What follows belongs to an exercise in optimizing a design on an open flow for a short achievable clock period and few clock cycles; a production flow would make more cautious choices.
Function was checked by simulation only, so behaviour that the tests miss may differ from the original.
The series may have gaps, and a smaller design here may also do less where the tests do not look.

===== flow/config.mk =====
export PLATFORM = sky130hd
export DESIGN_NAME = ARMProcessor
export DESIGN_NICKNAME = ARMProcessor
export VERILOG_FILES = /design/flow/design.v
export SDC_FILE = /design/flow/constraint.sdc
export NUM_CORES = 4
export LEC_CHECK = 0
export CAP_MARGIN = 20
export CORE_MARGIN = 2
export CORE_UTILIZATION = 40
export SETUP_SLACK_MARGIN = 2.5
export SLEW_MARGIN = 20

===== flow/constraint.sdc =====
create_clock -name core_clock -period 9.0 [get_ports {clk}]
set_input_delay 1.8000 -clock core_clock [delete_from_list [all_inputs] [get_ports {clk}]]
set_output_delay 1.8000 -clock core_clock [all_outputs]
set_load 0.01 [all_outputs]

===== flow/design.v =====
module ALU(
	input[31:0] SrcA,
	input[31:0] SrcB,
	input[3:0] ALUOp,
	output reg[31:0] ALUResult,
	output reg[3:0] ALUFlags
	);
	always @ (*)
	begin
		ALUFlags = 4'b0000;
		if(SrcA == SrcB)
			ALUFlags[2] = 1'b1;
		case(ALUOp)
			4'b0010:
			begin
				ALUResult = SrcA - SrcB;
			end
			4'b0100:
			begin
				ALUResult = SrcA + SrcB;
			end
			4'b1010:
			begin
				ALUResult = SrcA - SrcB;
			end
			4'b1101:
			begin
				ALUResult = SrcB;
			end
			default:
			begin
				ALUResult = 32'h00000000;
			end
		endcase
	end
endmodule
module Extend(  
	input[23:0] in,
	input[1:0] ImmSrc,
	output reg[31:0] ExtImm
	);
	integer i;
	always @ (*)
	begin
		case(ImmSrc  )
		  2'b00:
		begin
			ExtImm[7:0] = in[7:0];
			for(i=8; i<32; i=i+1)
				ExtImm[i] = in[7];
		end
		  2'b01:
		begin
			ExtImm[11:0] = in[11:0];
			for(i=12; i<32; i=i+1)
				ExtImm[i] = 'b0;
		end
		  2'b10:
		begin
			ExtImm[1:0] = 2'b00;
			ExtImm[25:2] = in[23:0];
			for(i=26; i<32; i=i+1)
				ExtImm[i] = in[23];
		end
		default:
			ExtImm = 'h00000000;
		endcase
	end
endmodule
module RegisterFile(
	input clk, 
	input reset, 
	input we,
	input[1:0] RegSrc,
	input[3:0] addr1,
	input[3:0] addr2,
	input[3:0] addr3,
	input[3:0] waddr,
	input[31:0] wdata,
	input[31:0] pcin,
	output reg[31:0] data1,
	output reg[31:0] data2,
	output reg[31:0] data3,
	output[31:0] pcout
	);
	reg[31:0] registers[15:0];
	integer idx;
	assign pcout = registers[15];
	always @ (posedge clk)
	begin
		if (reset)
		begin
			for(idx=0; idx<=15; idx=idx+1) begin
				registers[idx] <= 'h00000000;
			end
		end
		else  
		begin
			if(  we)
			begin
				if(RegSrc[0] != 1'b1)
					registers[waddr] <= wdata;
				else
					registers[14] <= registers[15] + 'd4;
			end
			if(  waddr != 4'b1111 || RegSrc[0] == 1'b1 || we == 1'b0)
				registers[15] <= pcin;
		end
	end
	always @ (*)
	begin
		begin
			if(  addr1 == 15)
			begin
				data1 = registers[15] + 32'd8;
			end
			else
			begin
				data1 = registers[addr1];
			end
			if(  addr2 == 15)
			begin
				data2 = registers[15] + 32'd8;
			end
			else
			begin
				if (  RegSrc[1] == 1'b0)
					data2 = registers[addr2];
				else
					data2 = registers[waddr];
			end
			if(  addr3 == 15)
			begin
				data3 = registers[15] + 32'd8;
			end
			else
			begin
				data3 = registers[addr3];
			end
		end
	end
endmodule
module Decoder (
	input[1:0] op,
	input[5:0] funct,
	output reg MemtoReg,
	output reg ALUSrc,
	output reg[1:0] ImmSrc,
	output reg[1:0] RegSrc,
	output reg[3:0] ALUOp,
	output reg Svalue
	);
	always @(*)
	begin
		case (op)
			2'b00:
			begin
				MemtoReg = 1'b0;
				ALUOp = funct[4:1];
				Svalue = funct[0];
				if(funct[5] == 1'b1)
				begin
					ALUSrc = 1'b1;
					ImmSrc = 2'b00;  
					RegSrc = 2'b00;
				end
				else
				begin
					ALUSrc = 1'b0;
					ImmSrc = 2'b00;
					RegSrc = 2'b00;
				end
			end
			2'b01:
			begin
				MemtoReg = 1'b1;
				ALUOp = (funct[3] == 1'b1) ? 4'b0100 : 4'b0010;
				Svalue = 1'b0;
				if(funct[5] == 1'b0)
				begin
					ALUSrc = 1'b1;
					ImmSrc = 2'b01;
					RegSrc = 2'b00;
				end
				else 
				begin
					ALUSrc = 1'b0;
					ImmSrc = 2'b01;
					RegSrc = 2'b00;				
				end
			end
			2'b10:
			begin
				MemtoReg = 1'b0;
				ALUOp = 4'b0100;
				Svalue = 1'b0;
				ALUSrc = 1'b1;
				ImmSrc = 2'b10;
				RegSrc = 2'b01;
			end
			default:
			begin
				MemtoReg = 1'b0;
				ALUOp = 4'b0000;
				Svalue = 1'b0;
				ALUSrc = 1'b0;
				ImmSrc = 2'b00;
				RegSrc = 2'b00;
			end
		endcase
	end
endmodule
module ConditionalLogic (
	input clk,
	input reset,
	input[1:0] op,
	input[5:0] funct,
	input[3:0] cond,
	input[3:0] ALUFlags,
	output reg PCSrc,
	output reg RegWrite,
	output reg MemWrite
	);
	reg condEx;
	reg Zero;
	always @(posedge clk)
	begin
		if (reset)
			Zero <= 1'b0;
		else if (op == 2'b00 && funct[4:1] == 4'b1010 && condEx == 1'b1)
			Zero <= ALUFlags[2];
	end
	always @(*)
	begin
		case(cond)
			4'b0000: condEx = (Zero == 1'b1) ? 1'b1 : 1'b0;
			4'b0001: condEx = (Zero == 1'b0) ? 1'b1 : 1'b0;
			default: condEx = 1'b1;
		endcase
	end
	always @(*)
	begin
		case(op)
			2'b00: 
			begin
				PCSrc = 1'b0;
				MemWrite = 1'b0;
				if(condEx == 1'b1)
					RegWrite = (funct[4:1] == 4'b0010 || funct[4:1] == 4'b0100 || funct[4:1] == 4'b1101) ? 1'b1 : 1'b0;
				else
					RegWrite = 1'b0;
			end
			2'b01:
			begin
				PCSrc = 1'b0;
				if(condEx == 1'b1)
				begin
					MemWrite = ~funct[0];
					RegWrite = funct[0];
				end
				else
				begin
					MemWrite = 1'b0;
					RegWrite = 1'b0;
				end
			end
			2'b10:
			begin
				MemWrite = 1'b0;
				if(condEx == 1'b1)
				begin
					PCSrc = 1'b1;
					RegWrite = (funct[4] == 1'b1) ? 1'b1 : 1'b0;
				end
				else
				begin
					PCSrc = 1'b0;
					RegWrite = 1'b0;
				end
			end
			default:
			begin
				PCSrc = 1'b0;
				MemWrite = 1'b0;
				RegWrite = 1'b0;
			end
		endcase
	end
endmodule
module ControlUnit(
	input clk,
	input reset,
	input[3:0] ALUFlags,
	input[3:0] cond,
	input[1:0] op,
	input[5:0] funct,
	output[3:0] ALUOp,
	output[1:0] ImmSrc,
	output[1:0] RegSrc,
	output PCSrc,
	output RegWrite,
	output MemWrite,
	output MemtoReg,
	output ALUSrc,
	output Svalue
	);
	Decoder _decoder(
		.op			(op),
		.funct		(funct),
		.MemtoReg	(MemtoReg),
		.ALUSrc		(ALUSrc),
		.ImmSrc		(ImmSrc),
		.RegSrc		(RegSrc),
		.ALUOp 		(ALUOp),
		.Svalue		(Svalue));
	ConditionalLogic _conditional(
		.clk		(clk),
		.reset		(reset),
		.op			(op),
		.funct		(funct),
		.cond		(cond),
		.ALUFlags	(ALUFlags),
		.PCSrc		(PCSrc),
		.RegWrite	(RegWrite),
		.MemWrite	(MemWrite));
endmodule
module ARMProcessor(
	input clk,
	input reset,
	output[31:0] pc,
	input[31:0] inst,
	input nIRQ,
	output[3:0] be,
	output[31:0] memaddr,
	output memwrite,
	output memread,
	output[31:0] writedata,
	input[31:0] readdata
	);
	assign pc = pctmp;
	assign be = 4'b1111;  
	wire[3:0] ReadAddr1, ReadAddr2, WriteAddr;
	wire[31:0] ReadData1, ReadData2, ReadData3;
	wire[31:0] Result, ExtImm, SrcB, ALUResult, PCPlus4, PCBranch, pctmp;
	wire[3:0] ALUOp, ALUFlags;
	wire[1:0] RegSrc, ImmSrc;
	wire PCSrc, RegWrite, MemWrite, MemtoReg, ALUSrc, Svalue;
	wire[31:0] NextPC;
	assign ReadAddr1 = inst[19:16];
	assign ReadAddr2 = inst[3:0];
	assign WriteAddr = inst[15:12];
	assign memaddr = ALUResult;
	assign memwrite = MemWrite;
	assign memread = 'b1;
	assign writedata = ReadData3;
	assign SrcB = (ALUSrc == 1'b0) ? ReadData2 : ExtImm;
	assign Result = (MemtoReg == 1'b0) ? ALUResult : readdata;
	assign PCPlus4 = pctmp + 32'd4;
	assign PCBranch = pctmp + ExtImm + 32'd8;
	assign NextPC = (PCSrc == 1'b0) ? PCPlus4 : PCBranch;
	ControlUnit _ControlUnit(
			.clk(clk),
			.reset(reset),
			.ALUFlags(ALUFlags), 
			.cond(inst[31:28]), 
			.op(inst[27:26]), 
			.funct(inst[25:20]), 
			.ALUOp(ALUOp), 
			.ImmSrc(ImmSrc), 
			.RegSrc(RegSrc),  
			.PCSrc(PCSrc), 
			.RegWrite(RegWrite), 
			.MemWrite(MemWrite), 
			.MemtoReg(MemtoReg), 
			.ALUSrc(ALUSrc), 
			.Svalue(Svalue)
	);
	RegisterFile _RegisterFile( 
			.clk(clk), 
			.reset(reset), 
			.we(RegWrite), 
			.RegSrc(RegSrc), 
			.addr1(ReadAddr1), 
			.addr2(ReadAddr2), 
			.addr3(WriteAddr),
			.waddr(WriteAddr), 
			.wdata(Result), 
			.pcin(NextPC), 
			.data1(ReadData1), 
			.data2(ReadData2), 
			.data3(ReadData3), 
			.pcout(pctmp)
	);
	Extend _Extend( 
		.in(inst[23:0]), 
		.ImmSrc(ImmSrc), 
		.ExtImm(ExtImm) 
	);
	ALU _ALU( 
		.SrcA(ReadData1), 
		.SrcB(SrcB), 
		.ALUOp(ALUOp), 
		.ALUFlags(ALUFlags), 
		.ALUResult(ALUResult) 
	); 
endmodule

===== flow/run.sh =====
#!/bin/bash
# synth_recipe.tcl (not shown) runs the flow's synth.tcl, then flattens the netlist and writes it again
# the make line also repeats each setting of config.mk as NAME=value (left out here)
make -C /OpenROAD-flow-scripts/flow DESIGN_CONFIG=/design/flow/config.mk WORK_HOME=/design/flow/orfs CLKGATE_MAP_FILE= SYNTH_SCRIPT=/design/flow/synth_recipe.tcl finish

### PDN straps and rails, run 1

Pins as bars on the die edge.
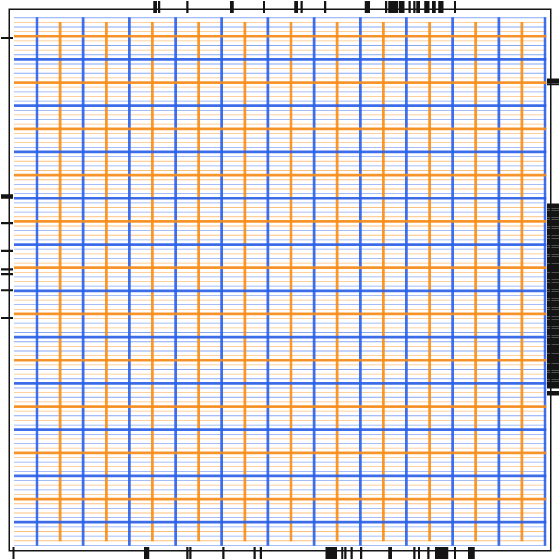
- VDD: orange
- VSS: blue
- rows: 114
- met4 straps: 23
- signal pins: 169

### Placed cells, one colour a class, run 1

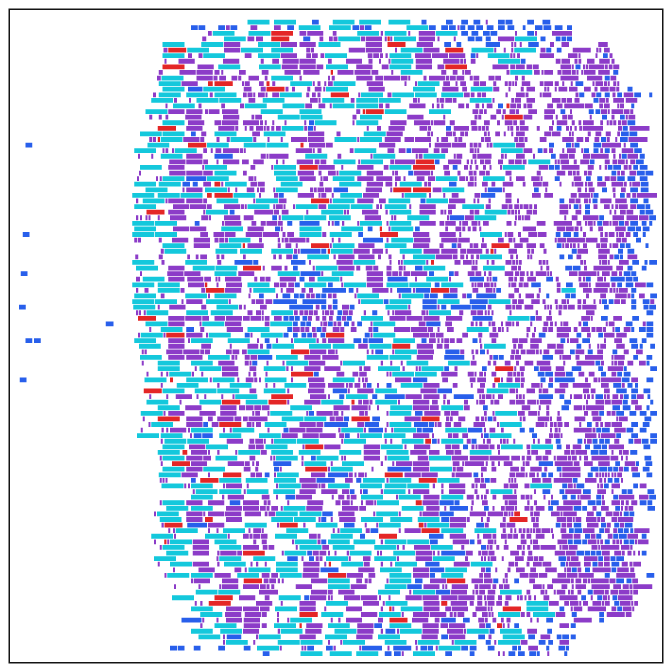
- remaining buffers and delay cells: blue (cells 649)
- registers: cyan (cells 513)
- clock drivers and dummy loads: red (cells 95)
- remaining logic cells: purple (cells 2660)

==> impl_metrics.yaml, run 1 <==
logic_synthesis:
  synth_most_common_cell: "edfxtp_1"
  synth_top_flop_cell: "edfxtp_1"
  synth.area.mux_share: 0.2435
  netlist_area_sq_um: 39280
  synthXorXnorAreaFrac: 0.02185
  syn_inst: 3455
  ys_seq_area_frac: 0.3920
  yosys-top-cells-area: "edfxtp_1, mux4_2, nor2_1"
  synth-simple-area-share: 0.1204
  ys_types: 108
  synth_compound_area_frac: 0.1330
  synthAdderAreaFrac: 0.04358
setup_path:
  slowest_stage: "mux4_2"
  rr_startpoint: "_RegisterFile.registers[15][4]"
  startpoint: "inst[0]"
  worst_setup_path_start_kind: "input port"
  rr_worst_depth: 38
  critPathMostFrequentCell: "mux4_2"
  timing.rr.end: "_RegisterFile.registers[8][23]"
  crit_chain: "clkbuf_16 > mux4_2 > mux4_2 > o21ai_2 > nor2_1 > a21oi_2 > ha_4 > a21o_2 > a311o_1 > a21oi_4 > a211oi_2 > buf_4 > or2_4 > o41ai_4 > xnor2_2 > o22ai_2 > a21o_1 > clkdlybuf4s15_2"
  regToRegSetupSlack_ps: 1580
  crit_family: "compound AO/OA/AOI/OAI gates"
  worst-path-stages: 18
  worstSetupPathType: "in -> out"
  cp_max_fo: 10
  end_kind: "primary output"
  path_buf_inv: 3
final_layout:
  regMostFlops: "_RegisterFile.registers"
  nets: 4078
  largest_reg_flops: 512
  stdcell_count: 5193
  nClkBuffers: 57
  final-clk-cell-share: 0.03667
  synthToLayoutAreaGrowth_pct: 27.63
  fillers: 8287
  multi_input_cells: 2572
  sh_seq_area: 0.3071
  num-nonclk-inverters: 88
  multi_input_area_sq_um: 24320
  final_util: 0.5168
sta:
  slew_violations: 0
  holdWs_ps: 534.2
  max_freq_mhz: 126.2
  setup_viol: 0
  finalCriticalPeriod_ps: 7922
  finalCritPeriodShare: 0.8803
  fin_ws_ps: 1078
  rsz0062_at_grt: "yes"
  worstMarginPinSlew_ps: 1146
  hold_viol: 0
detailed_routing:
  wl_met2_um: 76310
  first_iter_violations: 4916
  vias_per_cell: 6.627
  top_layer_used: "met4"
  drc_errors: 0
  vias: 34410
  met3_length_um: 21320
  first_pass_iters: 6
  m1WireLength_um: 59210
power_and_ir_drop:
  power.switching_w: 0.003123
  p_seq_w: 0.00284
  swShare: 0.3546
  power_frac_clock: 0.276
  p_comb_frac: 0.401
  ir_worst_vdd_mv: 0.1467
  power.group.top: "combinational logic"
die:
  row_count: 114
  taps: 1276
  die_x_um: 317.4
  floorplan.initialDensity: 0.4049
  dieHeight_um: 317.4
grt:
  antenna_found_initial: 3
  met2_usage: 0.5173
  grt_max_degree: 65
  gr-total-overflow: 0
  grt_pass1_vias: 33460
  grt_util_all_layers: 0.3232
  grt_util_met3: 0.09691
  grt_pass1_wl_um: 233800
cts:
  post_cts_buffers: 131
  tritoncts: "built"
  clk_path_buf_depth: 3
  post_cts_resized: 447
  cts-buffers-inserted: 52
  cts.clk_slew.worst_paths_ps: 80
  htreeDepth: 2
  clk-insertion-delay-late_ps: 660
placement:
  dp_worst_setup_slack_ps: 145.3
  detailed_place_hpwl_um: 105500
  place_congestion: 0.9521
  dp_cells: 4876
status:
  run_status: "complete, no violations"
worst_hold_path:
  hold_path_end: "_ControlUnit._conditional.Zero"
  hold_depth: 2
job:
  maxCapViolations: 0
Testbench counts for the RTL of run 1, summed over its fixed seeds: cycles 35,358.
### Clock network drawn from the DEF, run 1

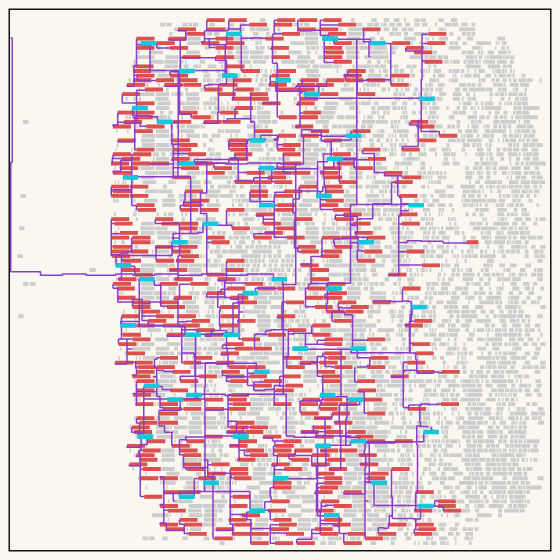
- clock wires: purple (length 7320 um)
- clock-net drivers: cyan (count 52)
- flip-flops: red (count 513)
- routed clock nets: 53

### Wiring by layer, run 1

Scale bar: 100 um.
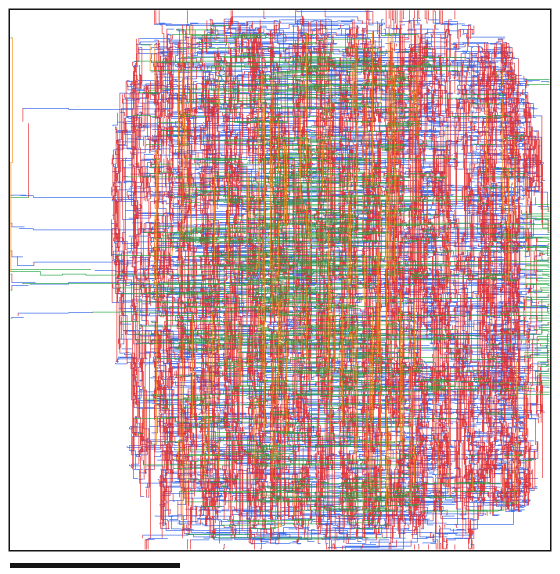

## Run 2: files that changed since run 1, shown whole
==> flow/design.v <==
module ARMProcessor(
	input clk,
	input reset,
	output[31:0] pc,
	input[31:0] inst,
	input nIRQ,
	output[3:0] be,
	output[31:0] memaddr,
	output memwrite,
	output memread,
	output[31:0] writedata,
	input[31:0] readdata
	);
	assign be = 4'b1111;
	assign memread = 1'b1;
	reg [31:0] pcF;
	reg [31:0] rf [0:14];
	reg        Z;
	reg        vE;
	reg [31:0] opA, opB, opD;
	reg        cinE;
	reg        eqE, neE;         
	reg        wrRegE;           
	reg        blE;              
	reg        wrPcE;            
	reg        cmpE, ldE, stE, ldpcE;
	reg [3:0]  rdE;
	reg [31:0] maddrM, wdataM;
	reg        mwM, ldM, ldpcM;
	reg [3:0]  rdM;
	assign pc = pcF;
	assign memaddr = maddrM;
	assign memwrite = mwM;
	assign writedata = wdataM;
	wire        condE = ~((eqE & ~Z) | (neE & Z));
	wire        exE   = vE & condE;
	wire [31:0] sum   = opA + opB + {31'd0, cinE};
	wire        wrE   = exE & wrRegE;
	wire [31:0] wdE   = blE ? opD : sum;
	wire        redirE = exE & wrPcE;
	wire        ldpcEx = exE & ldE & ldpcE;
	wire        ldEx   = exE & ldE & ~ldpcE;
	wire [3:0]  cond = inst[31:28];
	wire [1:0]  op   = inst[27:26];
	wire [3:0]  cmd  = inst[24:21];
	wire [3:0]  rn   = inst[19:16];
	wire [3:0]  rd   = inst[15:12];
	wire [3:0]  rm   = inst[3:0];
	wire        isDP = (op == 2'b00);
	wire        isLS = (op == 2'b01);
	wire        isB  = (op == 2'b10);
	wire        cADD = (cmd == 4'b0100);
	wire        cSUB = (cmd == 4'b0010);
	wire        cMOV = (cmd == 4'b1101);
	wire        cCMP = (cmd == 4'b1010);
	wire        dpWr = isDP & (cADD | cSUB | cMOV);
	wire [31:0] pc8 = pcF + 32'd8;
	wire [31:0] pc4 = pcF + 32'd4;
	function [31:0] rd_rf;
		input [3:0] a;
		begin
			case (a)
			4'd0: rd_rf = rf[0];   4'd1: rd_rf = rf[1];
			4'd2: rd_rf = rf[2];   4'd3: rd_rf = rf[3];
			4'd4: rd_rf = rf[4];   4'd5: rd_rf = rf[5];
			4'd6: rd_rf = rf[6];   4'd7: rd_rf = rf[7];
			4'd8: rd_rf = rf[8];   4'd9: rd_rf = rf[9];
			4'd10: rd_rf = rf[10]; 4'd11: rd_rf = rf[11];
			4'd12: rd_rf = rf[12]; 4'd13: rd_rf = rf[13];
			4'd14: rd_rf = rf[14]; default: rd_rf = 32'd0;
			endcase
		end
	endfunction
	function [31:0] rdval;
		input [3:0] a;
		begin
			if (a == 4'd15)
				rdval = pc8;
			else if (wrE && rdE == a)
				rdval = wdE;
			else if (ldM && rdM == a)
				rdval = readdata;
			else
				rdval = rd_rf(a);
		end
	endfunction
	wire [31:0] vn = rdval(rn);
	wire [31:0] vm = rdval(rm);
	wire [31:0] vd = rdval(rd);
	wire [31:0] imm8  = {{24{inst[7]}}, inst[7:0]};
	wire [31:0] imm12 = {20'd0, inst[11:0]};
	wire [31:0] imm24 = {{6{inst[23]}}, inst[23:0], 2'b00};
	reg  [31:0] b0;
	reg  [31:0] a0;
	reg         inv;
	always @(*) begin
		case (op)
		2'b00: begin
			b0 = inst[25] ? imm8 : vm;
			a0 = cMOV ? 32'd0 : vn;
			inv = cSUB | cCMP;
		end
		2'b01: begin
			b0 = inst[25] ? vm : imm12;
			a0 = vn;
			inv = ~inst[23];
		end
		default: begin
			b0 = imm24;
			a0 = pc8;
			inv = 1'b0;
		end
		endcase
	end
	wire useRn = (isDP & (cADD | cSUB | cCMP)) | isLS;
	wire useRm = (isDP & ~inst[25] & (cADD | cSUB | cMOV | cCMP)) | (isLS & inst[25]);
	wire useRd = isLS & ~inst[20];
	wire stallF = ldEx & ((useRn & rn == rdE) | (useRm & rm == rdE) | (useRd & rd == rdE));
	wire killF = redirE | ldpcEx | ldpcM | stallF;
	integer i;
	always @(posedge clk) begin
		if (reset) begin
			pcF <= 32'd0;
			vE <= 1'b0;
			Z <= 1'b0;
			mwM <= 1'b0;
			ldM <= 1'b0;
			ldpcM <= 1'b0;
			for (i = 0; i < 15; i = i + 1)
				rf[i] <= 32'd0;
		end else begin
			if (ldpcM)
				pcF <= readdata;
			else if (redirE)
				pcF <= sum;
			else if (!stallF)
				pcF <= pc4;
			vE <= ~killF;
			for (i = 0; i < 15; i = i + 1) begin
				if (wrE && rdE == i)
					rf[i] <= wdE;
				else if (ldM && rdM == i)
					rf[i] <= readdata;
			end
			if (exE & cmpE)
				Z <= &(opA ^ opB);
			mwM <= exE & stE;
			ldM <= ldEx;
			ldpcM <= ldpcEx;
		end
		maddrM <= sum;
		wdataM <= opD;
		rdM <= rdE;
		opA <= a0;
		opB <= inv ? ~b0 : b0;
		cinE <= inv;
		opD <= isB ? pc4 : vd;
		eqE <= (cond == 4'b0000);
		neE <= (cond == 4'b0001);
		wrRegE <= (dpWr & rd != 4'd15) | (isB & inst[24]);
		blE <= isB;
		wrPcE <= (dpWr & rd == 4'd15) | isB;
		cmpE <= isDP & cCMP;
		ldE <= isLS & inst[20];
		stE <= isLS & ~inst[20];
		ldpcE <= rd == 4'd15;
		rdE <= isB ? 4'd14 : rd;
	end
endmodule
==> flow/config.mk <==
export PLATFORM = sky130hd
export DESIGN_NAME = ARMProcessor
export DESIGN_NICKNAME = ARMProcessor
export VERILOG_FILES = /design/flow/design.v
export SDC_FILE = /design/flow/constraint.sdc
export NUM_CORES = 4
export LEC_CHECK = 0
export ABC_CLOCK_PERIOD_IN_PS = 3000
export CAP_MARGIN = 20
export CORE_MARGIN = 2
export CORE_UTILIZATION = 40
export SETUP_SLACK_MARGIN = 5
export SLEW_MARGIN = 20
### Wiring by layer, run 2

Scale bar: 100 um.
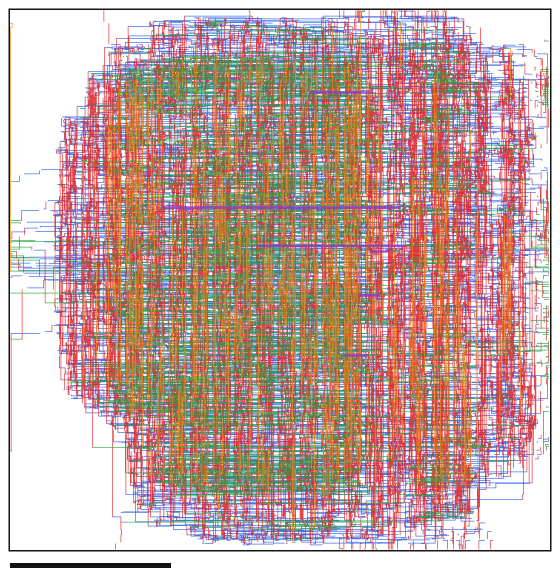
- M5: purple (wire length 309 um)
- M4: orange (wire length 21.7 mm)
- M3: green (wire length 39.9 mm)
- M2: red (wire length 98.3 mm)
- M1: blue (wire length 91.3 mm)

==> impl_metrics.yaml, run 2 <==
detailed_routing:
  drc_errors: 0
  top_layer_used: "met5"
  met3_length_um: 39950
  m1WireLength_um: 91280
  first_pass_iters: 13
  wl_met2_um: 98310
  vias_per_cell: 7.376
  first_iter_violations: 10580
sta:
  worstMarginPinSlew_ps: 1315
  fin_ws_ps: 4794
  setup_viol: 0
  hold_viol: 0
  slew_violations: 0
  rsz0062_at_grt: "yes"
  finalCritPeriodShare: 0.4673
  holdWs_ps: 350.2
logic_synthesis:
  synthArstFlopShare: 0
  synth_most_common_cell: "nor2_1"
  syn_inst: 5349
  ys_types: 115
  synth_compound_area_frac: 0.3160
  synthXorXnorAreaFrac: 0.02491
  synth_top_flop_cell: "dfxtp_1"
  synth-simple-area-share: 0.1678
power_and_ir_drop:
  swShare: 0.3070
  power.switching_w: 0.002591
  p_seq_w: 0.00327
  ir_worst_vdd_mv: 0.1224
  p_comb_frac: 0.170
cts:
  post_cts_resized: 172
  clk-insertion-delay-late_ps: 690
  clk_path_buf_depth: 3
  post_cts_buffers: 40
  tritoncts: "built"
  cts-buffers-inserted: 82
setup_path:
  crit_chain: "buf_8 > buf_12 > nor2_1 > buf_4 > nand3_1 > nand2_1 > a222oi_1 > and3_2 > a21oi_1 > a2111oi_2 > a311oi_1 > mux2i_1"
  rr_startpoint: "opA[4]"
  cp_max_fo: 28
  path_buf_inv: 3
  crit_family: "simple AND/OR/NAND/NOR gates"
  end_kind: "flip-flop"
  slowest_stage: "nor2_1"
  startpoint: "inst[3]"
  worstSetupPathType: "in -> reg"
  timing.rr.end: "opB[11]"
  rr_worst_depth: 10
  worst_setup_path_start_kind: "input port"
grt:
  antenna_found_initial: 14
  met2_usage: 0.5934
  grt_pass1_wl_um: 347700
  grt_util_all_layers: 0.4281
  gr-total-overflow: 0
  grt_pass1_vias: 45190
  grt_max_degree: 122
  grt_util_met3: 0.1985
die:
  floorplan.initialDensity: 0.4029
  taps: 1414
  dieHeight_um: 335.1
final_layout:
  synthToLayoutAreaGrowth_pct: 16.99
  nets: 5328
  final_util: 0.4714
  final-clk-cell-share: 0.05689
  regMostFlops: "rf"
  nClkBuffers: 113
  sh_seq_area: 0.2712
  multi_input_cells: 4000
  stdcell_count: 6715
  num-nonclk-inverters: 34
  multi_input_area_sq_um: 28270
job:
  maxCapViolations: 0
placement:
  place_congestion: 1.018
  detailed_place_hpwl_um: 153700
status:
  run_status: "complete, no violations"
worst_hold_path:
  hold_path_end: "wdataM[15]"
  hold_depth: 0
Testbench counts for the RTL of run 2, summed over its fixed seeds: cycles 41,778.
### Clock network drawn from the DEF, run 2

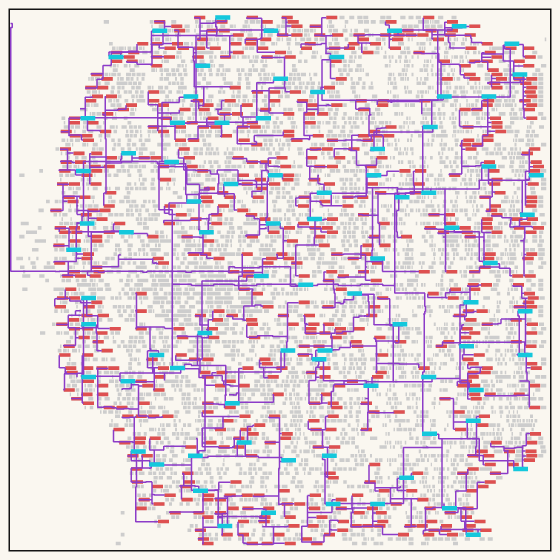
- flip-flops: red (count 695)
- clock-net drivers: cyan (count 82)
- clock wires: purple (length 10700 um)
- routed clock nets: 83
- flops lie: widely spread

### PDN straps and rails, run 2

Pins as bars on the die edge.
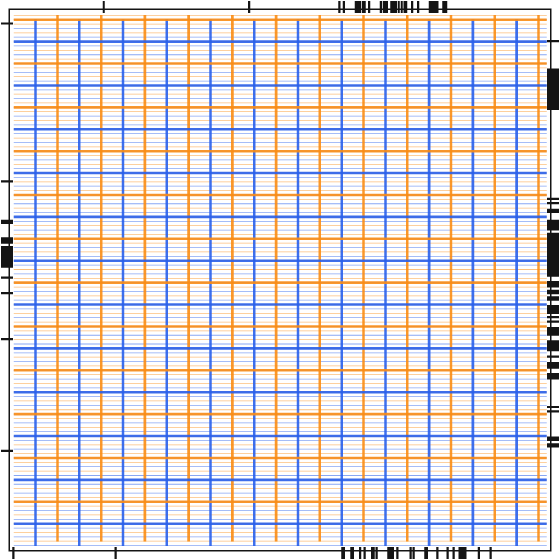

==> run 3: changes to the inputs <==
--- a/flow/design.v
+++ b/flow/design.v
@@ -57,2 +57,3 @@
 	wire [31:0] pc8 = pcF + 32'd8;
+	wire [31:0] imm8  = {{24{inst[7]}}, inst[7:0]};
 	wire [31:0] pc4 = pcF + 32'd4;
@@ -89,3 +90,2 @@
 	wire [31:0] vd = rdval(rd);
-	wire [31:0] imm8  = {{24{inst[7]}}, inst[7:0]};
 	wire [31:0] imm12 = {20'd0, inst[11:0]};
@@ -118,2 +118,20 @@
 	wire stallF = ldEx & ((useRn & rn == rdE) | (useRm & rm == rdE) | (useRd & rd == rdE));
+	wire        zE   = &(opA ^ opB);
+	wire        Zeff = (exE & cmpE) ? zE : Z;
+	wire        condF = ~(((cond == 4'b0000) & ~Zeff) | ((cond == 4'b0001) & Zeff));
+	wire [5:0]  hi   = pc8[31:26];
+	wire [5:0]  hiP  = hi + 6'd1;
+	wire [5:0]  hiM  = hi - 6'd1;
+	wire [24:0] loB  = {1'b0, pc8[25:2]} + {1'b0, inst[23:0]};
+	wire [5:0]  hiB  = inst[23] ? (loB[24] ? hi : hiM) : (loB[24] ? hiP : hi);
+	wire [31:0] tgtB = {hiB, loB[23:0], pc8[1:0]};
+	wire [23:0] hj   = pc8[31:8];
+	wire [23:0] hjP  = hj + 24'd1;
+	wire [23:0] hjM  = hj - 24'd1;
+	wire [8:0]  loJ  = {1'b0, pc8[7:0]} + {1'b0, inst[7:0]};
+	wire [23:0] hiJ  = inst[7] ? (loJ[8] ? hj : hjM) : (loJ[8] ? hjP : hj);
+	wire [31:0] tgtJ = cMOV ? imm8 : {hiJ, loJ[7:0]};
+	wire jmpF = isDP & inst[25] & (rd == 4'd15) & (cMOV | (cADD & rn == 4'd15));
+	wire brF  = isB & condF;
+	wire jF   = jmpF & condF;
 	wire killF = redirE | ldpcEx | ldpcM | stallF;
@@ -135,3 +153,9 @@
 				pcF <= sum;
-			else if (!stallF)
+			else if (ldpcEx | stallF)
+				pcF <= pcF;
+			else if (brF)
+				pcF <= tgtB;
+			else if (jF)
+				pcF <= tgtJ;
+			else
 				pcF <= pc4;
@@ -161,3 +185,3 @@
 		blE <= isB;
-		wrPcE <= (dpWr & rd == 4'd15) | isB;
+		wrPcE <= dpWr & rd == 4'd15 & ~jmpF;
 		cmpE <= isDP & cCMP;
### PDN straps and rails, run 3

Pins as bars on the die edge.
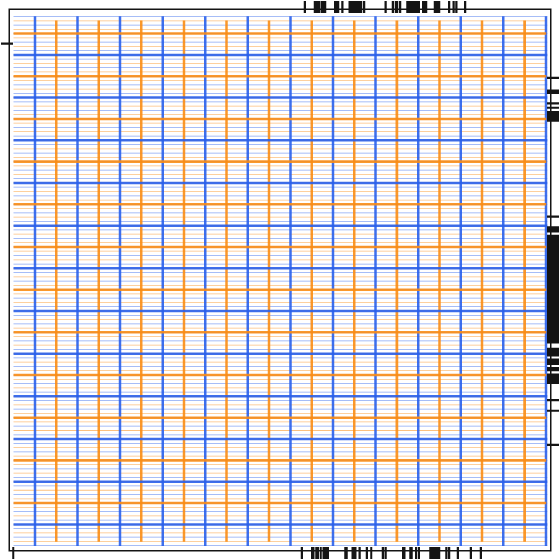
- VSS: blue
- VDD: orange
- met4 straps: 25
- rows: 124
- met1 rails: 125
- met5 straps: 24
- signal pins: 169

==> impl_metrics.yaml, run 3 <==
status:
  run_status: "complete, no violations"
setup_path:
  worstSetupPathType: "in -> reg"
  timing.rr.end: "pcF[29]"
  cp.required_ps: 9600
  end_kind: "flip-flop"
  path_buf_inv: 2
  startpoint: "inst[0]"
  worst_setup_path_start_kind: "input port"
  rr_worst_depth: 15
  crit_chain: "buf_16 > ha_4 > fa_2 > a211oi_4 > o21ai_4 > a211oi_4 > nand4_1 > buf_6 > or2_4 > or4_4 > a2bb2oi_4 > xnor2_1 > o22ai_1 > o32ai_1"
  cp_max_fo: 3
  slowest_stage: "or4_4"
  rr_startpoint: "pcF[3]"
  crit_family: "compound AO/OA/AOI/OAI gates"
detailed_routing:
  first_iter_violations: 11950
  m1WireLength_um: 97230
  wl_met2_um: 106800
  top_layer_used: "met5"
  vias_per_cell: 7.442
  first_pass_iters: 11
  met3_length_um: 43920
grt:
  grt_util_met3: 0.2010
  gr-total-overflow: 0
  grtUsageMet1: 0.5333
  grt_pass1_wl_um: 376900
  grt_util_all_layers: 0.4408
  met2_usage: 0.6038
  antenna_found_initial: 20
die:
  floorplan.initialDensity: 0.4042
  die_x_um: 344.2
  ios: 169
  taps: 1512
  dieArea_sq_um: 118400
job:
  maxCapViolations: 0
power_and_ir_drop:
  swShare: 0.3456
  intPower_w: 0.005752
  ir_worst_vdd_mv: 0.1175
  p_comb_frac: 0.234
sta:
  finalCritPeriodShare: 0.4760
  rsz0062_at_grt: "yes"
  setup_viol: 0
  slew_violations: 0
  worstMarginPinSlew_ps: 1203
  fin_ws_ps: 4716
logic_synthesis:
  syn_inst: 5777
  synth_most_common_cell: "nor2_1"
  synth-simple-area-share: 0.1623
  ys_types: 89
  synthArstFlopShare: 0
  synthXorXnorAreaFrac: 0.03177
  synth_top_flop_cell: "dfxtp_1"
  synth_compound_area_frac: 0.3149
  yosys-top-cells-count: "nor2_1, dfxtp_1, clkbuf_1"
worst_hold_path:
  hold_path_end: "wdataM[9]"
  holdCritStartpoint: "opD[9]"
  hold_depth: 0
final_layout:
  nets: 5962
  nClkBuffers: 118
  nonClkBufAreaFrac: 0.1096
  multi_input_area_sq_um: 31960
  final-clk-cell-share: 0.04603
  multi_input_area_share: 0.5607
  synthToLayoutAreaGrowth_pct: 23.17
  sh_seq_area: 0.2450
  multi_input_cells: 4384
  final_util: 0.4978
  stdcell_count: 7413
cts:
  cts-buffers-inserted: 81
  post_cts_buffers: 117
  tritoncts: "built"
  clk-insertion-delay-late_ps: 720
  clk_path_buf_depth: 3
placement:
  io_buffers: 162
  place_congestion: 1.080
Testbench counts for the RTL of run 3, summed over its fixed seeds: cycles 35,561.
### Wiring by layer, run 3

Scale bar: 100 um.
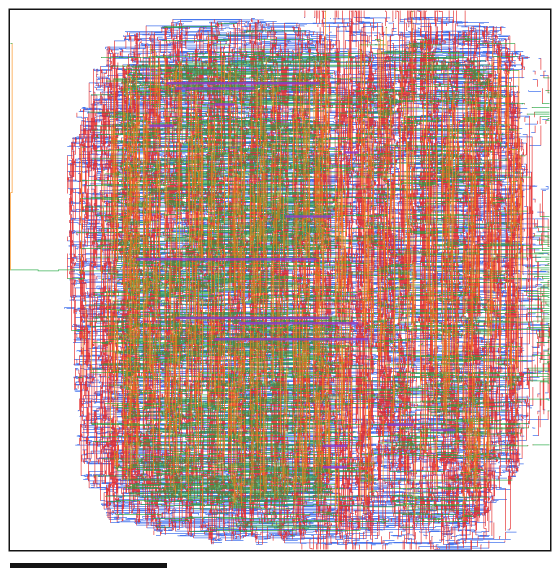
- M4: orange (wire length 26.9 mm)
- M5: purple (wire length 641 um)
- M3: green (wire length 43.9 mm)
- M2: red (wire length 107 mm)
- M1: blue (wire length 97.2 mm)

### Placed cells, one colour a class, run 3

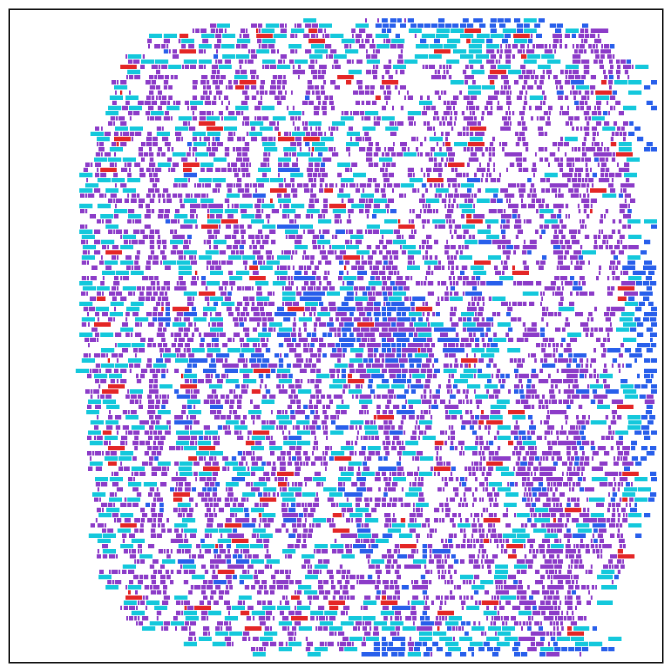

## Run 4: files that changed since run 3, shown whole
removed: flow/run.sh
==> flow/design.v <==
module Adder32(
	input  [31:0] a,
	input  [31:0] b,
	input         cin,
	output [31:0] s
	);
	wire [32:0] t = {a, 1'b1} + {b, cin};
	assign s = t[32:1];
endmodule
module PcInc(
	input  [31:0] pc,
	output [31:0] pc4,
	output [31:0] pc8,
	output [21:0] bhiP,    
	output [21:0] bhiM,    
	output [23:0] jhiP,    
	output [23:0] jhiM     
	);
	assign pc4 = pc + 32'd4;
	assign pc8 = pc + 32'd8;
	wire [31:0] bp = pc + 32'd8 + 32'd1024;
	wire [31:0] bm = pc + 32'd8 - 32'd1024;
	wire [31:0] jp = pc + 32'd8 + 32'd256;
	wire [31:0] jm = pc + 32'd8 - 32'd256;
	assign bhiP = bp[31:10];
	assign bhiM = bm[31:10];
	assign jhiP = jp[31:8];
	assign jhiM = jm[31:8];
endmodule
module ShortTarget(
	input  [31:0] pc8,
	input  [21:0] bhiP,
	input  [21:0] bhiM,
	input  [23:0] jhiP,
	input  [23:0] jhiM,
	input  [7:0]  imm,
	output [31:0] tgtB,
	output [31:0] tgtJ
	);
	wire [8:0]  lb = {1'b0, pc8[9:2]} + {1'b0, imm};
	wire [21:0] hb = imm[7] ? (lb[8] ? pc8[31:10] : bhiM) : (lb[8] ? bhiP : pc8[31:10]);
	assign tgtB = {hb, lb[7:0], pc8[1:0]};
	wire [8:0]  lj = {1'b0, pc8[7:0]} + {1'b0, imm};
	wire [23:0] hj = imm[7] ? (lj[8] ? pc8[31:8] : jhiM) : (lj[8] ? jhiP : pc8[31:8]);
	assign tgtJ = {hj, lj[7:0]};
endmodule
module RegRead(
	input  [479:0] regs,
	input  [31:0]  pc8,
	input  [3:0]   a,
	output reg [31:0] d
	);
	always @(*) begin
		case (a)
		4'd0:  d = regs[0*32 +: 32];
		4'd1:  d = regs[1*32 +: 32];
		4'd2:  d = regs[2*32 +: 32];
		4'd3:  d = regs[3*32 +: 32];
		4'd4:  d = regs[4*32 +: 32];
		4'd5:  d = regs[5*32 +: 32];
		4'd6:  d = regs[6*32 +: 32];
		4'd7:  d = regs[7*32 +: 32];
		4'd8:  d = regs[8*32 +: 32];
		4'd9:  d = regs[9*32 +: 32];
		4'd10: d = regs[10*32 +: 32];
		4'd11: d = regs[11*32 +: 32];
		4'd12: d = regs[12*32 +: 32];
		4'd13: d = regs[13*32 +: 32];
		4'd14: d = regs[14*32 +: 32];
		default: d = pc8;
		endcase
	end
endmodule
module ARMProcessor(
	input clk,
	input reset,
	output[31:0] pc,
	input[31:0] inst,
	input nIRQ,
	output[3:0] be,
	output[31:0] memaddr,
	output memwrite,
	output memread,
	output[31:0] writedata,
	input[31:0] readdata
	);
	assign be = 4'b1111;
	assign memread = 1'b1;
	reg [31:0] pcF;
	reg [31:0] rf [0:14];
	reg        Z;
	reg        vE;
	reg [31:0] rawA, rawB, rawD;
	reg        f1A, f2A, f1B, f2B, f1D, f2D;    
	reg        invE;
	reg        eqE, neE;         
	reg        wrRegE;           
	reg        pcAluE;           
	reg        pcBrE;            
	reg        cmpE, ldE, stE, ldpcE;
	reg [3:0]  rdE;
	reg [31:0] pc8E, offE;
	reg [31:0] resM, maddrM, wdataM, btgtM;
	reg        mwM, wrM, ldM, ldpcM;
	reg        pendM, pendBrM;   
	reg [3:0]  rdM;
	reg [31:0] resW;
	assign pc = pcF;
	assign memaddr = maddrM;
	assign memwrite = mwM;
	assign writedata = wdataM;
	wire        condE = ~((eqE & ~Z) | (neE & Z));
	wire        exE   = vE & condE;
	wire [31:0] opA = f1A ? resM : f2A ? resW : rawA;
	wire [31:0] opB = (f1B ? resM : f2B ? resW : rawB) ^ {32{invE}};
	wire [31:0] opD = f1D ? resM : f2D ? resW : rawD;
	wire [31:0] sum;
	Adder32 _add(.a(opA), .b(opB), .cin(invE), .s(sum));
	wire [31:0] btgt;
	Adder32 _badd(.a(pc8E), .b(offE), .cin(1'b0), .s(btgt));
	wire        zE    = &(opA ^ opB);
	wire        wrE   = exE & wrRegE;
	wire        redirE = exE & (pcAluE | pcBrE);
	wire        ldpcEx = exE & ldE & ldpcE;
	wire        ldEx   = exE & ldE & ~ldpcE;
	wire        memE   = exE & (ldE | stE);
	wire [3:0]  cond = inst[31:28];
	wire [1:0]  op   = inst[27:26];
	wire [3:0]  cmd  = inst[24:21];
	wire [3:0]  rn   = inst[19:16];
	wire [3:0]  rd   = inst[15:12];
	wire [3:0]  rm   = inst[3:0];
	wire        isDP = (op == 2'b00);
	wire        isLS = (op == 2'b01);
	wire        isB  = (op == 2'b10);
	wire        cADD = (cmd == 4'b0100);
	wire        cSUB = (cmd == 4'b0010);
	wire        cMOV = (cmd == 4'b1101);
	wire        cCMP = (cmd == 4'b1010);
	wire        dpWr = isDP & (cADD | cSUB | cMOV);
	wire [31:0] pc4, pc8;
	wire [21:0] bhiP, bhiM;
	wire [23:0] jhiP, jhiM;
	PcInc _inc(.pc(pcF), .pc4(pc4), .pc8(pc8), .bhiP(bhiP), .bhiM(bhiM), .jhiP(jhiP), .jhiM(jhiM));
	wire [31:0] tgtB, tgtJ;
	ShortTarget _tgt(.pc8(pc8), .bhiP(bhiP), .bhiM(bhiM), .jhiP(jhiP), .jhiM(jhiM),
		.imm(inst[7:0]), .tgtB(tgtB), .tgtJ(tgtJ));
	wire [31:0] imm8  = {{24{inst[7]}}, inst[7:0]};
	wire [31:0] imm12 = {20'd0, inst[11:0]};
	wire [31:0] imm24 = {{6{inst[23]}}, inst[23:0], 2'b00};
	wire [479:0] regs;
	genvar g;
	generate
		for (g = 0; g < 15; g = g + 1) begin : pack
			assign regs[g*32 +: 32] = rf[g];
		end
	endgenerate
	wire [31:0] rvn, rvm, rvd;
	RegRead _rn(.regs(regs), .pc8(pc8), .a(rn), .d(rvn));
	RegRead _rm(.regs(regs), .pc8(pc8), .a(rm), .d(rvm));
	RegRead _rd(.regs(regs), .pc8(pc8), .a(rd), .d(rvd));
	wire useRn = (isDP & (cADD | cSUB | cCMP)) | isLS;
	wire useRm = (isDP & ~inst[25] & (cADD | cSUB | cMOV | cCMP)) | (isLS & inst[25]);
	wire useRd = isLS & ~inst[20];
	wire wrE1 = wrE;                  
	wire n1 = wrE1 & (rdE == rn), n2 = wrM & (rdM == rn);
	wire m1 = wrE1 & (rdE == rm), m2 = wrM & (rdM == rm);
	wire d1 = wrE1 & (rdE == rd), d2 = wrM & (rdM == rd);
	wire stallF = ldEx & ((useRn & rn == rdE) | (useRm & rm == rdE) | (useRd & rd == rdE));
	wire        Zeff = (exE & cmpE) ? zE : Z;
	wire        condF = ~(((cond == 4'b0000) & ~Zeff) | ((cond == 4'b0001) & Zeff));
	wire shortB = (inst[23:7] == 17'h1ffff) | (inst[23:7] == 17'h0);
	wire jmpF = isDP & inst[25] & (rd == 4'd15) & (cMOV | (cADD & rn == 4'd15));
	wire brF  = isB & shortB & condF;
	wire jF   = jmpF & condF;
	wire killF = ldpcM | pendM | redirE | ldpcEx | stallF;
	integer i;
	always @(posedge clk) begin
		if (reset) begin
			pcF <= 32'd0;
			vE <= 1'b0;
			Z <= 1'b0;
			mwM <= 1'b0;
			wrM <= 1'b0;
			ldM <= 1'b0;
			ldpcM <= 1'b0;
			pendM <= 1'b0;
			for (i = 0; i < 15; i = i + 1)
				rf[i] <= 32'd0;
		end else begin
			if (ldpcM)
				pcF <= readdata;
			else if (pendM)
				pcF <= pendBrM ? btgtM : resM;
			else if (redirE | ldpcEx | stallF)
				pcF <= pcF;
			else if (brF)
				pcF <= tgtB;
			else if (jF)
				pcF <= (isDP & cMOV) ? imm8 : tgtJ;
			else
				pcF <= pc4;
			vE <= ~killF;
			for (i = 0; i < 15; i = i + 1)
				if (wrM && rdM == i)
					rf[i] <= ldM ? readdata : resM;
			if (exE & cmpE)
				Z <= zE;
			mwM <= exE & stE;
			wrM <= wrE | ldEx;
			ldM <= ldEx;
			ldpcM <= ldpcEx;
			pendM <= redirE;
		end
		resM <= sum;
		if (memE)
			maddrM <= sum;
		if (exE & stE)
			wdataM <= opD;
		btgtM <= btgt;
		pendBrM <= pcBrE;
		rdM <= rdE;
		resW <= ldM ? readdata : resM;
		if (isB) begin
			rawA <= pc4;              
			rawB <= 32'd0;
		end else begin
			rawA <= (isDP & cMOV) ? 32'd0 : rvn;
			rawB <= (isDP ? inst[25] : ~inst[25]) ? (isDP ? imm8 : imm12) : rvm;
		end
		rawD <= rvd;
		f1A <= useRn & n1;  f2A <= useRn & n2;
		f1B <= useRm & m1;  f2B <= useRm & m2;
		f1D <= useRd & d1;  f2D <= useRd & d2;
		invE <= (isDP & (cSUB | cCMP)) | (isLS & ~inst[23]);
		pc8E <= pc8;
		offE <= imm24;
		eqE <= (cond == 4'b0000);
		neE <= (cond == 4'b0001);
		wrRegE <= (dpWr & rd != 4'd15) | (isB & inst[24]);
		pcAluE <= dpWr & rd == 4'd15 & ~jmpF;
		pcBrE <= isB & ~shortB;
		cmpE <= isDP & cCMP;
		ldE <= isLS & inst[20];
		stE <= isLS & ~inst[20];
		ldpcE <= rd == 4'd15;
		rdE <= isB ? 4'd14 : rd;
	end
endmodule
==> flow/flow/run.sh <==
#!/bin/bash
set -euo pipefail
bash standard.sh SETUP_SLACK_MARGIN=6.0 finish > standard.log 2>&1
==> flow/standard.sh <==
#!/bin/bash
# synth_recipe.tcl (not shown) runs the flow's synth.tcl, then flattens the netlist and writes it again
# the make line also repeats each setting of config.mk as NAME=value (left out here)
make -C /OpenROAD-flow-scripts/flow DESIGN_CONFIG=/design/flow/config.mk WORK_HOME=/design/flow/orfs CLKGATE_MAP_FILE= SYNTH_SCRIPT=/design/flow/synth_recipe.tcl "${@:-finish}"
==> flow/config.mk <==
export PLATFORM = sky130hd
export DESIGN_NAME = ARMProcessor
export DESIGN_NICKNAME = ARMProcessor
export VERILOG_FILES = /design/flow/design.v
export SDC_FILE = /design/flow/constraint.sdc
export NUM_CORES = 4
export LEC_CHECK = 0
export CAP_MARGIN = 20
export CORE_MARGIN = 2
export CORE_UTILIZATION = 40
export SLEW_MARGIN = 20
export SYNTH_HIERARCHICAL = 1
### Placed cells, one colour a class, run 4

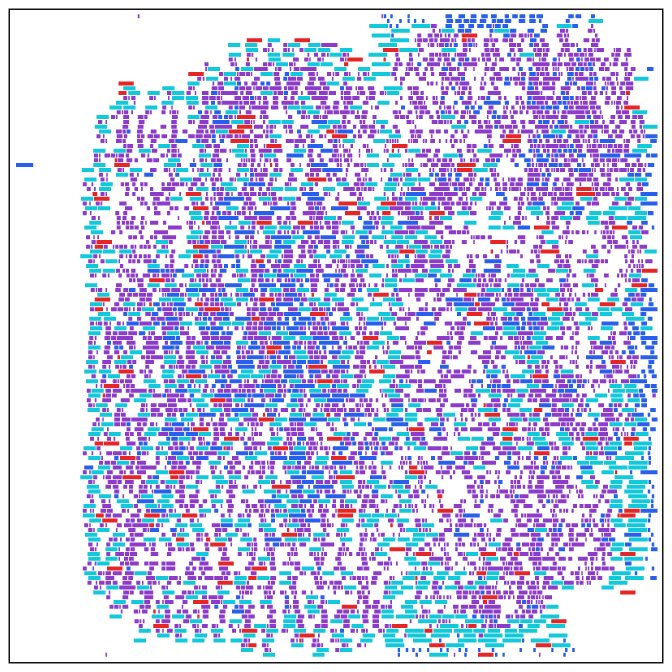
- clock drivers and dummy loads: red (cells 178)
- registers: cyan (cells 856)
- remaining buffers and delay cells: blue (cells 812)
- remaining logic cells: purple (cells 4762)

==> impl_metrics.yaml, run 4 <==
status:
  run_status: "complete, no violations"
sta:
  slew_violations: 0
  setup_viol: 0
  worstMarginPinSlew_ps: 1245
  finalCritPeriodShare: 0.4240
  rsz0062_at_grt: "yes"
  fin_ws_ps: 5184
final_layout:
  multi_input_area_share: 0.5212
  multi_input_area_sq_um: 36940
  synthToLayoutAreaGrowth_pct: 32.72
  nonClkBufAreaFrac: 0.1396
  nClkBuffers: 135
  final_util: 0.5331
die:
  die_x_um: 369.4
  dieArea_sq_um: 136500
  taps: 1768
  ios: 169
grt:
  grtUsageMet1: 0.4945
  gr-total-overflow: 0
  antenna_found_initial: 29
  grt_pass1_wl_um: 405900
  grt_util_met3: 0.1713
cts:
  tritoncts: "built"
  post_cts_buffers: 274
  clk-insertion-delay-late_ps: 760
  cts-buffers-inserted: 96
setup_path:
  cp_max_fo: 5
  end_kind: "flip-flop"
  rr_startpoint: "pcF[3]"
  crit_family: "simple AND/OR/NAND/NOR gates"
  worst_setup_path_start_kind: "flip-flop"
  timing.rr.end: "pcF[24]"
  rr_worst_depth: 17
  path_buf_inv: 2
logic_synthesis:
  syn_inst: 6193
  synth_most_common_cell: "dfxtp_1"
  yosys-top-cells-count: "dfxtp_1, nor2_1, a211oi_1"
  synth-simple-area-share: 0.1608
  ys_types: 111
  synthArstFlopShare: 0
  synthXorXnorAreaFrac: 0.04346
detailed_routing:
  first_pass_iters: 13
  first_iter_violations: 10420
  met3_length_um: 45820
  vias_per_cell: 7.060
worst_hold_path:
  holdCritStartpoint: "rdE[2]"
  hold_path_end: "rdM[2]"
power_and_ir_drop:
  p_comb_frac: 0.241
  intPower_w: 0.007583
job:
  maxCapViolations: 0
placement:
  io_buffers: 162
Testbench counts for the RTL of run 4, summed over its fixed seeds: cycles 35,561.
### PDN straps and rails, run 4

Pins as bars on the die edge.
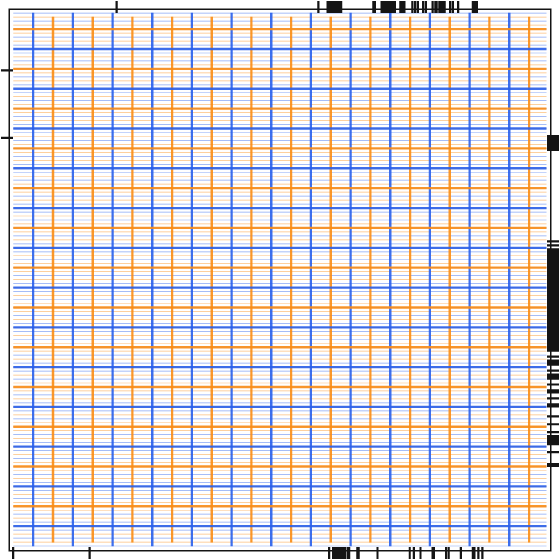
- VDD: orange
- VSS: blue
- met5 straps: 26
- signal pins: 169
- rows: 134
- met1 rails: 135

### Clock network drawn from the DEF, run 4

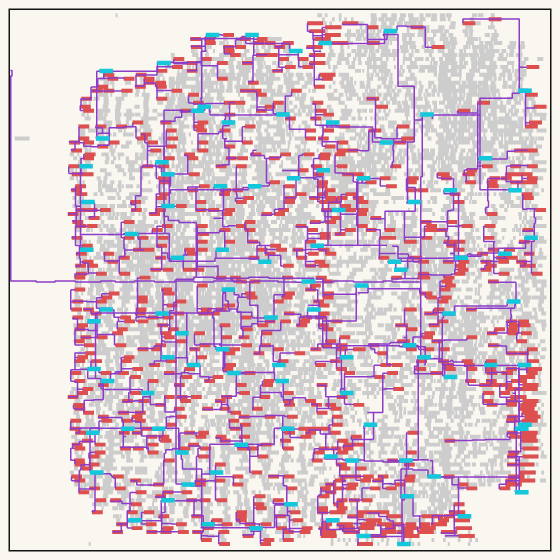

--- run 5 (changed files replaced; the others as in run 4) ---
==> flow/design.v <==
module Adder32(
	input  [31:0] a,
	input  [31:0] b,
	input         cin,
	output [31:0] s
	);
	wire [32:0] t = {a, 1'b1} + {b, cin};
	assign s = t[32:1];
endmodule
module PcInc(
	input  [31:0] pc,
	output [31:0] pc4,
	output [31:0] pc8,
	output [21:0] bM1, bP1, bP2,    
	output [23:0] jM1, jP1, jP2,    
	output [8:0]  pb,               
	output [8:0]  pj                
	);
	assign pb = {1'b0, pc[9:2]} + 9'd2;
	assign pj = {1'b0, pc[7:0]} + 9'd8;
	assign pc4 = pc + 32'd4;
	assign pc8 = pc + 32'd8;
	assign bM1 = pc[31:10] - 22'd1;
	assign bP1 = pc[31:10] + 22'd1;
	assign bP2 = pc[31:10] + 22'd2;
	assign jM1 = pc[31:8] - 24'd1;
	assign jP1 = pc[31:8] + 24'd1;
	assign jP2 = pc[31:8] + 24'd2;
endmodule
module ShortAdd(
	input  [8:0]  pb,               
	input  [8:0]  pj,               
	input  [7:0]  imm,
	input         mov,
	output [7:0]  lb,
	output        cb,
	output [7:0]  lj,
	output        cj
	);
	wire [8:0] b = {1'b0, pb[7:0]} + {1'b0, imm};
	wire [8:0] j = {1'b0, pj[7:0]} + {1'b0, imm};
	assign lb = b[7:0];
	assign cb = b[8];
	assign lj = mov ? imm : j[7:0];
	assign cj = j[8];
endmodule
module HiCand(
	input  [31:0] pc,
	input  [21:0] bM1, bP1, bP2,    
	input  [23:0] jM1, jP1, jP2,    
	input         pb8, pj8, s, mov,
	output [21:0] xb0, xb1,
	output [23:0] xj0, xj1
	);
	wire [21:0] b0 = pc[31:10];
	wire [23:0] j0 = pc[31:8];
	assign xb0 = pb8 ? (s ? b0 : bP1) : (s ? bM1 : b0);
	assign xb1 = pb8 ? (s ? bP1 : bP2) : (s ? b0 : bP1);
	assign xj0 = mov ? {24{s}} : pj8 ? (s ? j0 : jP1) : (s ? jM1 : j0);
	assign xj1 = mov ? {24{s}} : pj8 ? (s ? jP1 : jP2) : (s ? j0 : jP1);
endmodule
module PcRest(
	input  [31:0] rdata, resM, btgtM, tgtE, pc4E, pc, pc4,
	input         rst, sRd, sResM, sBtgt, sTgtE, sPc4E, sHold,
	output [31:0] rest
	);
	assign rest = rst ? 32'd0 : sRd ? rdata : sResM ? resM : sBtgt ? btgtM : sTgtE ? tgtE :
	              sPc4E ? pc4E : sHold ? pc : pc4;
endmodule
module PcSel(
	input  [31:0] b0, b1, j0, j1, rest,
	input         sB, sJ, cb, cj,
	output [31:0] next
	);
	wire sb1 = sB & cb, sb0 = sB & ~cb, sj1 = sJ & cj, sj0 = sJ & ~cj, sr = ~sB & ~sJ;
	assign next = ({32{sb1}} & b1) | ({32{sb0}} & b0) | ({32{sj1}} & j1) | ({32{sj0}} & j0) |
	              ({32{sr}} & rest);
endmodule
module Pass(
	input  [31:0] i,
	output [31:0] o
	);
	assign o = i;
endmodule
module RegRead(
	input  [479:0] regs,
	input  [31:0]  pc8,
	input  [3:0]   a,
	output reg [31:0] d
	);
	always @(*) begin
		case (a)
		4'd0:  d = regs[0*32 +: 32];
		4'd1:  d = regs[1*32 +: 32];
		4'd2:  d = regs[2*32 +: 32];
		4'd3:  d = regs[3*32 +: 32];
		4'd4:  d = regs[4*32 +: 32];
		4'd5:  d = regs[5*32 +: 32];
		4'd6:  d = regs[6*32 +: 32];
		4'd7:  d = regs[7*32 +: 32];
		4'd8:  d = regs[8*32 +: 32];
		4'd9:  d = regs[9*32 +: 32];
		4'd10: d = regs[10*32 +: 32];
		4'd11: d = regs[11*32 +: 32];
		4'd12: d = regs[12*32 +: 32];
		4'd13: d = regs[13*32 +: 32];
		4'd14: d = regs[14*32 +: 32];
		default: d = pc8;
		endcase
	end
endmodule
module FetchCtl(
	input  [31:0] inst,
	input         Z,          
	input         cmpInE,     
	input         ldEx,       
	input  [3:0]  rdE,
	output        brF,        
	output        jF,         
	output        stallF      
	);
	wire [3:0] cond = inst[31:28];
	wire [1:0] op   = inst[27:26];
	wire [3:0] cmd  = inst[24:21];
	wire [3:0] rn   = inst[19:16];
	wire [3:0] rd   = inst[15:12];
	wire [3:0] rm   = inst[3:0];
	wire isDP = (op == 2'b00);
	wire isLS = (op == 2'b01);
	wire cADD = (cmd == 4'b0100);
	wire cSUB = (cmd == 4'b0010);
	wire cMOV = (cmd == 4'b1101);
	wire cCMP = (cmd == 4'b1010);
	wire condZ = ~(((cond == 4'b0000) & ~Z) | ((cond == 4'b0001) & Z));
	wire isEqNe = (cond[3:1] == 3'b000);
	wire condB = cmpInE ? (~isEqNe | inst[23]) : condZ;
	wire condJ = cmpInE ? ~isEqNe : condZ;
	assign brF = (op == 2'b10) & condB;
	assign jF  = isDP & inst[25] & (rd == 4'd15) & (cMOV | (cADD & rn == 4'd15)) & condJ;
	wire useRn = (isDP & (cADD | cSUB | cCMP)) | isLS;
	wire useRm = (isDP & ~inst[25] & (cADD | cSUB | cMOV | cCMP)) | (isLS & inst[25]);
	wire useRd = isLS & ~inst[20];
	assign stallF = ldEx & ((useRn & rn == rdE) | (useRm & rm == rdE) | (useRd & rd == rdE));
endmodule
module ARMProcessor(
	input clk,
	input reset,
	output[31:0] pc,
	input[31:0] inst,
	input nIRQ,
	output[3:0] be,
	output[31:0] memaddr,
	output memwrite,
	output memread,
	output[31:0] writedata,
	input[31:0] readdata
	);
	assign be = 4'b1111;
	assign memread = 1'b1;
	reg [31:0] pcF;
	reg [31:0] pcOut;            
	reg [31:0] rf [0:14];
	reg        Z;
	reg        vE;
	reg [31:0] rawA, rawB, rawD;
	reg        a1, a2, a0, d1, d2, d0;    
	reg        b1p, b1n, b2p, b2n, b0;    
	reg        invE;
	reg        eqE, neE;         
	reg        wrRegE;           
	reg        pcAluE;           
	reg        pcBrE;            
	reg        cmpE, ldE, stE, ldpcE;
	reg [3:0]  rdE;
	reg [31:0] pc8E, offE;
	reg [31:0] tgtE, pc4E;       
	reg        ftE;              
	reg        shortE;           
	reg [31:0] resM, maddrM, wdataM, btgtM;
	reg        mwM, wrM, ldM, ldpcM;
	reg        pendM, pendBrM;   
	reg [3:0]  rdM;
	reg [31:0] resW;
	reg [31:0] resMn, resWn;
	assign pc = pcOut;
	assign memaddr = maddrM;
	assign memwrite = mwM;
	assign writedata = wdataM;
	wire        condE = ~((eqE & ~Z) | (neE & Z));
	wire        exE   = vE & condE;
	wire [31:0] opA = ({32{a1}} & resM) | ({32{a2}} & resW) | ({32{a0}} & rawA);
	wire [31:0] opB = ({32{b1p}} & resM) | ({32{b1n}} & resMn) | ({32{b2p}} & resW) |
	                  ({32{b2n}} & resWn) | ({32{b0}} & rawB);
	wire [31:0] opD = ({32{d1}} & resM) | ({32{d2}} & resW) | ({32{d0}} & rawD);
	wire [31:0] sum;
	Adder32 _add(.a(opA), .b(opB), .cin(invE), .s(sum));
	wire [31:0] btgt;
	Adder32 _badd(.a(pc8E), .b(offE), .cin(1'b0), .s(btgt));
	wire        zE    = &(opA ^ opB);
	wire        wrE   = exE & wrRegE;
	wire        redirE = exE & (pcAluE | pcBrE);
	wire        ldpcEx = exE & ldE & ldpcE;
	wire        ldEx   = exE & ldE & ~ldpcE;
	wire        memE   = exE & (ldE | stE);
	wire        fixTake = exE & shortE & ~ftE;
	wire        fixFall = vE & ~condE & ftE;
	wire        cmpInE  = exE & cmpE;
	wire [3:0]  cond = inst[31:28];
	wire [1:0]  op   = inst[27:26];
	wire [3:0]  cmd  = inst[24:21];
	wire [3:0]  rn   = inst[19:16];
	wire [3:0]  rd   = inst[15:12];
	wire [3:0]  rm   = inst[3:0];
	wire        isDP = (op == 2'b00);
	wire        isLS = (op == 2'b01);
	wire        isB  = (op == 2'b10);
	wire        cADD = (cmd == 4'b0100);
	wire        cSUB = (cmd == 4'b0010);
	wire        cMOV = (cmd == 4'b1101);
	wire        cCMP = (cmd == 4'b1010);
	wire        dpWr = isDP & (cADD | cSUB | cMOV);
	wire [31:0] pc4, pc8;
	wire [21:0] bM1, bP1, bP2;
	wire [23:0] jM1, jP1, jP2;
	wire [8:0]  pbI, pjI;
	PcInc _inc(.pc(pcF), .pc4(pc4), .pc8(pc8), .bM1(bM1), .bP1(bP1), .bP2(bP2),
		.jM1(jM1), .jP1(jP1), .jP2(jP2), .pb(pbI), .pj(pjI));
	wire [7:0]  lb, lj;
	wire        cb, cj;
	ShortAdd _sa(.pb(pbI), .pj(pjI), .imm(inst[7:0]), .mov(cMOV), .lb(lb), .cb(cb), .lj(lj), .cj(cj));
	wire [21:0] xb0, xb1;
	wire [23:0] xj0, xj1;
	HiCand _hc(.pc(pcF), .bM1(bM1), .bP1(bP1), .bP2(bP2), .jM1(jM1), .jP1(jP1), .jP2(jP2),
		.pb8(pbI[8]), .pj8(pjI[8]), .s(inst[7]), .mov(cMOV), .xb0(xb0), .xb1(xb1), .xj0(xj0), .xj1(xj1));
	wire [31:0] tb0 = {xb0, lb, pcF[1:0]};
	wire [31:0] tb1 = {xb1, lb, pcF[1:0]};
	wire [31:0] tj0 = {xj0, lj};
	wire [31:0] tj1 = {xj1, lj};
	wire [31:0] imm8  = {{24{inst[7]}}, inst[7:0]};
	wire [31:0] imm12 = {20'd0, inst[11:0]};
	wire [31:0] imm24 = {{6{inst[23]}}, inst[23:0], 2'b00};
	wire [479:0] regs;
	genvar g;
	generate
		for (g = 0; g < 15; g = g + 1) begin : pack
			assign regs[g*32 +: 32] = rf[g];
		end
	endgenerate
	wire [31:0] rvn, rvm, rvd;
	RegRead _rn(.regs(regs), .pc8(pc8), .a(rn), .d(rvn));
	RegRead _rm(.regs(regs), .pc8(pc8), .a(rm), .d(rvm));
	RegRead _rd(.regs(regs), .pc8(pc8), .a(rd), .d(rvd));
	wire useRn = (isDP & (cADD | cSUB | cCMP)) | isLS;
	wire useRm = (isDP & ~inst[25] & (cADD | cSUB | cMOV | cCMP)) | (isLS & inst[25]);
	wire useRd = isLS & ~inst[20];
	wire n1 = useRn & wrE & (rdE == rn), n2 = useRn & wrM & (rdM == rn);
	wire m1 = useRm & wrE & (rdE == rm), m2 = useRm & wrM & (rdM == rm);
	wire e1 = useRd & wrE & (rdE == rd), e2 = useRd & wrM & (rdM == rd);
	wire brF, jF, stallF;
	FetchCtl _fc(.inst(inst), .Z(Z), .cmpInE(cmpInE), .ldEx(ldEx), .rdE(rdE), .brF(brF), .jF(jF), .stallF(stallF));
	wire shortB = (inst[23:7] == 17'h1ffff) | (inst[23:7] == 17'h0);
	wire jmpF = isDP & inst[25] & (rd == 4'd15) & (cMOV | (cADD & rn == 4'd15));
	wire invF = (isDP & (cSUB | cCMP)) | (isLS & ~inst[23]);
	wire killF = ldpcM | pendM | fixTake | fixFall | redirE | ldpcEx | stallF;
	wire early = ldpcM | pendM | fixTake | fixFall | redirE | ldpcEx | reset;
	wire [31:0] pcRest, pcNext, pcNext2;
	PcRest _pr(.rdata(readdata), .resM(resM), .btgtM(btgtM), .tgtE(tgtE), .pc4E(pc4E),
		.pc(pcF), .pc4(pc4), .rst(reset),
		.sRd(ldpcM), .sResM(pendM & ~pendBrM), .sBtgt(pendM & pendBrM), .sTgtE(fixTake),
		.sPc4E(fixFall), .sHold(redirE | ldpcEx | stallF), .rest(pcRest));
	PcSel _ps(.b0(tb0), .b1(tb1), .j0(tj0), .j1(tj1), .rest(pcRest),
		.sB(brF & ~early), .sJ(jF & ~early), .cb(cb), .cj(cj), .next(pcNext));
	Pass _pp(.i(pcNext), .o(pcNext2));
	integer i;
	always @(posedge clk) begin
		pcF <= pcNext;
		pcOut <= pcNext2;
		if (reset) begin
			vE <= 1'b0;
			Z <= 1'b0;
			mwM <= 1'b0;
			wrM <= 1'b0;
			ldM <= 1'b0;
			ldpcM <= 1'b0;
			pendM <= 1'b0;
			for (i = 0; i < 15; i = i + 1)
				rf[i] <= 32'd0;
		end else begin
			vE <= ~killF;
			for (i = 0; i < 15; i = i + 1)
				if (wrM && rdM == i)
					rf[i] <= ldM ? readdata : resM;
			if (exE & cmpE)
				Z <= zE;
			mwM <= exE & stE;
			wrM <= wrE | ldEx;
			ldM <= ldEx;
			ldpcM <= ldpcEx;
			pendM <= redirE;
		end
		resM <= sum;
		if (memE)
			maddrM <= sum;
		if (exE & stE)
			wdataM <= opD;
		btgtM <= btgt;
		pendBrM <= pcBrE;
		rdM <= rdE;
		resW <= ldM ? readdata : resM;
		resMn <= ~sum;
		resWn <= ~(ldM ? readdata : resM);
		if (isB) begin
			rawA <= pc4;              
			rawB <= 32'd0;
		end else begin
			rawA <= (isDP & cMOV) ? 32'd0 : rvn;
			rawB <= ((isDP ? inst[25] : ~inst[25]) ? (isDP ? imm8 : imm12) : rvm) ^ {32{invF}};
		end
		rawD <= rvd;
		a1 <= n1;  a2 <= ~n1 & n2;  a0 <= ~n1 & ~n2;
		b1p <= m1 & ~invF;  b2p <= ~m1 & m2 & ~invF;
		b1n <= m1 & invF;   b2n <= ~m1 & m2 & invF;   b0 <= ~m1 & ~m2;
		d1 <= e1;  d2 <= ~e1 & e2;  d0 <= ~e1 & ~e2;
		invE <= invF;
		pc8E <= pc8;
		pc4E <= pc4;
		tgtE <= isB ? (cb ? tb1 : tb0) : (cj ? tj1 : tj0);
		ftE <= brF | jF;
		shortE <= (isB & shortB) | jmpF;
		offE <= imm24;
		eqE <= (cond == 4'b0000);
		neE <= (cond == 4'b0001);
		wrRegE <= (dpWr & rd != 4'd15) | (isB & inst[24]);
		pcAluE <= dpWr & rd == 4'd15 & ~jmpF;
		pcBrE <= isB & ~shortB;
		cmpE <= isDP & cCMP;
		ldE <= isLS & inst[20];
		stE <= isLS & ~inst[20];
		ldpcE <= rd == 4'd15;
		rdE <= isB ? 4'd14 : rd;
	end
endmodule
==> flow/config.mk <==
export PLATFORM = sky130hd
export DESIGN_NAME = ARMProcessor
export DESIGN_NICKNAME = ARMProcessor
export VERILOG_FILES = /design/flow/design.v
export SDC_FILE = /design/flow/constraint.sdc
export NUM_CORES = 4
export LEC_CHECK = 0
export CAP_MARGIN = 20
export CORE_MARGIN = 2
export CORE_UTILIZATION = 45
export SLEW_MARGIN = 20
export SYNTH_HIERARCHICAL = 1
### Clock network drawn from the DEF, run 5

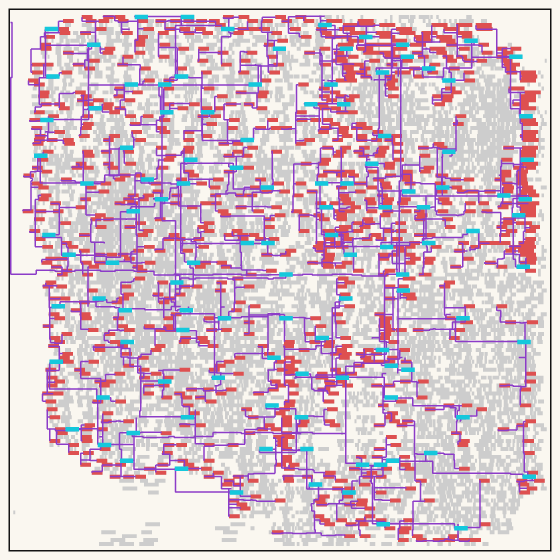
- clock wires: purple (length 14300 um)
- clock-net drivers: cyan (count 114)
- flip-flops: red (count 1023)
- flops lie: widely spread

### Placed cells, one colour a class, run 5

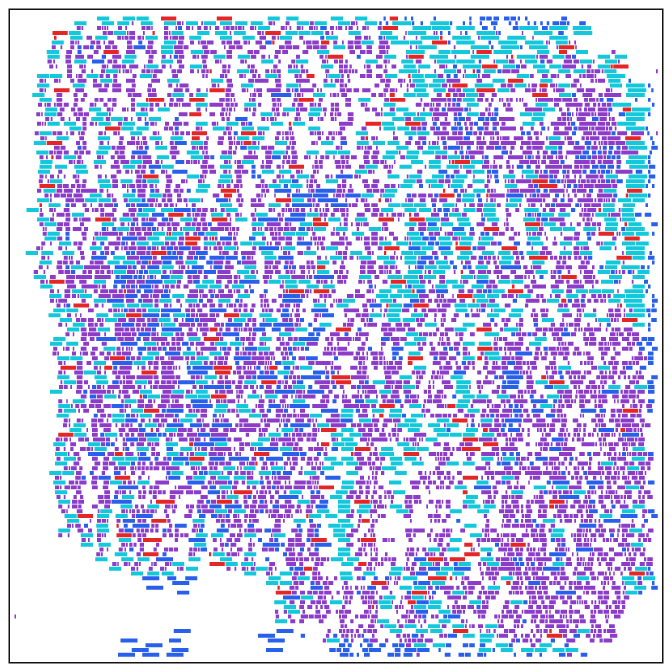
- registers: cyan (cells 1023)
- remaining logic cells: purple (cells 5116)
- remaining buffers and delay cells: blue (cells 874)
- clock drivers and dummy loads: red (cells 207)

==> impl_metrics.yaml, run 5 <==
status:
  run_status: "complete, no violations"
worst_hold_path:
  hold_path_end: "pendBrM"
  hold_path_class: "reg -> reg"
  holdCritStartpoint: "pcBrE"
  hold_depth: 0
power_and_ir_drop:
  power.density_nw_per_um2: 185.5
  clk-power_w: 0.00484
  power.group.top: "sequential cells"
  power_leakage_nw: 28.62
  p_comb_frac: 0.297
  power.switching_w: 0.005149
  comb-power_w: 0.00433
  swShare: 0.3531
  intPower_w: 0.009431
  ir_worst_vdd_mv: 0.1918
die:
  taps: 1768
  die_x_um: 370.7
  floorplan.initialDensity: 0.4534
  dieArea_sq_um: 137400
  core_area_sq_um: 133500
  ios: 169
sta:
  hold_viol: 0
  fin_skew_ps: 90.94
  fin_ws_ps: 5374
  slew_violations: 0
  setup_viol: 0
  finalCritPeriodShare: 0.4029
  rsz0062_at_grt: "yes"
  worstMarginPinSlew_ps: 1158
logic_synthesis:
  ys_seq_area_frac: 0.3490
  synthArstFlopShare: 0
  yosys-top-cells-area: "dfxtp_1, a211oi_1, mux2i_1"
  ys_types: 110
  synth_most_common_cell: "dfxtp_1"
  synthXorXnorAreaFrac: 0.04805
  yosys-top-cells-count: "dfxtp_1, nor2_1, a211oi_1"
  syn_inst: 6825
  synth-simple-area-share: 0.1426
  yosys.area.top_type_share: 0.3173
  synth_edf_count: 64
  yosysTopAreaCell: "dfxtp_1"
  avgSynthCellArea_sq_um: 8.866
  synth.area.mux_share: 0.09501
final_layout:
  register_area_sq_um: 21230
  antenna_cells: 17
  multi_input_area_share: 0.5078
  nets: 7293
  final_common_cell: "dfxtp_1"
  final-clk-cell-share: 0.04845
  sh_seq_area: 0.2701
  stdcell_count: 9005
  nonClkBufAreaFrac: 0.1362
  fin_area_sq_um: 78580
  nClkBuffers: 157
  multi_input_area_sq_um: 39910
  final_cell_mix: "dfxtp_1, nor2_1, a211oi_1, buf_4, nand2_1"
  final_util: 0.5888
  largest_reg_flops: 480
  synthToLayoutAreaGrowth_pct: 29.87
  regMostFlops: "rf"
  multi_input_cells: 4936
  seq_cell_count: 1023
setup_path:
  crit_family: "compound AO/OA/AOI/OAI gates"
  worstSetupPathType: "in -> reg"
  worstSetupEndpoint: "rawB[20]"
  worst-path-stages: 12
  cp.required_ps: 9690
  startpoint: "inst[0]"
  cp_max_fo: 10
  end_kind: "flip-flop"
  rr_startpoint: "pcF[9]"
  cp_slowest_stage_delay_ps: 540
  rr_worst_depth: 10
  path_buf_inv: 5
  slowest_stage: "o32a_1"
  timing.rr.end: "pcOut[23]"
  worst_setup_path_start_kind: "input port"
detailed_routing:
  wl_met2_um: 128800
  m1WireLength_um: 112100
  drc_errors: 0
  vias_per_cell: 7.068
  first_pass_iters: 9
  routedWlPerCell_um: 35.60
  route.antenna.remaining_nets: 0
  wl_um: 320600
  first_iter_violations: 11470
  vias: 63650
  met3_length_um: 45810
grt:
  grtUsageMet1: 0.5191
  grt_util_met3: 0.1675
  grt_pass1_wl_um: 432800
  grt_max_degree: 178
  grt_pass1_vias: 57840
  grt_util_all_layers: 0.4359
  antenna_found_initial: 23
  gr-total-overflow: 0
placement:
  detailed_place_hpwl_um: 184600
  dpl_cell_area_sq_um: 62960
  place_congestion: 1.006
  io_buffers: 162
cts:
  cts-buffers-inserted: 114
  cts.clk_slew.worst_paths_ps: 70
  tritoncts: "built"
  post_cts_buffers: 304
  cts.sinks: 1023
  clk-insertion-delay-late_ps: 830
job:
  maxCapViolations: 0
Testbench counts for the RTL of run 5, summed over its fixed seeds: cycles 36,525.
### Wiring by layer, run 5

Scale bar: 100 um.
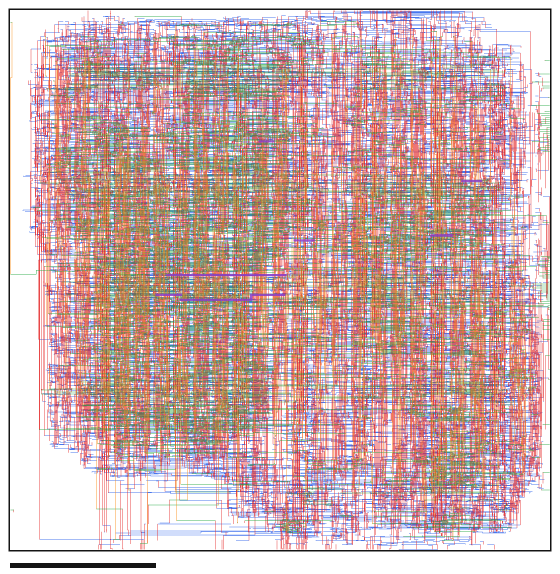

==> run 6: changes to the inputs <==
--- a/flow/design.v
+++ b/flow/design.v
@@ -1 +1,14 @@
+module PNode(
+	input  g, p, gl, pl,
+	output go, po
+	);
+	assign go = g | (p & gl);
+	assign po = p & pl;
+endmodule
+module GNode(
+	input  g, p, gl,
+	output go
+	);
+	assign go = g | (p & gl);
+endmodule
 module Adder32(
@@ -6,4 +19,68 @@
 	);
-	wire [32:0] t = {a, 1'b1} + {b, cin};
-	assign s = t[32:1];
+	wire [32:0] g0 = {a & b, cin};
+	wire [32:0] p0 = {a | b, 1'b0};
+	wire [32:0] g1, p1, g2, p2, g3, p3, g4, p4, g5;
+	genvar i;
+	generate
+		for (i = 0; i < 33; i = i + 1) begin : l
+			if (i >= 1) begin : n1
+				PNode n(.g(g0[i]), .p(p0[i]), .gl(g0[i-1]), .pl(p0[i-1]), .go(g1[i]), .po(p1[i]));
+			end else begin : w1
+				assign g1[i] = g0[i]; assign p1[i] = p0[i];
+			end
+			if (i >= 2) begin : n2
+				PNode n(.g(g1[i]), .p(p1[i]), .gl(g1[i-2]), .pl(p1[i-2]), .go(g2[i]), .po(p2[i]));
+			end else begin : w2
+				assign g2[i] = g1[i]; assign p2[i] = p1[i];
+			end
+			if (i >= 4) begin : n3
+				PNode n(.g(g2[i]), .p(p2[i]), .gl(g2[i-4]), .pl(p2[i-4]), .go(g3[i]), .po(p3[i]));
+			end else begin : w3
+				assign g3[i] = g2[i]; assign p3[i] = p2[i];
+			end
+			if (i >= 8) begin : n4
+				PNode n(.g(g3[i]), .p(p3[i]), .gl(g3[i-8]), .pl(p3[i-8]), .go(g4[i]), .po(p4[i]));
+			end else begin : w4
+				assign g4[i] = g3[i]; assign p4[i] = p3[i];
+			end
+			if (i >= 16) begin : n5
+				GNode n(.g(g4[i]), .p(p4[i]), .gl(g4[i-16]), .go(g5[i]));
+			end else begin : w5
+				assign g5[i] = g4[i];
+			end
+		end
+	endgenerate
+	assign s = a ^ b ^ g5[31:0];
+endmodule
+module Adder8(
+	input  [7:0] a,
+	input  [7:0] b,
+	output [7:0] s,
+	output       co
+	);
+	wire [7:0] g0 = a & b;
+	wire [7:0] p0 = a | b;
+	wire [7:0] g1, p1, g2, p2, g3;
+	genvar i;
+	generate
+		for (i = 0; i < 8; i = i + 1) begin : l
+			if (i >= 1) begin : n1
+				PNode n(.g(g0[i]), .p(p0[i]), .gl(g0[i-1]), .pl(p0[i-1]), .go(g1[i]), .po(p1[i]));
+			end else begin : w1
+				assign g1[i] = g0[i]; assign p1[i] = p0[i];
+			end
+			if (i >= 2) begin : n2
+				PNode n(.g(g1[i]), .p(p1[i]), .gl(g1[i-2]), .pl(p1[i-2]), .go(g2[i]), .po(p2[i]));
+			end else begin : w2
+				assign g2[i] = g1[i]; assign p2[i] = p1[i];
+			end
+			if (i >= 4) begin : n3
+				GNode n(.g(g2[i]), .p(p2[i]), .gl(g2[i-4]), .go(g3[i]));
+			end else begin : w3
+				assign g3[i] = g2[i];
+			end
+		end
+	endgenerate
+	assign s = a ^ b ^ {g3[6:0], 1'b0};
+	assign co = g3[7];
 endmodule
@@ -39,8 +116,6 @@
 	);
-	wire [8:0] b = {1'b0, pb[7:0]} + {1'b0, imm};
-	wire [8:0] j = {1'b0, pj[7:0]} + {1'b0, imm};
-	assign lb = b[7:0];
-	assign cb = b[8];
-	assign lj = mov ? imm : j[7:0];
-	assign cj = j[8];
+	wire [7:0] jl;
+	Adder8 _b(.a(pb[7:0]), .b(imm), .s(lb), .co(cb));
+	Adder8 _j(.a(pj[7:0]), .b(imm), .s(jl), .co(cj));
+	assign lj = mov ? imm : jl;
 endmodule
@@ -165,2 +240,4 @@
 	reg [31:0] rawA, rawB, rawD;
+	reg [31:0] immE;             
+	reg        aL, bI;           
 	reg        a1, a2, a0, d1, d2, d0;    
@@ -190,5 +267,5 @@
 	wire        exE   = vE & condE;
-	wire [31:0] opA = ({32{a1}} & resM) | ({32{a2}} & resW) | ({32{a0}} & rawA);
+	wire [31:0] opA = ({32{a1}} & resM) | ({32{a2}} & resW) | ({32{a0}} & rawA) | ({32{aL}} & pc4E);
 	wire [31:0] opB = ({32{b1p}} & resM) | ({32{b1n}} & resMn) | ({32{b2p}} & resW) |
-	                  ({32{b2n}} & resWn) | ({32{b0}} & rawB);
+	                  ({32{b2n}} & resWn) | ({32{b0}} & rawB) | ({32{bI}} & immE);
 	wire [31:0] opD = ({32{d1}} & resM) | ({32{d2}} & resW) | ({32{d0}} & rawD);
@@ -238,2 +315,5 @@
 	wire [31:0] tj1 = {xj1, lj};
+	wire [7:0]  lbE, ljE;
+	wire        cbE, cjE;
+	ShortAdd _saE(.pb(pbI), .pj(pjI), .imm(inst[7:0]), .mov(cMOV), .lb(lbE), .cb(cbE), .lj(ljE), .cj(cjE));
 	wire [31:0] imm8  = {{24{inst[7]}}, inst[7:0]};
@@ -263,2 +343,4 @@
 	wire invF = (isDP & (cSUB | cCMP)) | (isLS & ~inst[23]);
+	wire movF = isDP & cMOV;
+	wire regB = ~isB & (isDP ? ~inst[25] : inst[25]);    
 	wire killF = ldpcM | pendM | fixTake | fixFall | redirE | ldpcEx | stallF;
@@ -311,13 +393,11 @@
 		resWn <= ~(ldM ? readdata : resM);
-		if (isB) begin
-			rawA <= pc4;              
-			rawB <= 32'd0;
-		end else begin
-			rawA <= (isDP & cMOV) ? 32'd0 : rvn;
-			rawB <= ((isDP ? inst[25] : ~inst[25]) ? (isDP ? imm8 : imm12) : rvm) ^ {32{invF}};
-		end
+		rawA <= rvn;
+		rawB <= rvm ^ {32{invF}};
+		immE <= (isDP ? imm8 : imm12) ^ {32{invF}};
 		rawD <= rvd;
-		a1 <= n1;  a2 <= ~n1 & n2;  a0 <= ~n1 & ~n2;
-		b1p <= m1 & ~invF;  b2p <= ~m1 & m2 & ~invF;
-		b1n <= m1 & invF;   b2n <= ~m1 & m2 & invF;   b0 <= ~m1 & ~m2;
+		aL <= isB;
+		a1 <= ~isB & ~movF & n1;  a2 <= ~isB & ~movF & ~n1 & n2;  a0 <= ~isB & ~movF & ~n1 & ~n2;
+		b1p <= regB & m1 & ~invF;  b2p <= regB & ~m1 & m2 & ~invF;
+		b1n <= regB & m1 & invF;   b2n <= regB & ~m1 & m2 & invF;   b0 <= regB & ~m1 & ~m2;
+		bI <= ~isB & ~regB;
 		d1 <= e1;  d2 <= ~e1 & e2;  d0 <= ~e1 & ~e2;
@@ -326,3 +406,3 @@
 		pc4E <= pc4;
-		tgtE <= isB ? (cb ? tb1 : tb0) : (cj ? tj1 : tj0);
+		tgtE <= isB ? {cbE ? xb1 : xb0, lbE, pcF[1:0]} : {cjE ? xj1 : xj0, ljE};
 		ftE <= brF | jF;
### Wiring by layer, run 6

Scale bar: 100 um.
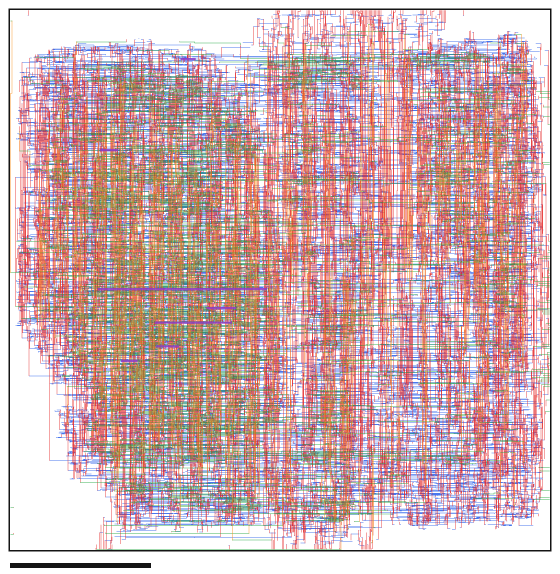
- M4: orange (wire length 31.9 mm)
- M1: blue (wire length 114 mm)
- M2: red (wire length 134 mm)
- M5: purple (wire length 236 um)
- M3: green (wire length 39.4 mm)

==> impl_metrics.yaml, run 6 <==
status:
  run_status: "complete, no violations"
setup_path:
  startpoint: "inst[22]"
  rr_worst_depth: 11
  end_kind: "flip-flop"
  worst-path-stages: 14
  timing.rr.end: "pcOut[28]"
  rr_startpoint: "pcF[2]"
  cp.required_ps: 9650
  cp_max_fo: 8
  path_buf_inv: 3
  cp_slowest_stage_delay_ps: 380
detailed_routing:
  drc_errors: 0
  route.antenna.remaining_nets: 0
  first_pass_iters: 10
  vias: 63390
  first_iter_violations: 10120
  met3_length_um: 39450
  routedWlPerCell_um: 34.00
  vias_per_cell: 6.741
  wl_met2_um: 133800
power_and_ir_drop:
  p_comb_frac: 0.283
  comb-power_w: 0.00407
  ir_worst_vdd_mv: 0.1704
  intPower_w: 0.009419
  power.switching_w: 0.004983
  power.density_nw_per_um2: 183.9
  swShare: 0.3460
final_layout:
  final_cell_mix: "dfxtp_1, nor2_1, a211oi_1, inv_1, a22oi_1"
  nClkBuffers: 160
  multi_input_cells: 5247
  synthToLayoutAreaGrowth_pct: 20.85
  largest_reg_flops: 480
  final_util: 0.5463
  seq_cell_count: 1038
  final_common_cell: "dfxtp_1"
  register_area_sq_um: 21510
  regMostFlops: "rf"
  nonClkBufAreaFrac: 0.09309
  multi_input_area_sq_um: 41620
  nets: 7656
  multi_input_area_share: 0.5315
  stdcell_count: 9404
  antenna_cells: 21
placement:
  io_buffers: 162
  dpl_cell_area_sq_um: 67370
cts:
  post_cts_buffers: 126
  tritoncts: "built"
  clk-insertion-delay-late_ps: 790
  cts.clk_slew.worst_paths_ps: 60
sta:
  finalCritPeriodShare: 0.3862
  setup_viol: 0
  slew_violations: 0
  worstMarginPinSlew_ps: 1145
  fin_skew_ps: 43.87
  fin_ws_ps: 5524
die:
  die_x_um: 383.4
  floorplan.initialDensity: 0.4521
  dieArea_sq_um: 147000
  core_area_sq_um: 143300
  ios: 169
grt:
  antenna_found_initial: 21
  grt_max_degree: 202
  grt_pass1_vias: 59870
worst_hold_path:
  hold_path_class: "reg -> reg"
  holdCritStartpoint: "pcBrE"
  hold_depth: 0
job:
  maxCapViolations: 0
logic_synthesis:
  avgSynthCellArea_sq_um: 8.816
Testbench counts for the RTL of run 6, summed over its fixed seeds: cycles 36,525.
### Placed cells, one colour a class, run 6

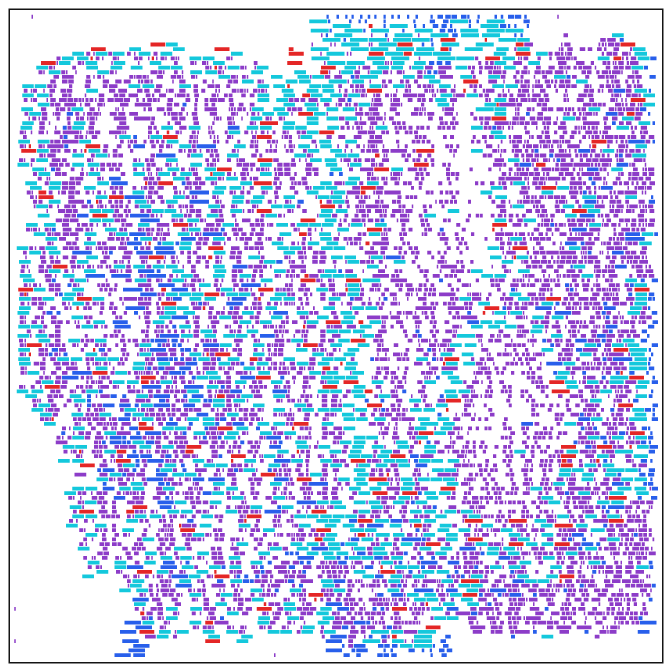
- clock drivers and dummy loads: red (cells 210)
- registers: cyan (cells 1038)
- remaining logic cells: purple (cells 5658)
- remaining buffers and delay cells: blue (cells 574)

### PDN straps and rails, run 6

Pins as bars on the die edge.
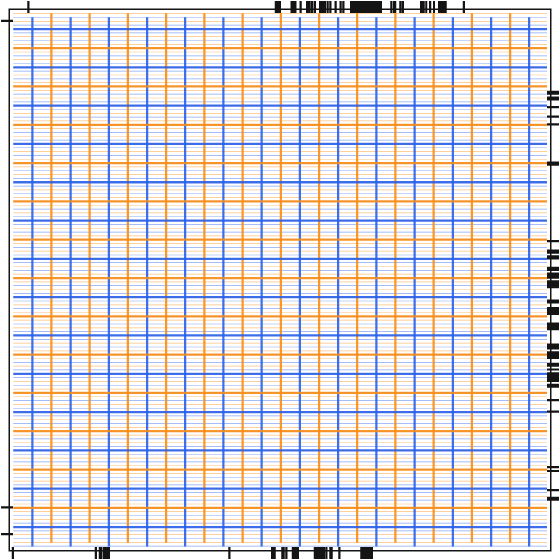

==> run 7: changes to the inputs <==
--- a/flow/design.v
+++ b/flow/design.v
@@ -144,10 +144,37 @@
 endmodule
+module SelGen(
+	input  sB, sJ, cb, cj, sH,
+	input  early,               
+	input  rst,                 
+	output sb1, sb0, sj1, sj0, sh, sr
+	);
+	assign sb1 = sB & ~early & cb & ~rst;
+	assign sb0 = sB & ~early & ~cb & ~rst;
+	assign sj1 = sJ & ~early & cj & ~rst;
+	assign sj0 = sJ & ~early & ~cj & ~rst;
+	assign sh  = sH & ~rst;
+	assign sr  = ((~sB & ~sJ & ~sH) | early) & ~rst;
+endmodule
+module Ao6(
+	input  b0, b1, j0, j1, h, r,
+	input  sb0, sb1, sj0, sj1, sh, sr,
+	output o
+	);
+	assign o = (sb1 & b1) | (sb0 & b0) | (sj1 & j1) | (sj0 & j0) | (sh & h) | (sr & r);
+endmodule
 module PcSel(
-	input  [31:0] b0, b1, j0, j1, rest,
-	input         sB, sJ, cb, cj,
+	input  [31:0] b0, b1, j0, j1, hold, rest,
+	input         sB, sJ, cb, cj, sH, early, rst,
 	output [31:0] next
 	);
-	wire sb1 = sB & cb, sb0 = sB & ~cb, sj1 = sJ & cj, sj0 = sJ & ~cj, sr = ~sB & ~sJ;
-	assign next = ({32{sb1}} & b1) | ({32{sb0}} & b0) | ({32{sj1}} & j1) | ({32{sj0}} & j0) |
-	              ({32{sr}} & rest);
+	wire sb1, sb0, sj1, sj0, sh, sr;
+	SelGen _g(.sB(sB), .sJ(sJ), .cb(cb), .cj(cj), .sH(sH), .early(early), .rst(rst),
+		.sb1(sb1), .sb0(sb0), .sj1(sj1), .sj0(sj0), .sh(sh), .sr(sr));
+	genvar i;
+	generate
+		for (i = 0; i < 32; i = i + 1) begin : sel
+			Ao6 _m(.b0(b0[i]), .b1(b1[i]), .j0(j0[i]), .j1(j1[i]), .h(hold[i]), .r(rest[i]),
+				.sb0(sb0), .sb1(sb1), .sj0(sj0), .sj1(sj1), .sh(sh), .sr(sr), .o(next[i]));
+		end
+	endgenerate
 endmodule
@@ -186,2 +213,32 @@
 endmodule
+module BrCtl(
+	input  [31:0] inst,
+	output        b0, b1, bp,   
+	output        j0, j1, jp    
+	);
+	wire [3:0] cond = inst[31:28];
+	wire [1:0] op   = inst[27:26];
+	wire [3:0] cmd  = inst[24:21];
+	wire [3:0] rn   = inst[19:16];
+	wire [3:0] rd   = inst[15:12];
+	wire isEQ = (cond == 4'b0000);
+	wire isNE = (cond == 4'b0001);
+	wire isB  = (op == 2'b10);
+	wire isJ  = (op == 2'b00) & inst[25] & (rd == 4'd15) &
+	            ((cmd == 4'b1101) | ((cmd == 4'b0100) & rn == 4'd15));
+	assign b0 = isB & ~isEQ;
+	assign b1 = isB & ~isNE;
+	assign bp = isB & ((~isEQ & ~isNE) | inst[23]);
+	assign j0 = isJ & ~isEQ;
+	assign j1 = isJ & ~isNE;
+	assign jp = isJ & ~isEQ & ~isNE;
+endmodule
+module BrSel(
+	input  b0, b1, bp, j0, j1, jp,
+	input  Z, cmpInE,
+	output sB, sJ
+	);
+	assign sB = cmpInE ? bp : Z ? b1 : b0;
+	assign sJ = cmpInE ? jp : Z ? j1 : j0;
+endmodule
 module FetchCtl(
@@ -219,2 +276,25 @@
 endmodule
+module StallCtl(
+	input  [31:0] inst,
+	input         ldEx,
+	input  [3:0]  rdE,
+	input         block,      
+	output        sH          
+	);
+	wire [1:0] op  = inst[27:26];
+	wire [3:0] cmd = inst[24:21];
+	wire [3:0] rn  = inst[19:16];
+	wire [3:0] rd  = inst[15:12];
+	wire [3:0] rm  = inst[3:0];
+	wire isDP = (op == 2'b00);
+	wire isLS = (op == 2'b01);
+	wire cADD = (cmd == 4'b0100);
+	wire cSUB = (cmd == 4'b0010);
+	wire cMOV = (cmd == 4'b1101);
+	wire cCMP = (cmd == 4'b1010);
+	wire useRn = (isDP & (cADD | cSUB | cCMP)) | isLS;
+	wire useRm = (isDP & ~inst[25] & (cADD | cSUB | cMOV | cCMP)) | (isLS & inst[25]);
+	wire useRd = isLS & ~inst[20];
+	assign sH = ldEx & ~block & ((useRn & rn == rdE) | (useRm & rm == rdE) | (useRd & rd == rdE));
+endmodule
 module ARMProcessor(
@@ -273,2 +353,4 @@
 	Adder32 _add(.a(opA), .b(opB), .cin(invE), .s(sum));
+	wire [31:0] sumM;
+	Pass _ps2(.i(sum), .o(sumM));
 	wire [31:0] btgt;
@@ -346,10 +428,18 @@
 	wire killF = ldpcM | pendM | fixTake | fixFall | redirE | ldpcEx | stallF;
-	wire early = ldpcM | pendM | fixTake | fixFall | redirE | ldpcEx | reset;
+	wire early = ldpcM | pendM | fixTake | fixFall | redirE | ldpcEx;
+	wire sB, sJ;
+	wire bc0, bc1, bcp, jc0, jc1, jcp;
+	BrCtl _bc(.inst(inst), .b0(bc0), .b1(bc1), .bp(bcp), .j0(jc0), .j1(jc1), .jp(jcp));
+	BrSel _bs(.b0(bc0), .b1(bc1), .bp(bcp), .j0(jc0), .j1(jc1), .jp(jcp), .Z(Z), .cmpInE(cmpInE),
+		.sB(sB), .sJ(sJ));
 	wire [31:0] pcRest, pcNext, pcNext2;
 	PcRest _pr(.rdata(readdata), .resM(resM), .btgtM(btgtM), .tgtE(tgtE), .pc4E(pc4E),
-		.pc(pcF), .pc4(pc4), .rst(reset),
+		.pc(pcF), .pc4(pc4), .rst(1'b0),
 		.sRd(ldpcM), .sResM(pendM & ~pendBrM), .sBtgt(pendM & pendBrM), .sTgtE(fixTake),
-		.sPc4E(fixFall), .sHold(redirE | ldpcEx | stallF), .rest(pcRest));
-	PcSel _ps(.b0(tb0), .b1(tb1), .j0(tj0), .j1(tj1), .rest(pcRest),
-		.sB(brF & ~early), .sJ(jF & ~early), .cb(cb), .cj(cj), .next(pcNext));
+		.sPc4E(fixFall), .sHold(redirE | ldpcEx), .rest(pcRest));
+	wire sH;
+	StallCtl _st(.inst(inst), .ldEx(ldEx), .rdE(rdE),
+		.block(ldpcM | pendM | fixTake | fixFall), .sH(sH));
+	PcSel _ps(.b0(tb0), .b1(tb1), .j0(tj0), .j1(tj1), .hold(pcF), .rest(pcRest),
+		.sB(sB), .sJ(sJ), .cb(cb), .cj(cj), .sH(sH), .early(early), .rst(reset), .next(pcNext));
 	Pass _pp(.i(pcNext), .o(pcNext2));
@@ -383,6 +473,4 @@
 		resM <= sum;
-		if (memE)
-			maddrM <= sum;
-		if (exE & stE)
-			wdataM <= opD;
+		maddrM <= sumM;              
+		wdataM <= opD;
 		btgtM <= btgt;
==> flow/flow/run.sh (replaced) <==
#!/bin/bash
set -euo pipefail
bash standard.sh SETUP_SLACK_MARGIN=5.5 finish > standard.log 2>&1
### PDN straps and rails, run 7

Pins as bars on the die edge.
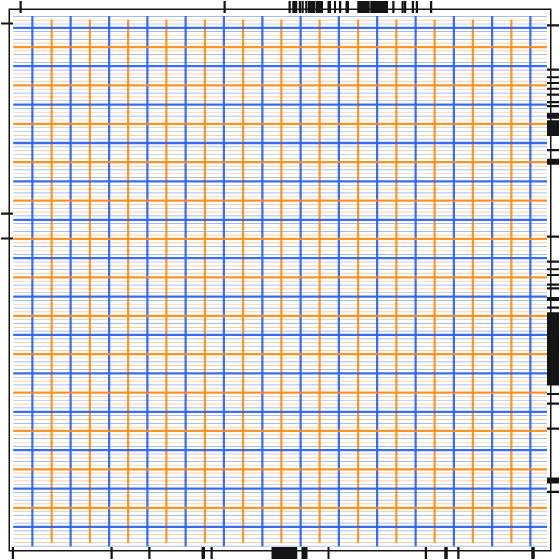
- VDD: orange
- VSS: blue
- met5 straps: 27
- signal pins: 169

### Placed cells, one colour a class, run 7

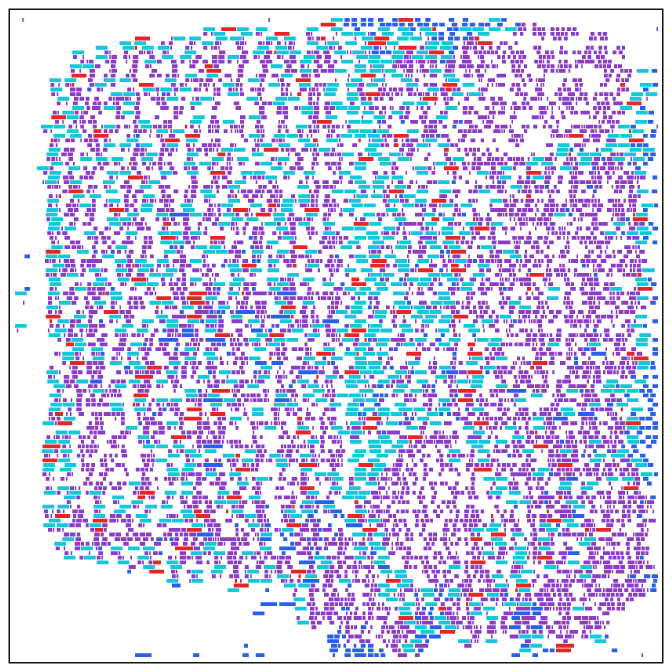
- remaining logic cells: purple (cells 5667)
- remaining buffers and delay cells: blue (cells 413)
- registers: cyan (cells 1038)
- clock drivers and dummy loads: red (cells 216)

==> impl_metrics.yaml, run 7 <==
power_and_ir_drop:
  power.density_nw_per_um2: 177.0
  swShare: 0.3269
  p_comb_frac: 0.206
  total_power_w: 0.01292
  power.switching_w: 0.004225
  comb-power_w: 0.00266
  intPower_w: 0.008699
  power_leakage_nw: 29.26
  clk-power_w: 0.00503
  ir_worst_vdd_mv: 0.1732
die:
  core_area_sq_um: 141900
  taps: 1890
  ios: 169
  dieArea_sq_um: 146300
  dieHeight_um: 382.5
  floorplan.initialDensity: 0.4543
  die_x_um: 382.5
cts:
  clk-insertion-delay-late_ps: 790
  cts.clk_slew.worst_paths_ps: 60
  post_cts_buffers: 40
  cts-buffers-inserted: 118
  post_cts_resized: 219
  htreeDepth: 3
  tritoncts: "built"
  holdBufCountCts: 0
logic_synthesis:
  netlist_area_sq_um: 64480
  syn_inst: 7383
  synth.yosys.warnings: 9
  avgSynthCellArea_sq_um: 8.734
final_layout:
  final_util: 0.5145
  stdcell_count: 9246
  nonClkBufAreaFrac: 0.06046
  multi_input_area_share: 0.5453
  final-clk-cell-share: 0.05462
  largestClassByArea: "multi-input combinational cells"
  seq_cell_count: 1038
  regMostFlops: "rf"
  largest_reg_flops: 480
  nets: 7508
  multi_input_area_sq_um: 39820
  fin_area_sq_um: 73030
  register_area_sq_um: 20820
  nClkBuffers: 156
  synthToLayoutAreaGrowth_pct: 13.25
  final_cell_mix: "dfxtp_1, nor2_1, a211oi_1, a22oi_1, inv_1"
  nNonClkBuffers: 413
  antenna_cells: 22
  num-nonclk-inverters: 414
  final_common_cell: "dfxtp_1"
  multi_input_cells: 5253
placement:
  dpl_cell_area_sq_um: 66470
  io_buffers: 162
  detailed_place_hpwl_um: 193500
setup_path:
  timing.rr.end: "resMn[28]"
  rr_worst_depth: 11
  cp_max_fo: 78
  cp_slowest_stage_delay_ps: 630
  arrival_ps: 4330
  rr_startpoint: "b0"
  path_buf_inv: 3
  crit_family: "compound AO/OA/AOI/OAI gates"
  worst-path-stages: 7
  startpoint: "inst[13]"
  slowest_stage: "o221ai_1"
  end_kind: "flip-flop"
  crit_chain: "buf_4 > buf_16 > nor2b_2 > buf_4 > a22oi_1 > o221ai_1 > o32a_1"
  worstSetupPathType: "in -> reg"
  cp.required_ps: 9700
job:
  maxCapViolations: 0
grt:
  grt_max_degree: 172
  grt_pass1_vias: 57160
  grt_pass1_wl_um: 415900
  gr-total-overflow: 0
  grt_util_met3: 0.1219
  antenna_found_initial: 16
sta:
  worstMarginPinSlew_ps: 1236
  setup_viol: 0
  slew_violations: 0
  finalCritPeriodShare: 0.4028
  fin_ws_ps: 5375
  fin_skew_ps: 70.20
worst_hold_path:
  holdCritStartpoint: "pcBrE"
  hold_path_end: "pendBrM"
  hold_path_class: "reg -> reg"
  hold_depth: 0
detailed_routing:
  first_pass_iters: 10
  drc_errors: 0
  routedWlPerCell_um: 32.09
  vias: 61530
  route.antenna.remaining_nets: 0
  met3_length_um: 37730
  vias_per_cell: 6.654
  wl_met2_um: 123100
  m1WireLength_um: 112800
  first_iter_violations: 9309
status:
  run_status: "complete, no violations"
Testbench counts for the RTL of run 7, summed over its fixed seeds: cycles 36,525.
### Wiring by layer, run 7

Scale bar: 100 um.
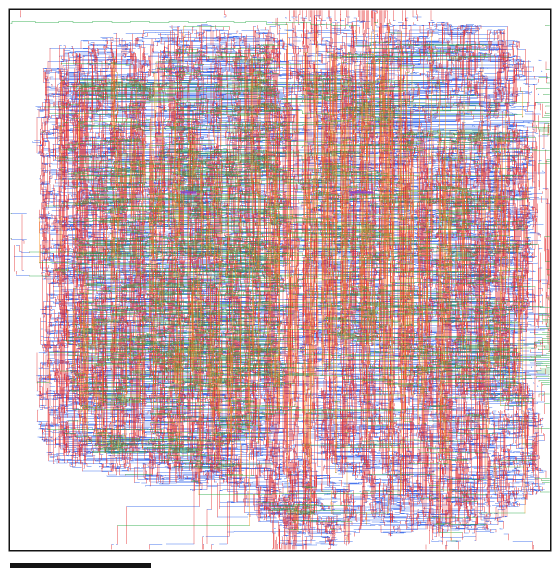

==> run 8: changes to the inputs <==
--- a/flow/design.v
+++ b/flow/design.v
@@ -299,2 +299,13 @@
 endmodule
+module EarlyCtl(
+	input  Z, vE, eqE, neE,
+	input  pcAluE, pcBrE, ldE, ldpcE, shortE, ftE,
+	input  ldpcM, pendM,
+	output early
+	);
+	wire condE = ~((eqE & ~Z) | (neE & Z));
+	wire exE = vE & condE;
+	assign early = ldpcM | pendM | (exE & (pcAluE | pcBrE | (ldE & ldpcE) | (shortE & ~ftE))) |
+	               (vE & ~condE & ftE);
+endmodule
 module ARMProcessor(
@@ -428,3 +439,6 @@
 	wire killF = ldpcM | pendM | fixTake | fixFall | redirE | ldpcEx | stallF;
-	wire early = ldpcM | pendM | fixTake | fixFall | redirE | ldpcEx;
+	wire early;
+	EarlyCtl _ec(.Z(Z), .vE(vE), .eqE(eqE), .neE(neE), .pcAluE(pcAluE), .pcBrE(pcBrE),
+		.ldE(ldE), .ldpcE(ldpcE), .shortE(shortE), .ftE(ftE), .ldpcM(ldpcM), .pendM(pendM),
+		.early(early));
 	wire sB, sJ;
### Wiring by layer, run 8

Scale bar: 100 um.
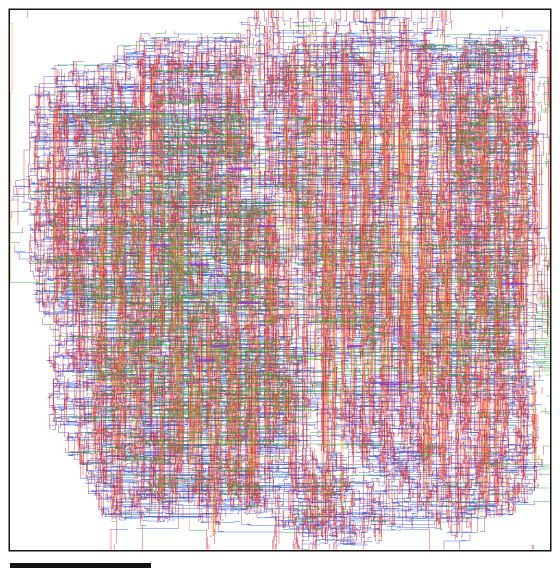
- M2: red (wire length 123 mm)
- M1: blue (wire length 110 mm)
- M5: purple (wire length 124 um)
- M4: orange (wire length 22.9 mm)
- M3: green (wire length 32.6 mm)

==> impl_metrics.yaml, run 8 <==
status:
  run_status: "complete, no violations"
power_and_ir_drop:
  total_power_w: 0.01284
  power_leakage_nw: 29.00
  clk-power_w: 0.00500
  ir_worst_vdd_mv: 0.1848
  comb-power_w: 0.00262
  p_comb_frac: 0.204
  power.switching_w: 0.004161
  power.density_nw_per_um2: 176.7
final_layout:
  multi_input_area_sq_um: 39840
  synthToLayoutAreaGrowth_pct: 12.64
  final_cell_mix: "dfxtp_1, nor2_1, a211oi_1, a22oi_1, inv_1"
  largest_reg_flops: 480
  multi_input_cells: 5259
  nNonClkBuffers: 402
  num-nonclk-inverters: 414
  final_util: 0.5121
  multi_input_area_share: 0.5482
  nets: 7499
  final_common_cell: "dfxtp_1"
  nonClkBufAreaFrac: 0.05710
  regMostFlops: "rf"
  seq_cell_count: 1038
  fin_area_sq_um: 72680
setup_path:
  arrival_ps: 4270
  worstSetupPathType: "in -> reg"
  crit_chain: "buf_12 > buf_12 > nand2b_1 > buf_4 > o221ai_1 > o32a_1"
  timing.rr.end: "Z"
  cp.required_ps: 9630
  end_kind: "flip-flop"
  startpoint: "inst[12]"
  cp_max_fo: 48
  rr_startpoint: "b0"
  cp_slowest_stage_delay_ps: 500
  worst-path-stages: 6
  slowest_stage: "o32a_1"
  rr_worst_depth: 7
  crit_family: "buffers and inverters"
logic_synthesis:
  synth.yosys.warnings: 9
  avgSynthCellArea_sq_um: 8.732
  syn_inst: 7389
cts:
  clk-insertion-delay-late_ps: 770
  htreeDepth: 3
  cts.clk_slew.worst_paths_ps: 60
  tritoncts: "built"
  post_cts_resized: 208
worst_hold_path:
  hold_depth: 0
  holdCritStartpoint: "pcBrE"
  hold_path_end: "pendBrM"
  hold_path_class: "reg -> reg"
detailed_routing:
  first_pass_iters: 9
  wl_met2_um: 123100
  vias: 60870
  met3_length_um: 32600
  first_iter_violations: 9061
  m1WireLength_um: 110500
  vias_per_cell: 6.604
  route.antenna.remaining_nets: 0
die:
  die_x_um: 382.7
  dieArea_sq_um: 146400
  core_area_sq_um: 141900
  taps: 1890
  dieHeight_um: 382.7
  floorplan.initialDensity: 0.4546
sta:
  finalCritPeriodShare: 0.4044
  fin_ws_ps: 5361
  setup_viol: 0
  slew_violations: 0
placement:
  io_buffers: 162
  dpl_cell_area_sq_um: 66560
  detailed_place_hpwl_um: 195200
grt:
  grt_util_met3: 0.09825
  antenna_found_initial: 22
  gr-total-overflow: 0
job:
  maxCapViolations: 0
Testbench counts for the RTL of run 8, summed over its fixed seeds: cycles 36,525.
### PDN straps and rails, run 8

Pins as bars on the die edge.
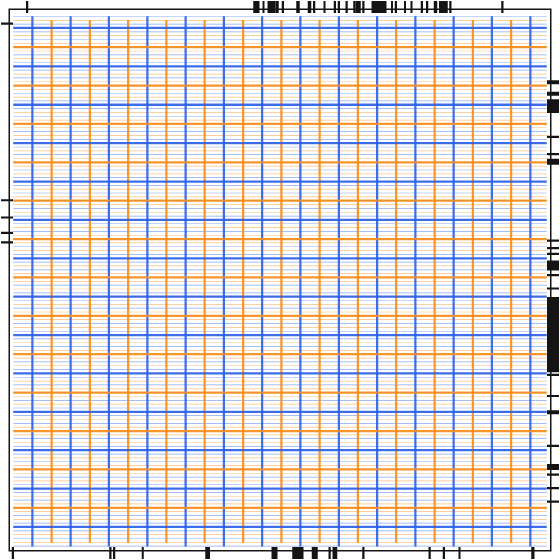
- VSS: blue
- VDD: orange
- rows: 138
- met1 rails: 139

### Placed cells, one colour a class, run 8

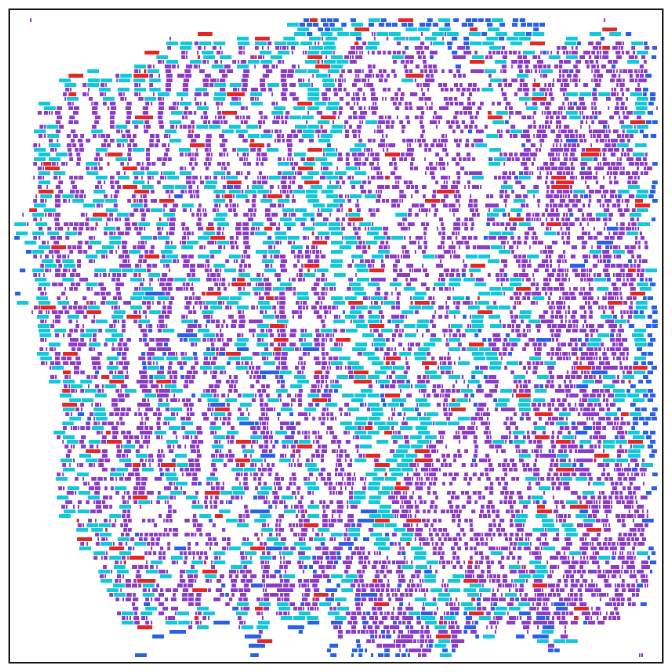

==> run 9: changes to the inputs <==
==> flow/flow/run.sh (replaced) <==
#!/bin/bash
set -euo pipefail
bash standard.sh SETUP_SLACK_MARGIN=6.0 finish > standard.log 2>&1
### Placed cells, one colour a class, run 9

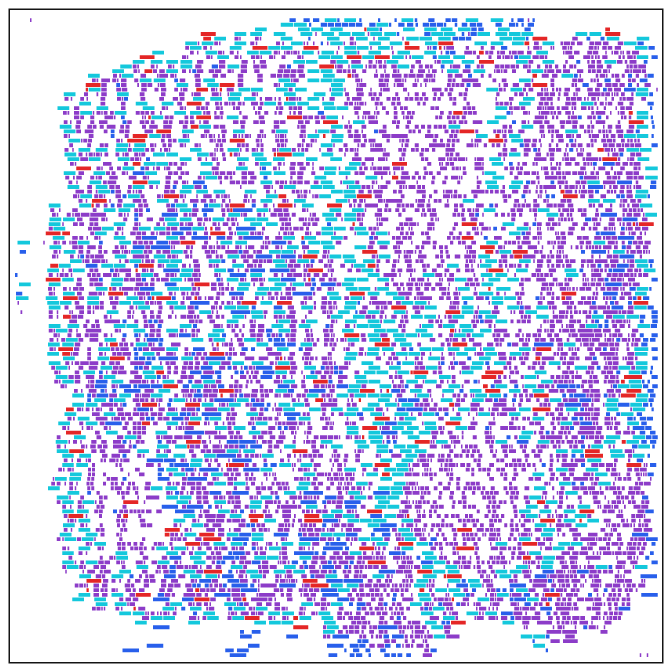
- registers: cyan (cells 1038)
- remaining logic cells: purple (cells 5683)
- remaining buffers and delay cells: blue (cells 677)
- clock drivers and dummy loads: red (cells 216)

### PDN straps and rails, run 9

Pins as bars on the die edge.
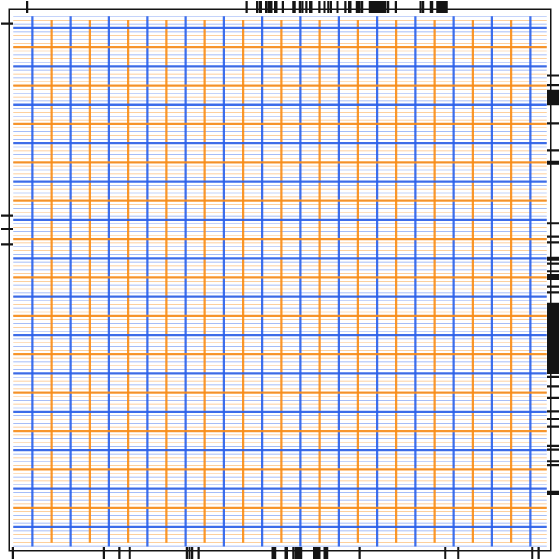
- VDD: orange
- VSS: blue
- met5 straps: 27
- rows: 138
- met1 rails: 139
- signal pins: 169
- met4 straps: 27

==> impl_metrics.yaml, run 9 <==
final_layout:
  multi_input_cells: 5269
  final_common_cell: "dfxtp_1"
  nNonClkBuffers: 677
  seq_cell_count: 1038
  synthToLayoutAreaGrowth_pct: 22.25
  nonClkBufAreaFrac: 0.1069
  largest_reg_flops: 480
  num-nonclk-inverters: 414
cts:
  cts.clk_slew.worst_paths_ps: 70
  tritoncts: "built"
  post_cts_resized: 985
  htreeDepth: 3
  clk-insertion-delay-late_ps: 810
setup_path:
  rr_startpoint: "Z"
  rr_worst_depth: 15
  crit_chain: "mux2i_4 > nor2_4 > buf_12 > or4_4 > nor3b_4 > nand4_1 > or4b_1 > o211ai_1 > or3_4 > a21oi_4 > buf_12 > buf_6 > buf_16 > a22oi_2 > nand3_2"
  worstSetupPathType: "reg -> reg"
  cp_max_fo: 8
detailed_routing:
  first_pass_iters: 10
  vias_per_cell: 6.736
  first_iter_violations: 9692
  met3_length_um: 40300
  m1WireLength_um: 113600
die:
  dieHeight_um: 382.7
  core_area_sq_um: 141900
  floorplan.initialDensity: 0.4546
  dieArea_sq_um: 146400
logic_synthesis:
  syn_inst: 7389
  avgSynthCellArea_sq_um: 8.732
power_and_ir_drop:
  p_comb_frac: 0.225
  total_power_w: 0.01329
  power_leakage_nw: 32.06
  ir_worst_vdd_mv: 0.1963
  comb-power_w: 0.00299
  power.switching_w: 0.004411
  clk-power_w: 0.00506
sta:
  fin_ws_ps: 5504
  slew_violations: 0
  finalCritPeriodShare: 0.3885
job:
  maxCapViolations: 0
status:
  run_status: "complete, no violations"
grt:
  gr-total-overflow: 0
placement:
  io_buffers: 162
  dpl_cell_area_sq_um: 66990
  detailed_place_hpwl_um: 193500
worst_hold_path:
  hold_path_end: "pendBrM"

-- separate check: timing with driven ports --
Ports are ideal in the flow. The routed layouts listed here were re-timed in OpenROAD.
Step 1 sets driving cells, clkbuf_16 on the clock port and buf_2 on the other inputs (assumed; they add their load-dependent delay and slew).
Step 2 also shifts input and output timing later by t, the mid clock arrival at the registers, as if the neighbouring blocks saw the same clock.
Three values: no drivers, after step 1, after step 2; two values: the first two.
run | t, ns | setup slack, ns | slew at the worst register clock pin (ns) | worst slew at a driven data input, ns
run 1 | 0.704 | 1.078 / 0.776 / 0.346 | 0.08 / 0.08 | 0.35
run 2 | 0.755 | 4.794 / 4.832 / 4.077 | 0.07 / 0.07 | 0.17
run 3 | 0.772 | 4.716 / 4.721 / 3.948 | 0.07 / 0.07 | 0.14
run 4 | 0.815 | 5.184 / 5.170 / 4.355 | 0.07 / 0.07 | 0.40
run 5 | 0.862 | 5.374 / 5.248 / 4.386 | 0.07 / 0.07 | 0.40
run 6 | 0.848 | 5.524 / 5.385 / 4.537 | 0.07 / 0.07 | 0.34
run 7 | 0.839 | 5.375 / 5.337 / 4.499 | 0.07 / 0.07 | 0.27
run 8 | 0.835 | 5.361 / 5.307 / 4.472 | 0.07 / 0.07 | 0.25
run 9 | 0.852 | 5.504 / 5.504 / 4.682 | 0.07 / 0.07 | 0.38
After both steps every run listed still meets setup and hold. For run 5, which loses most, drivers alone change the setup slack by -0.126 ns; drivers and shift together by -0.988 ns.
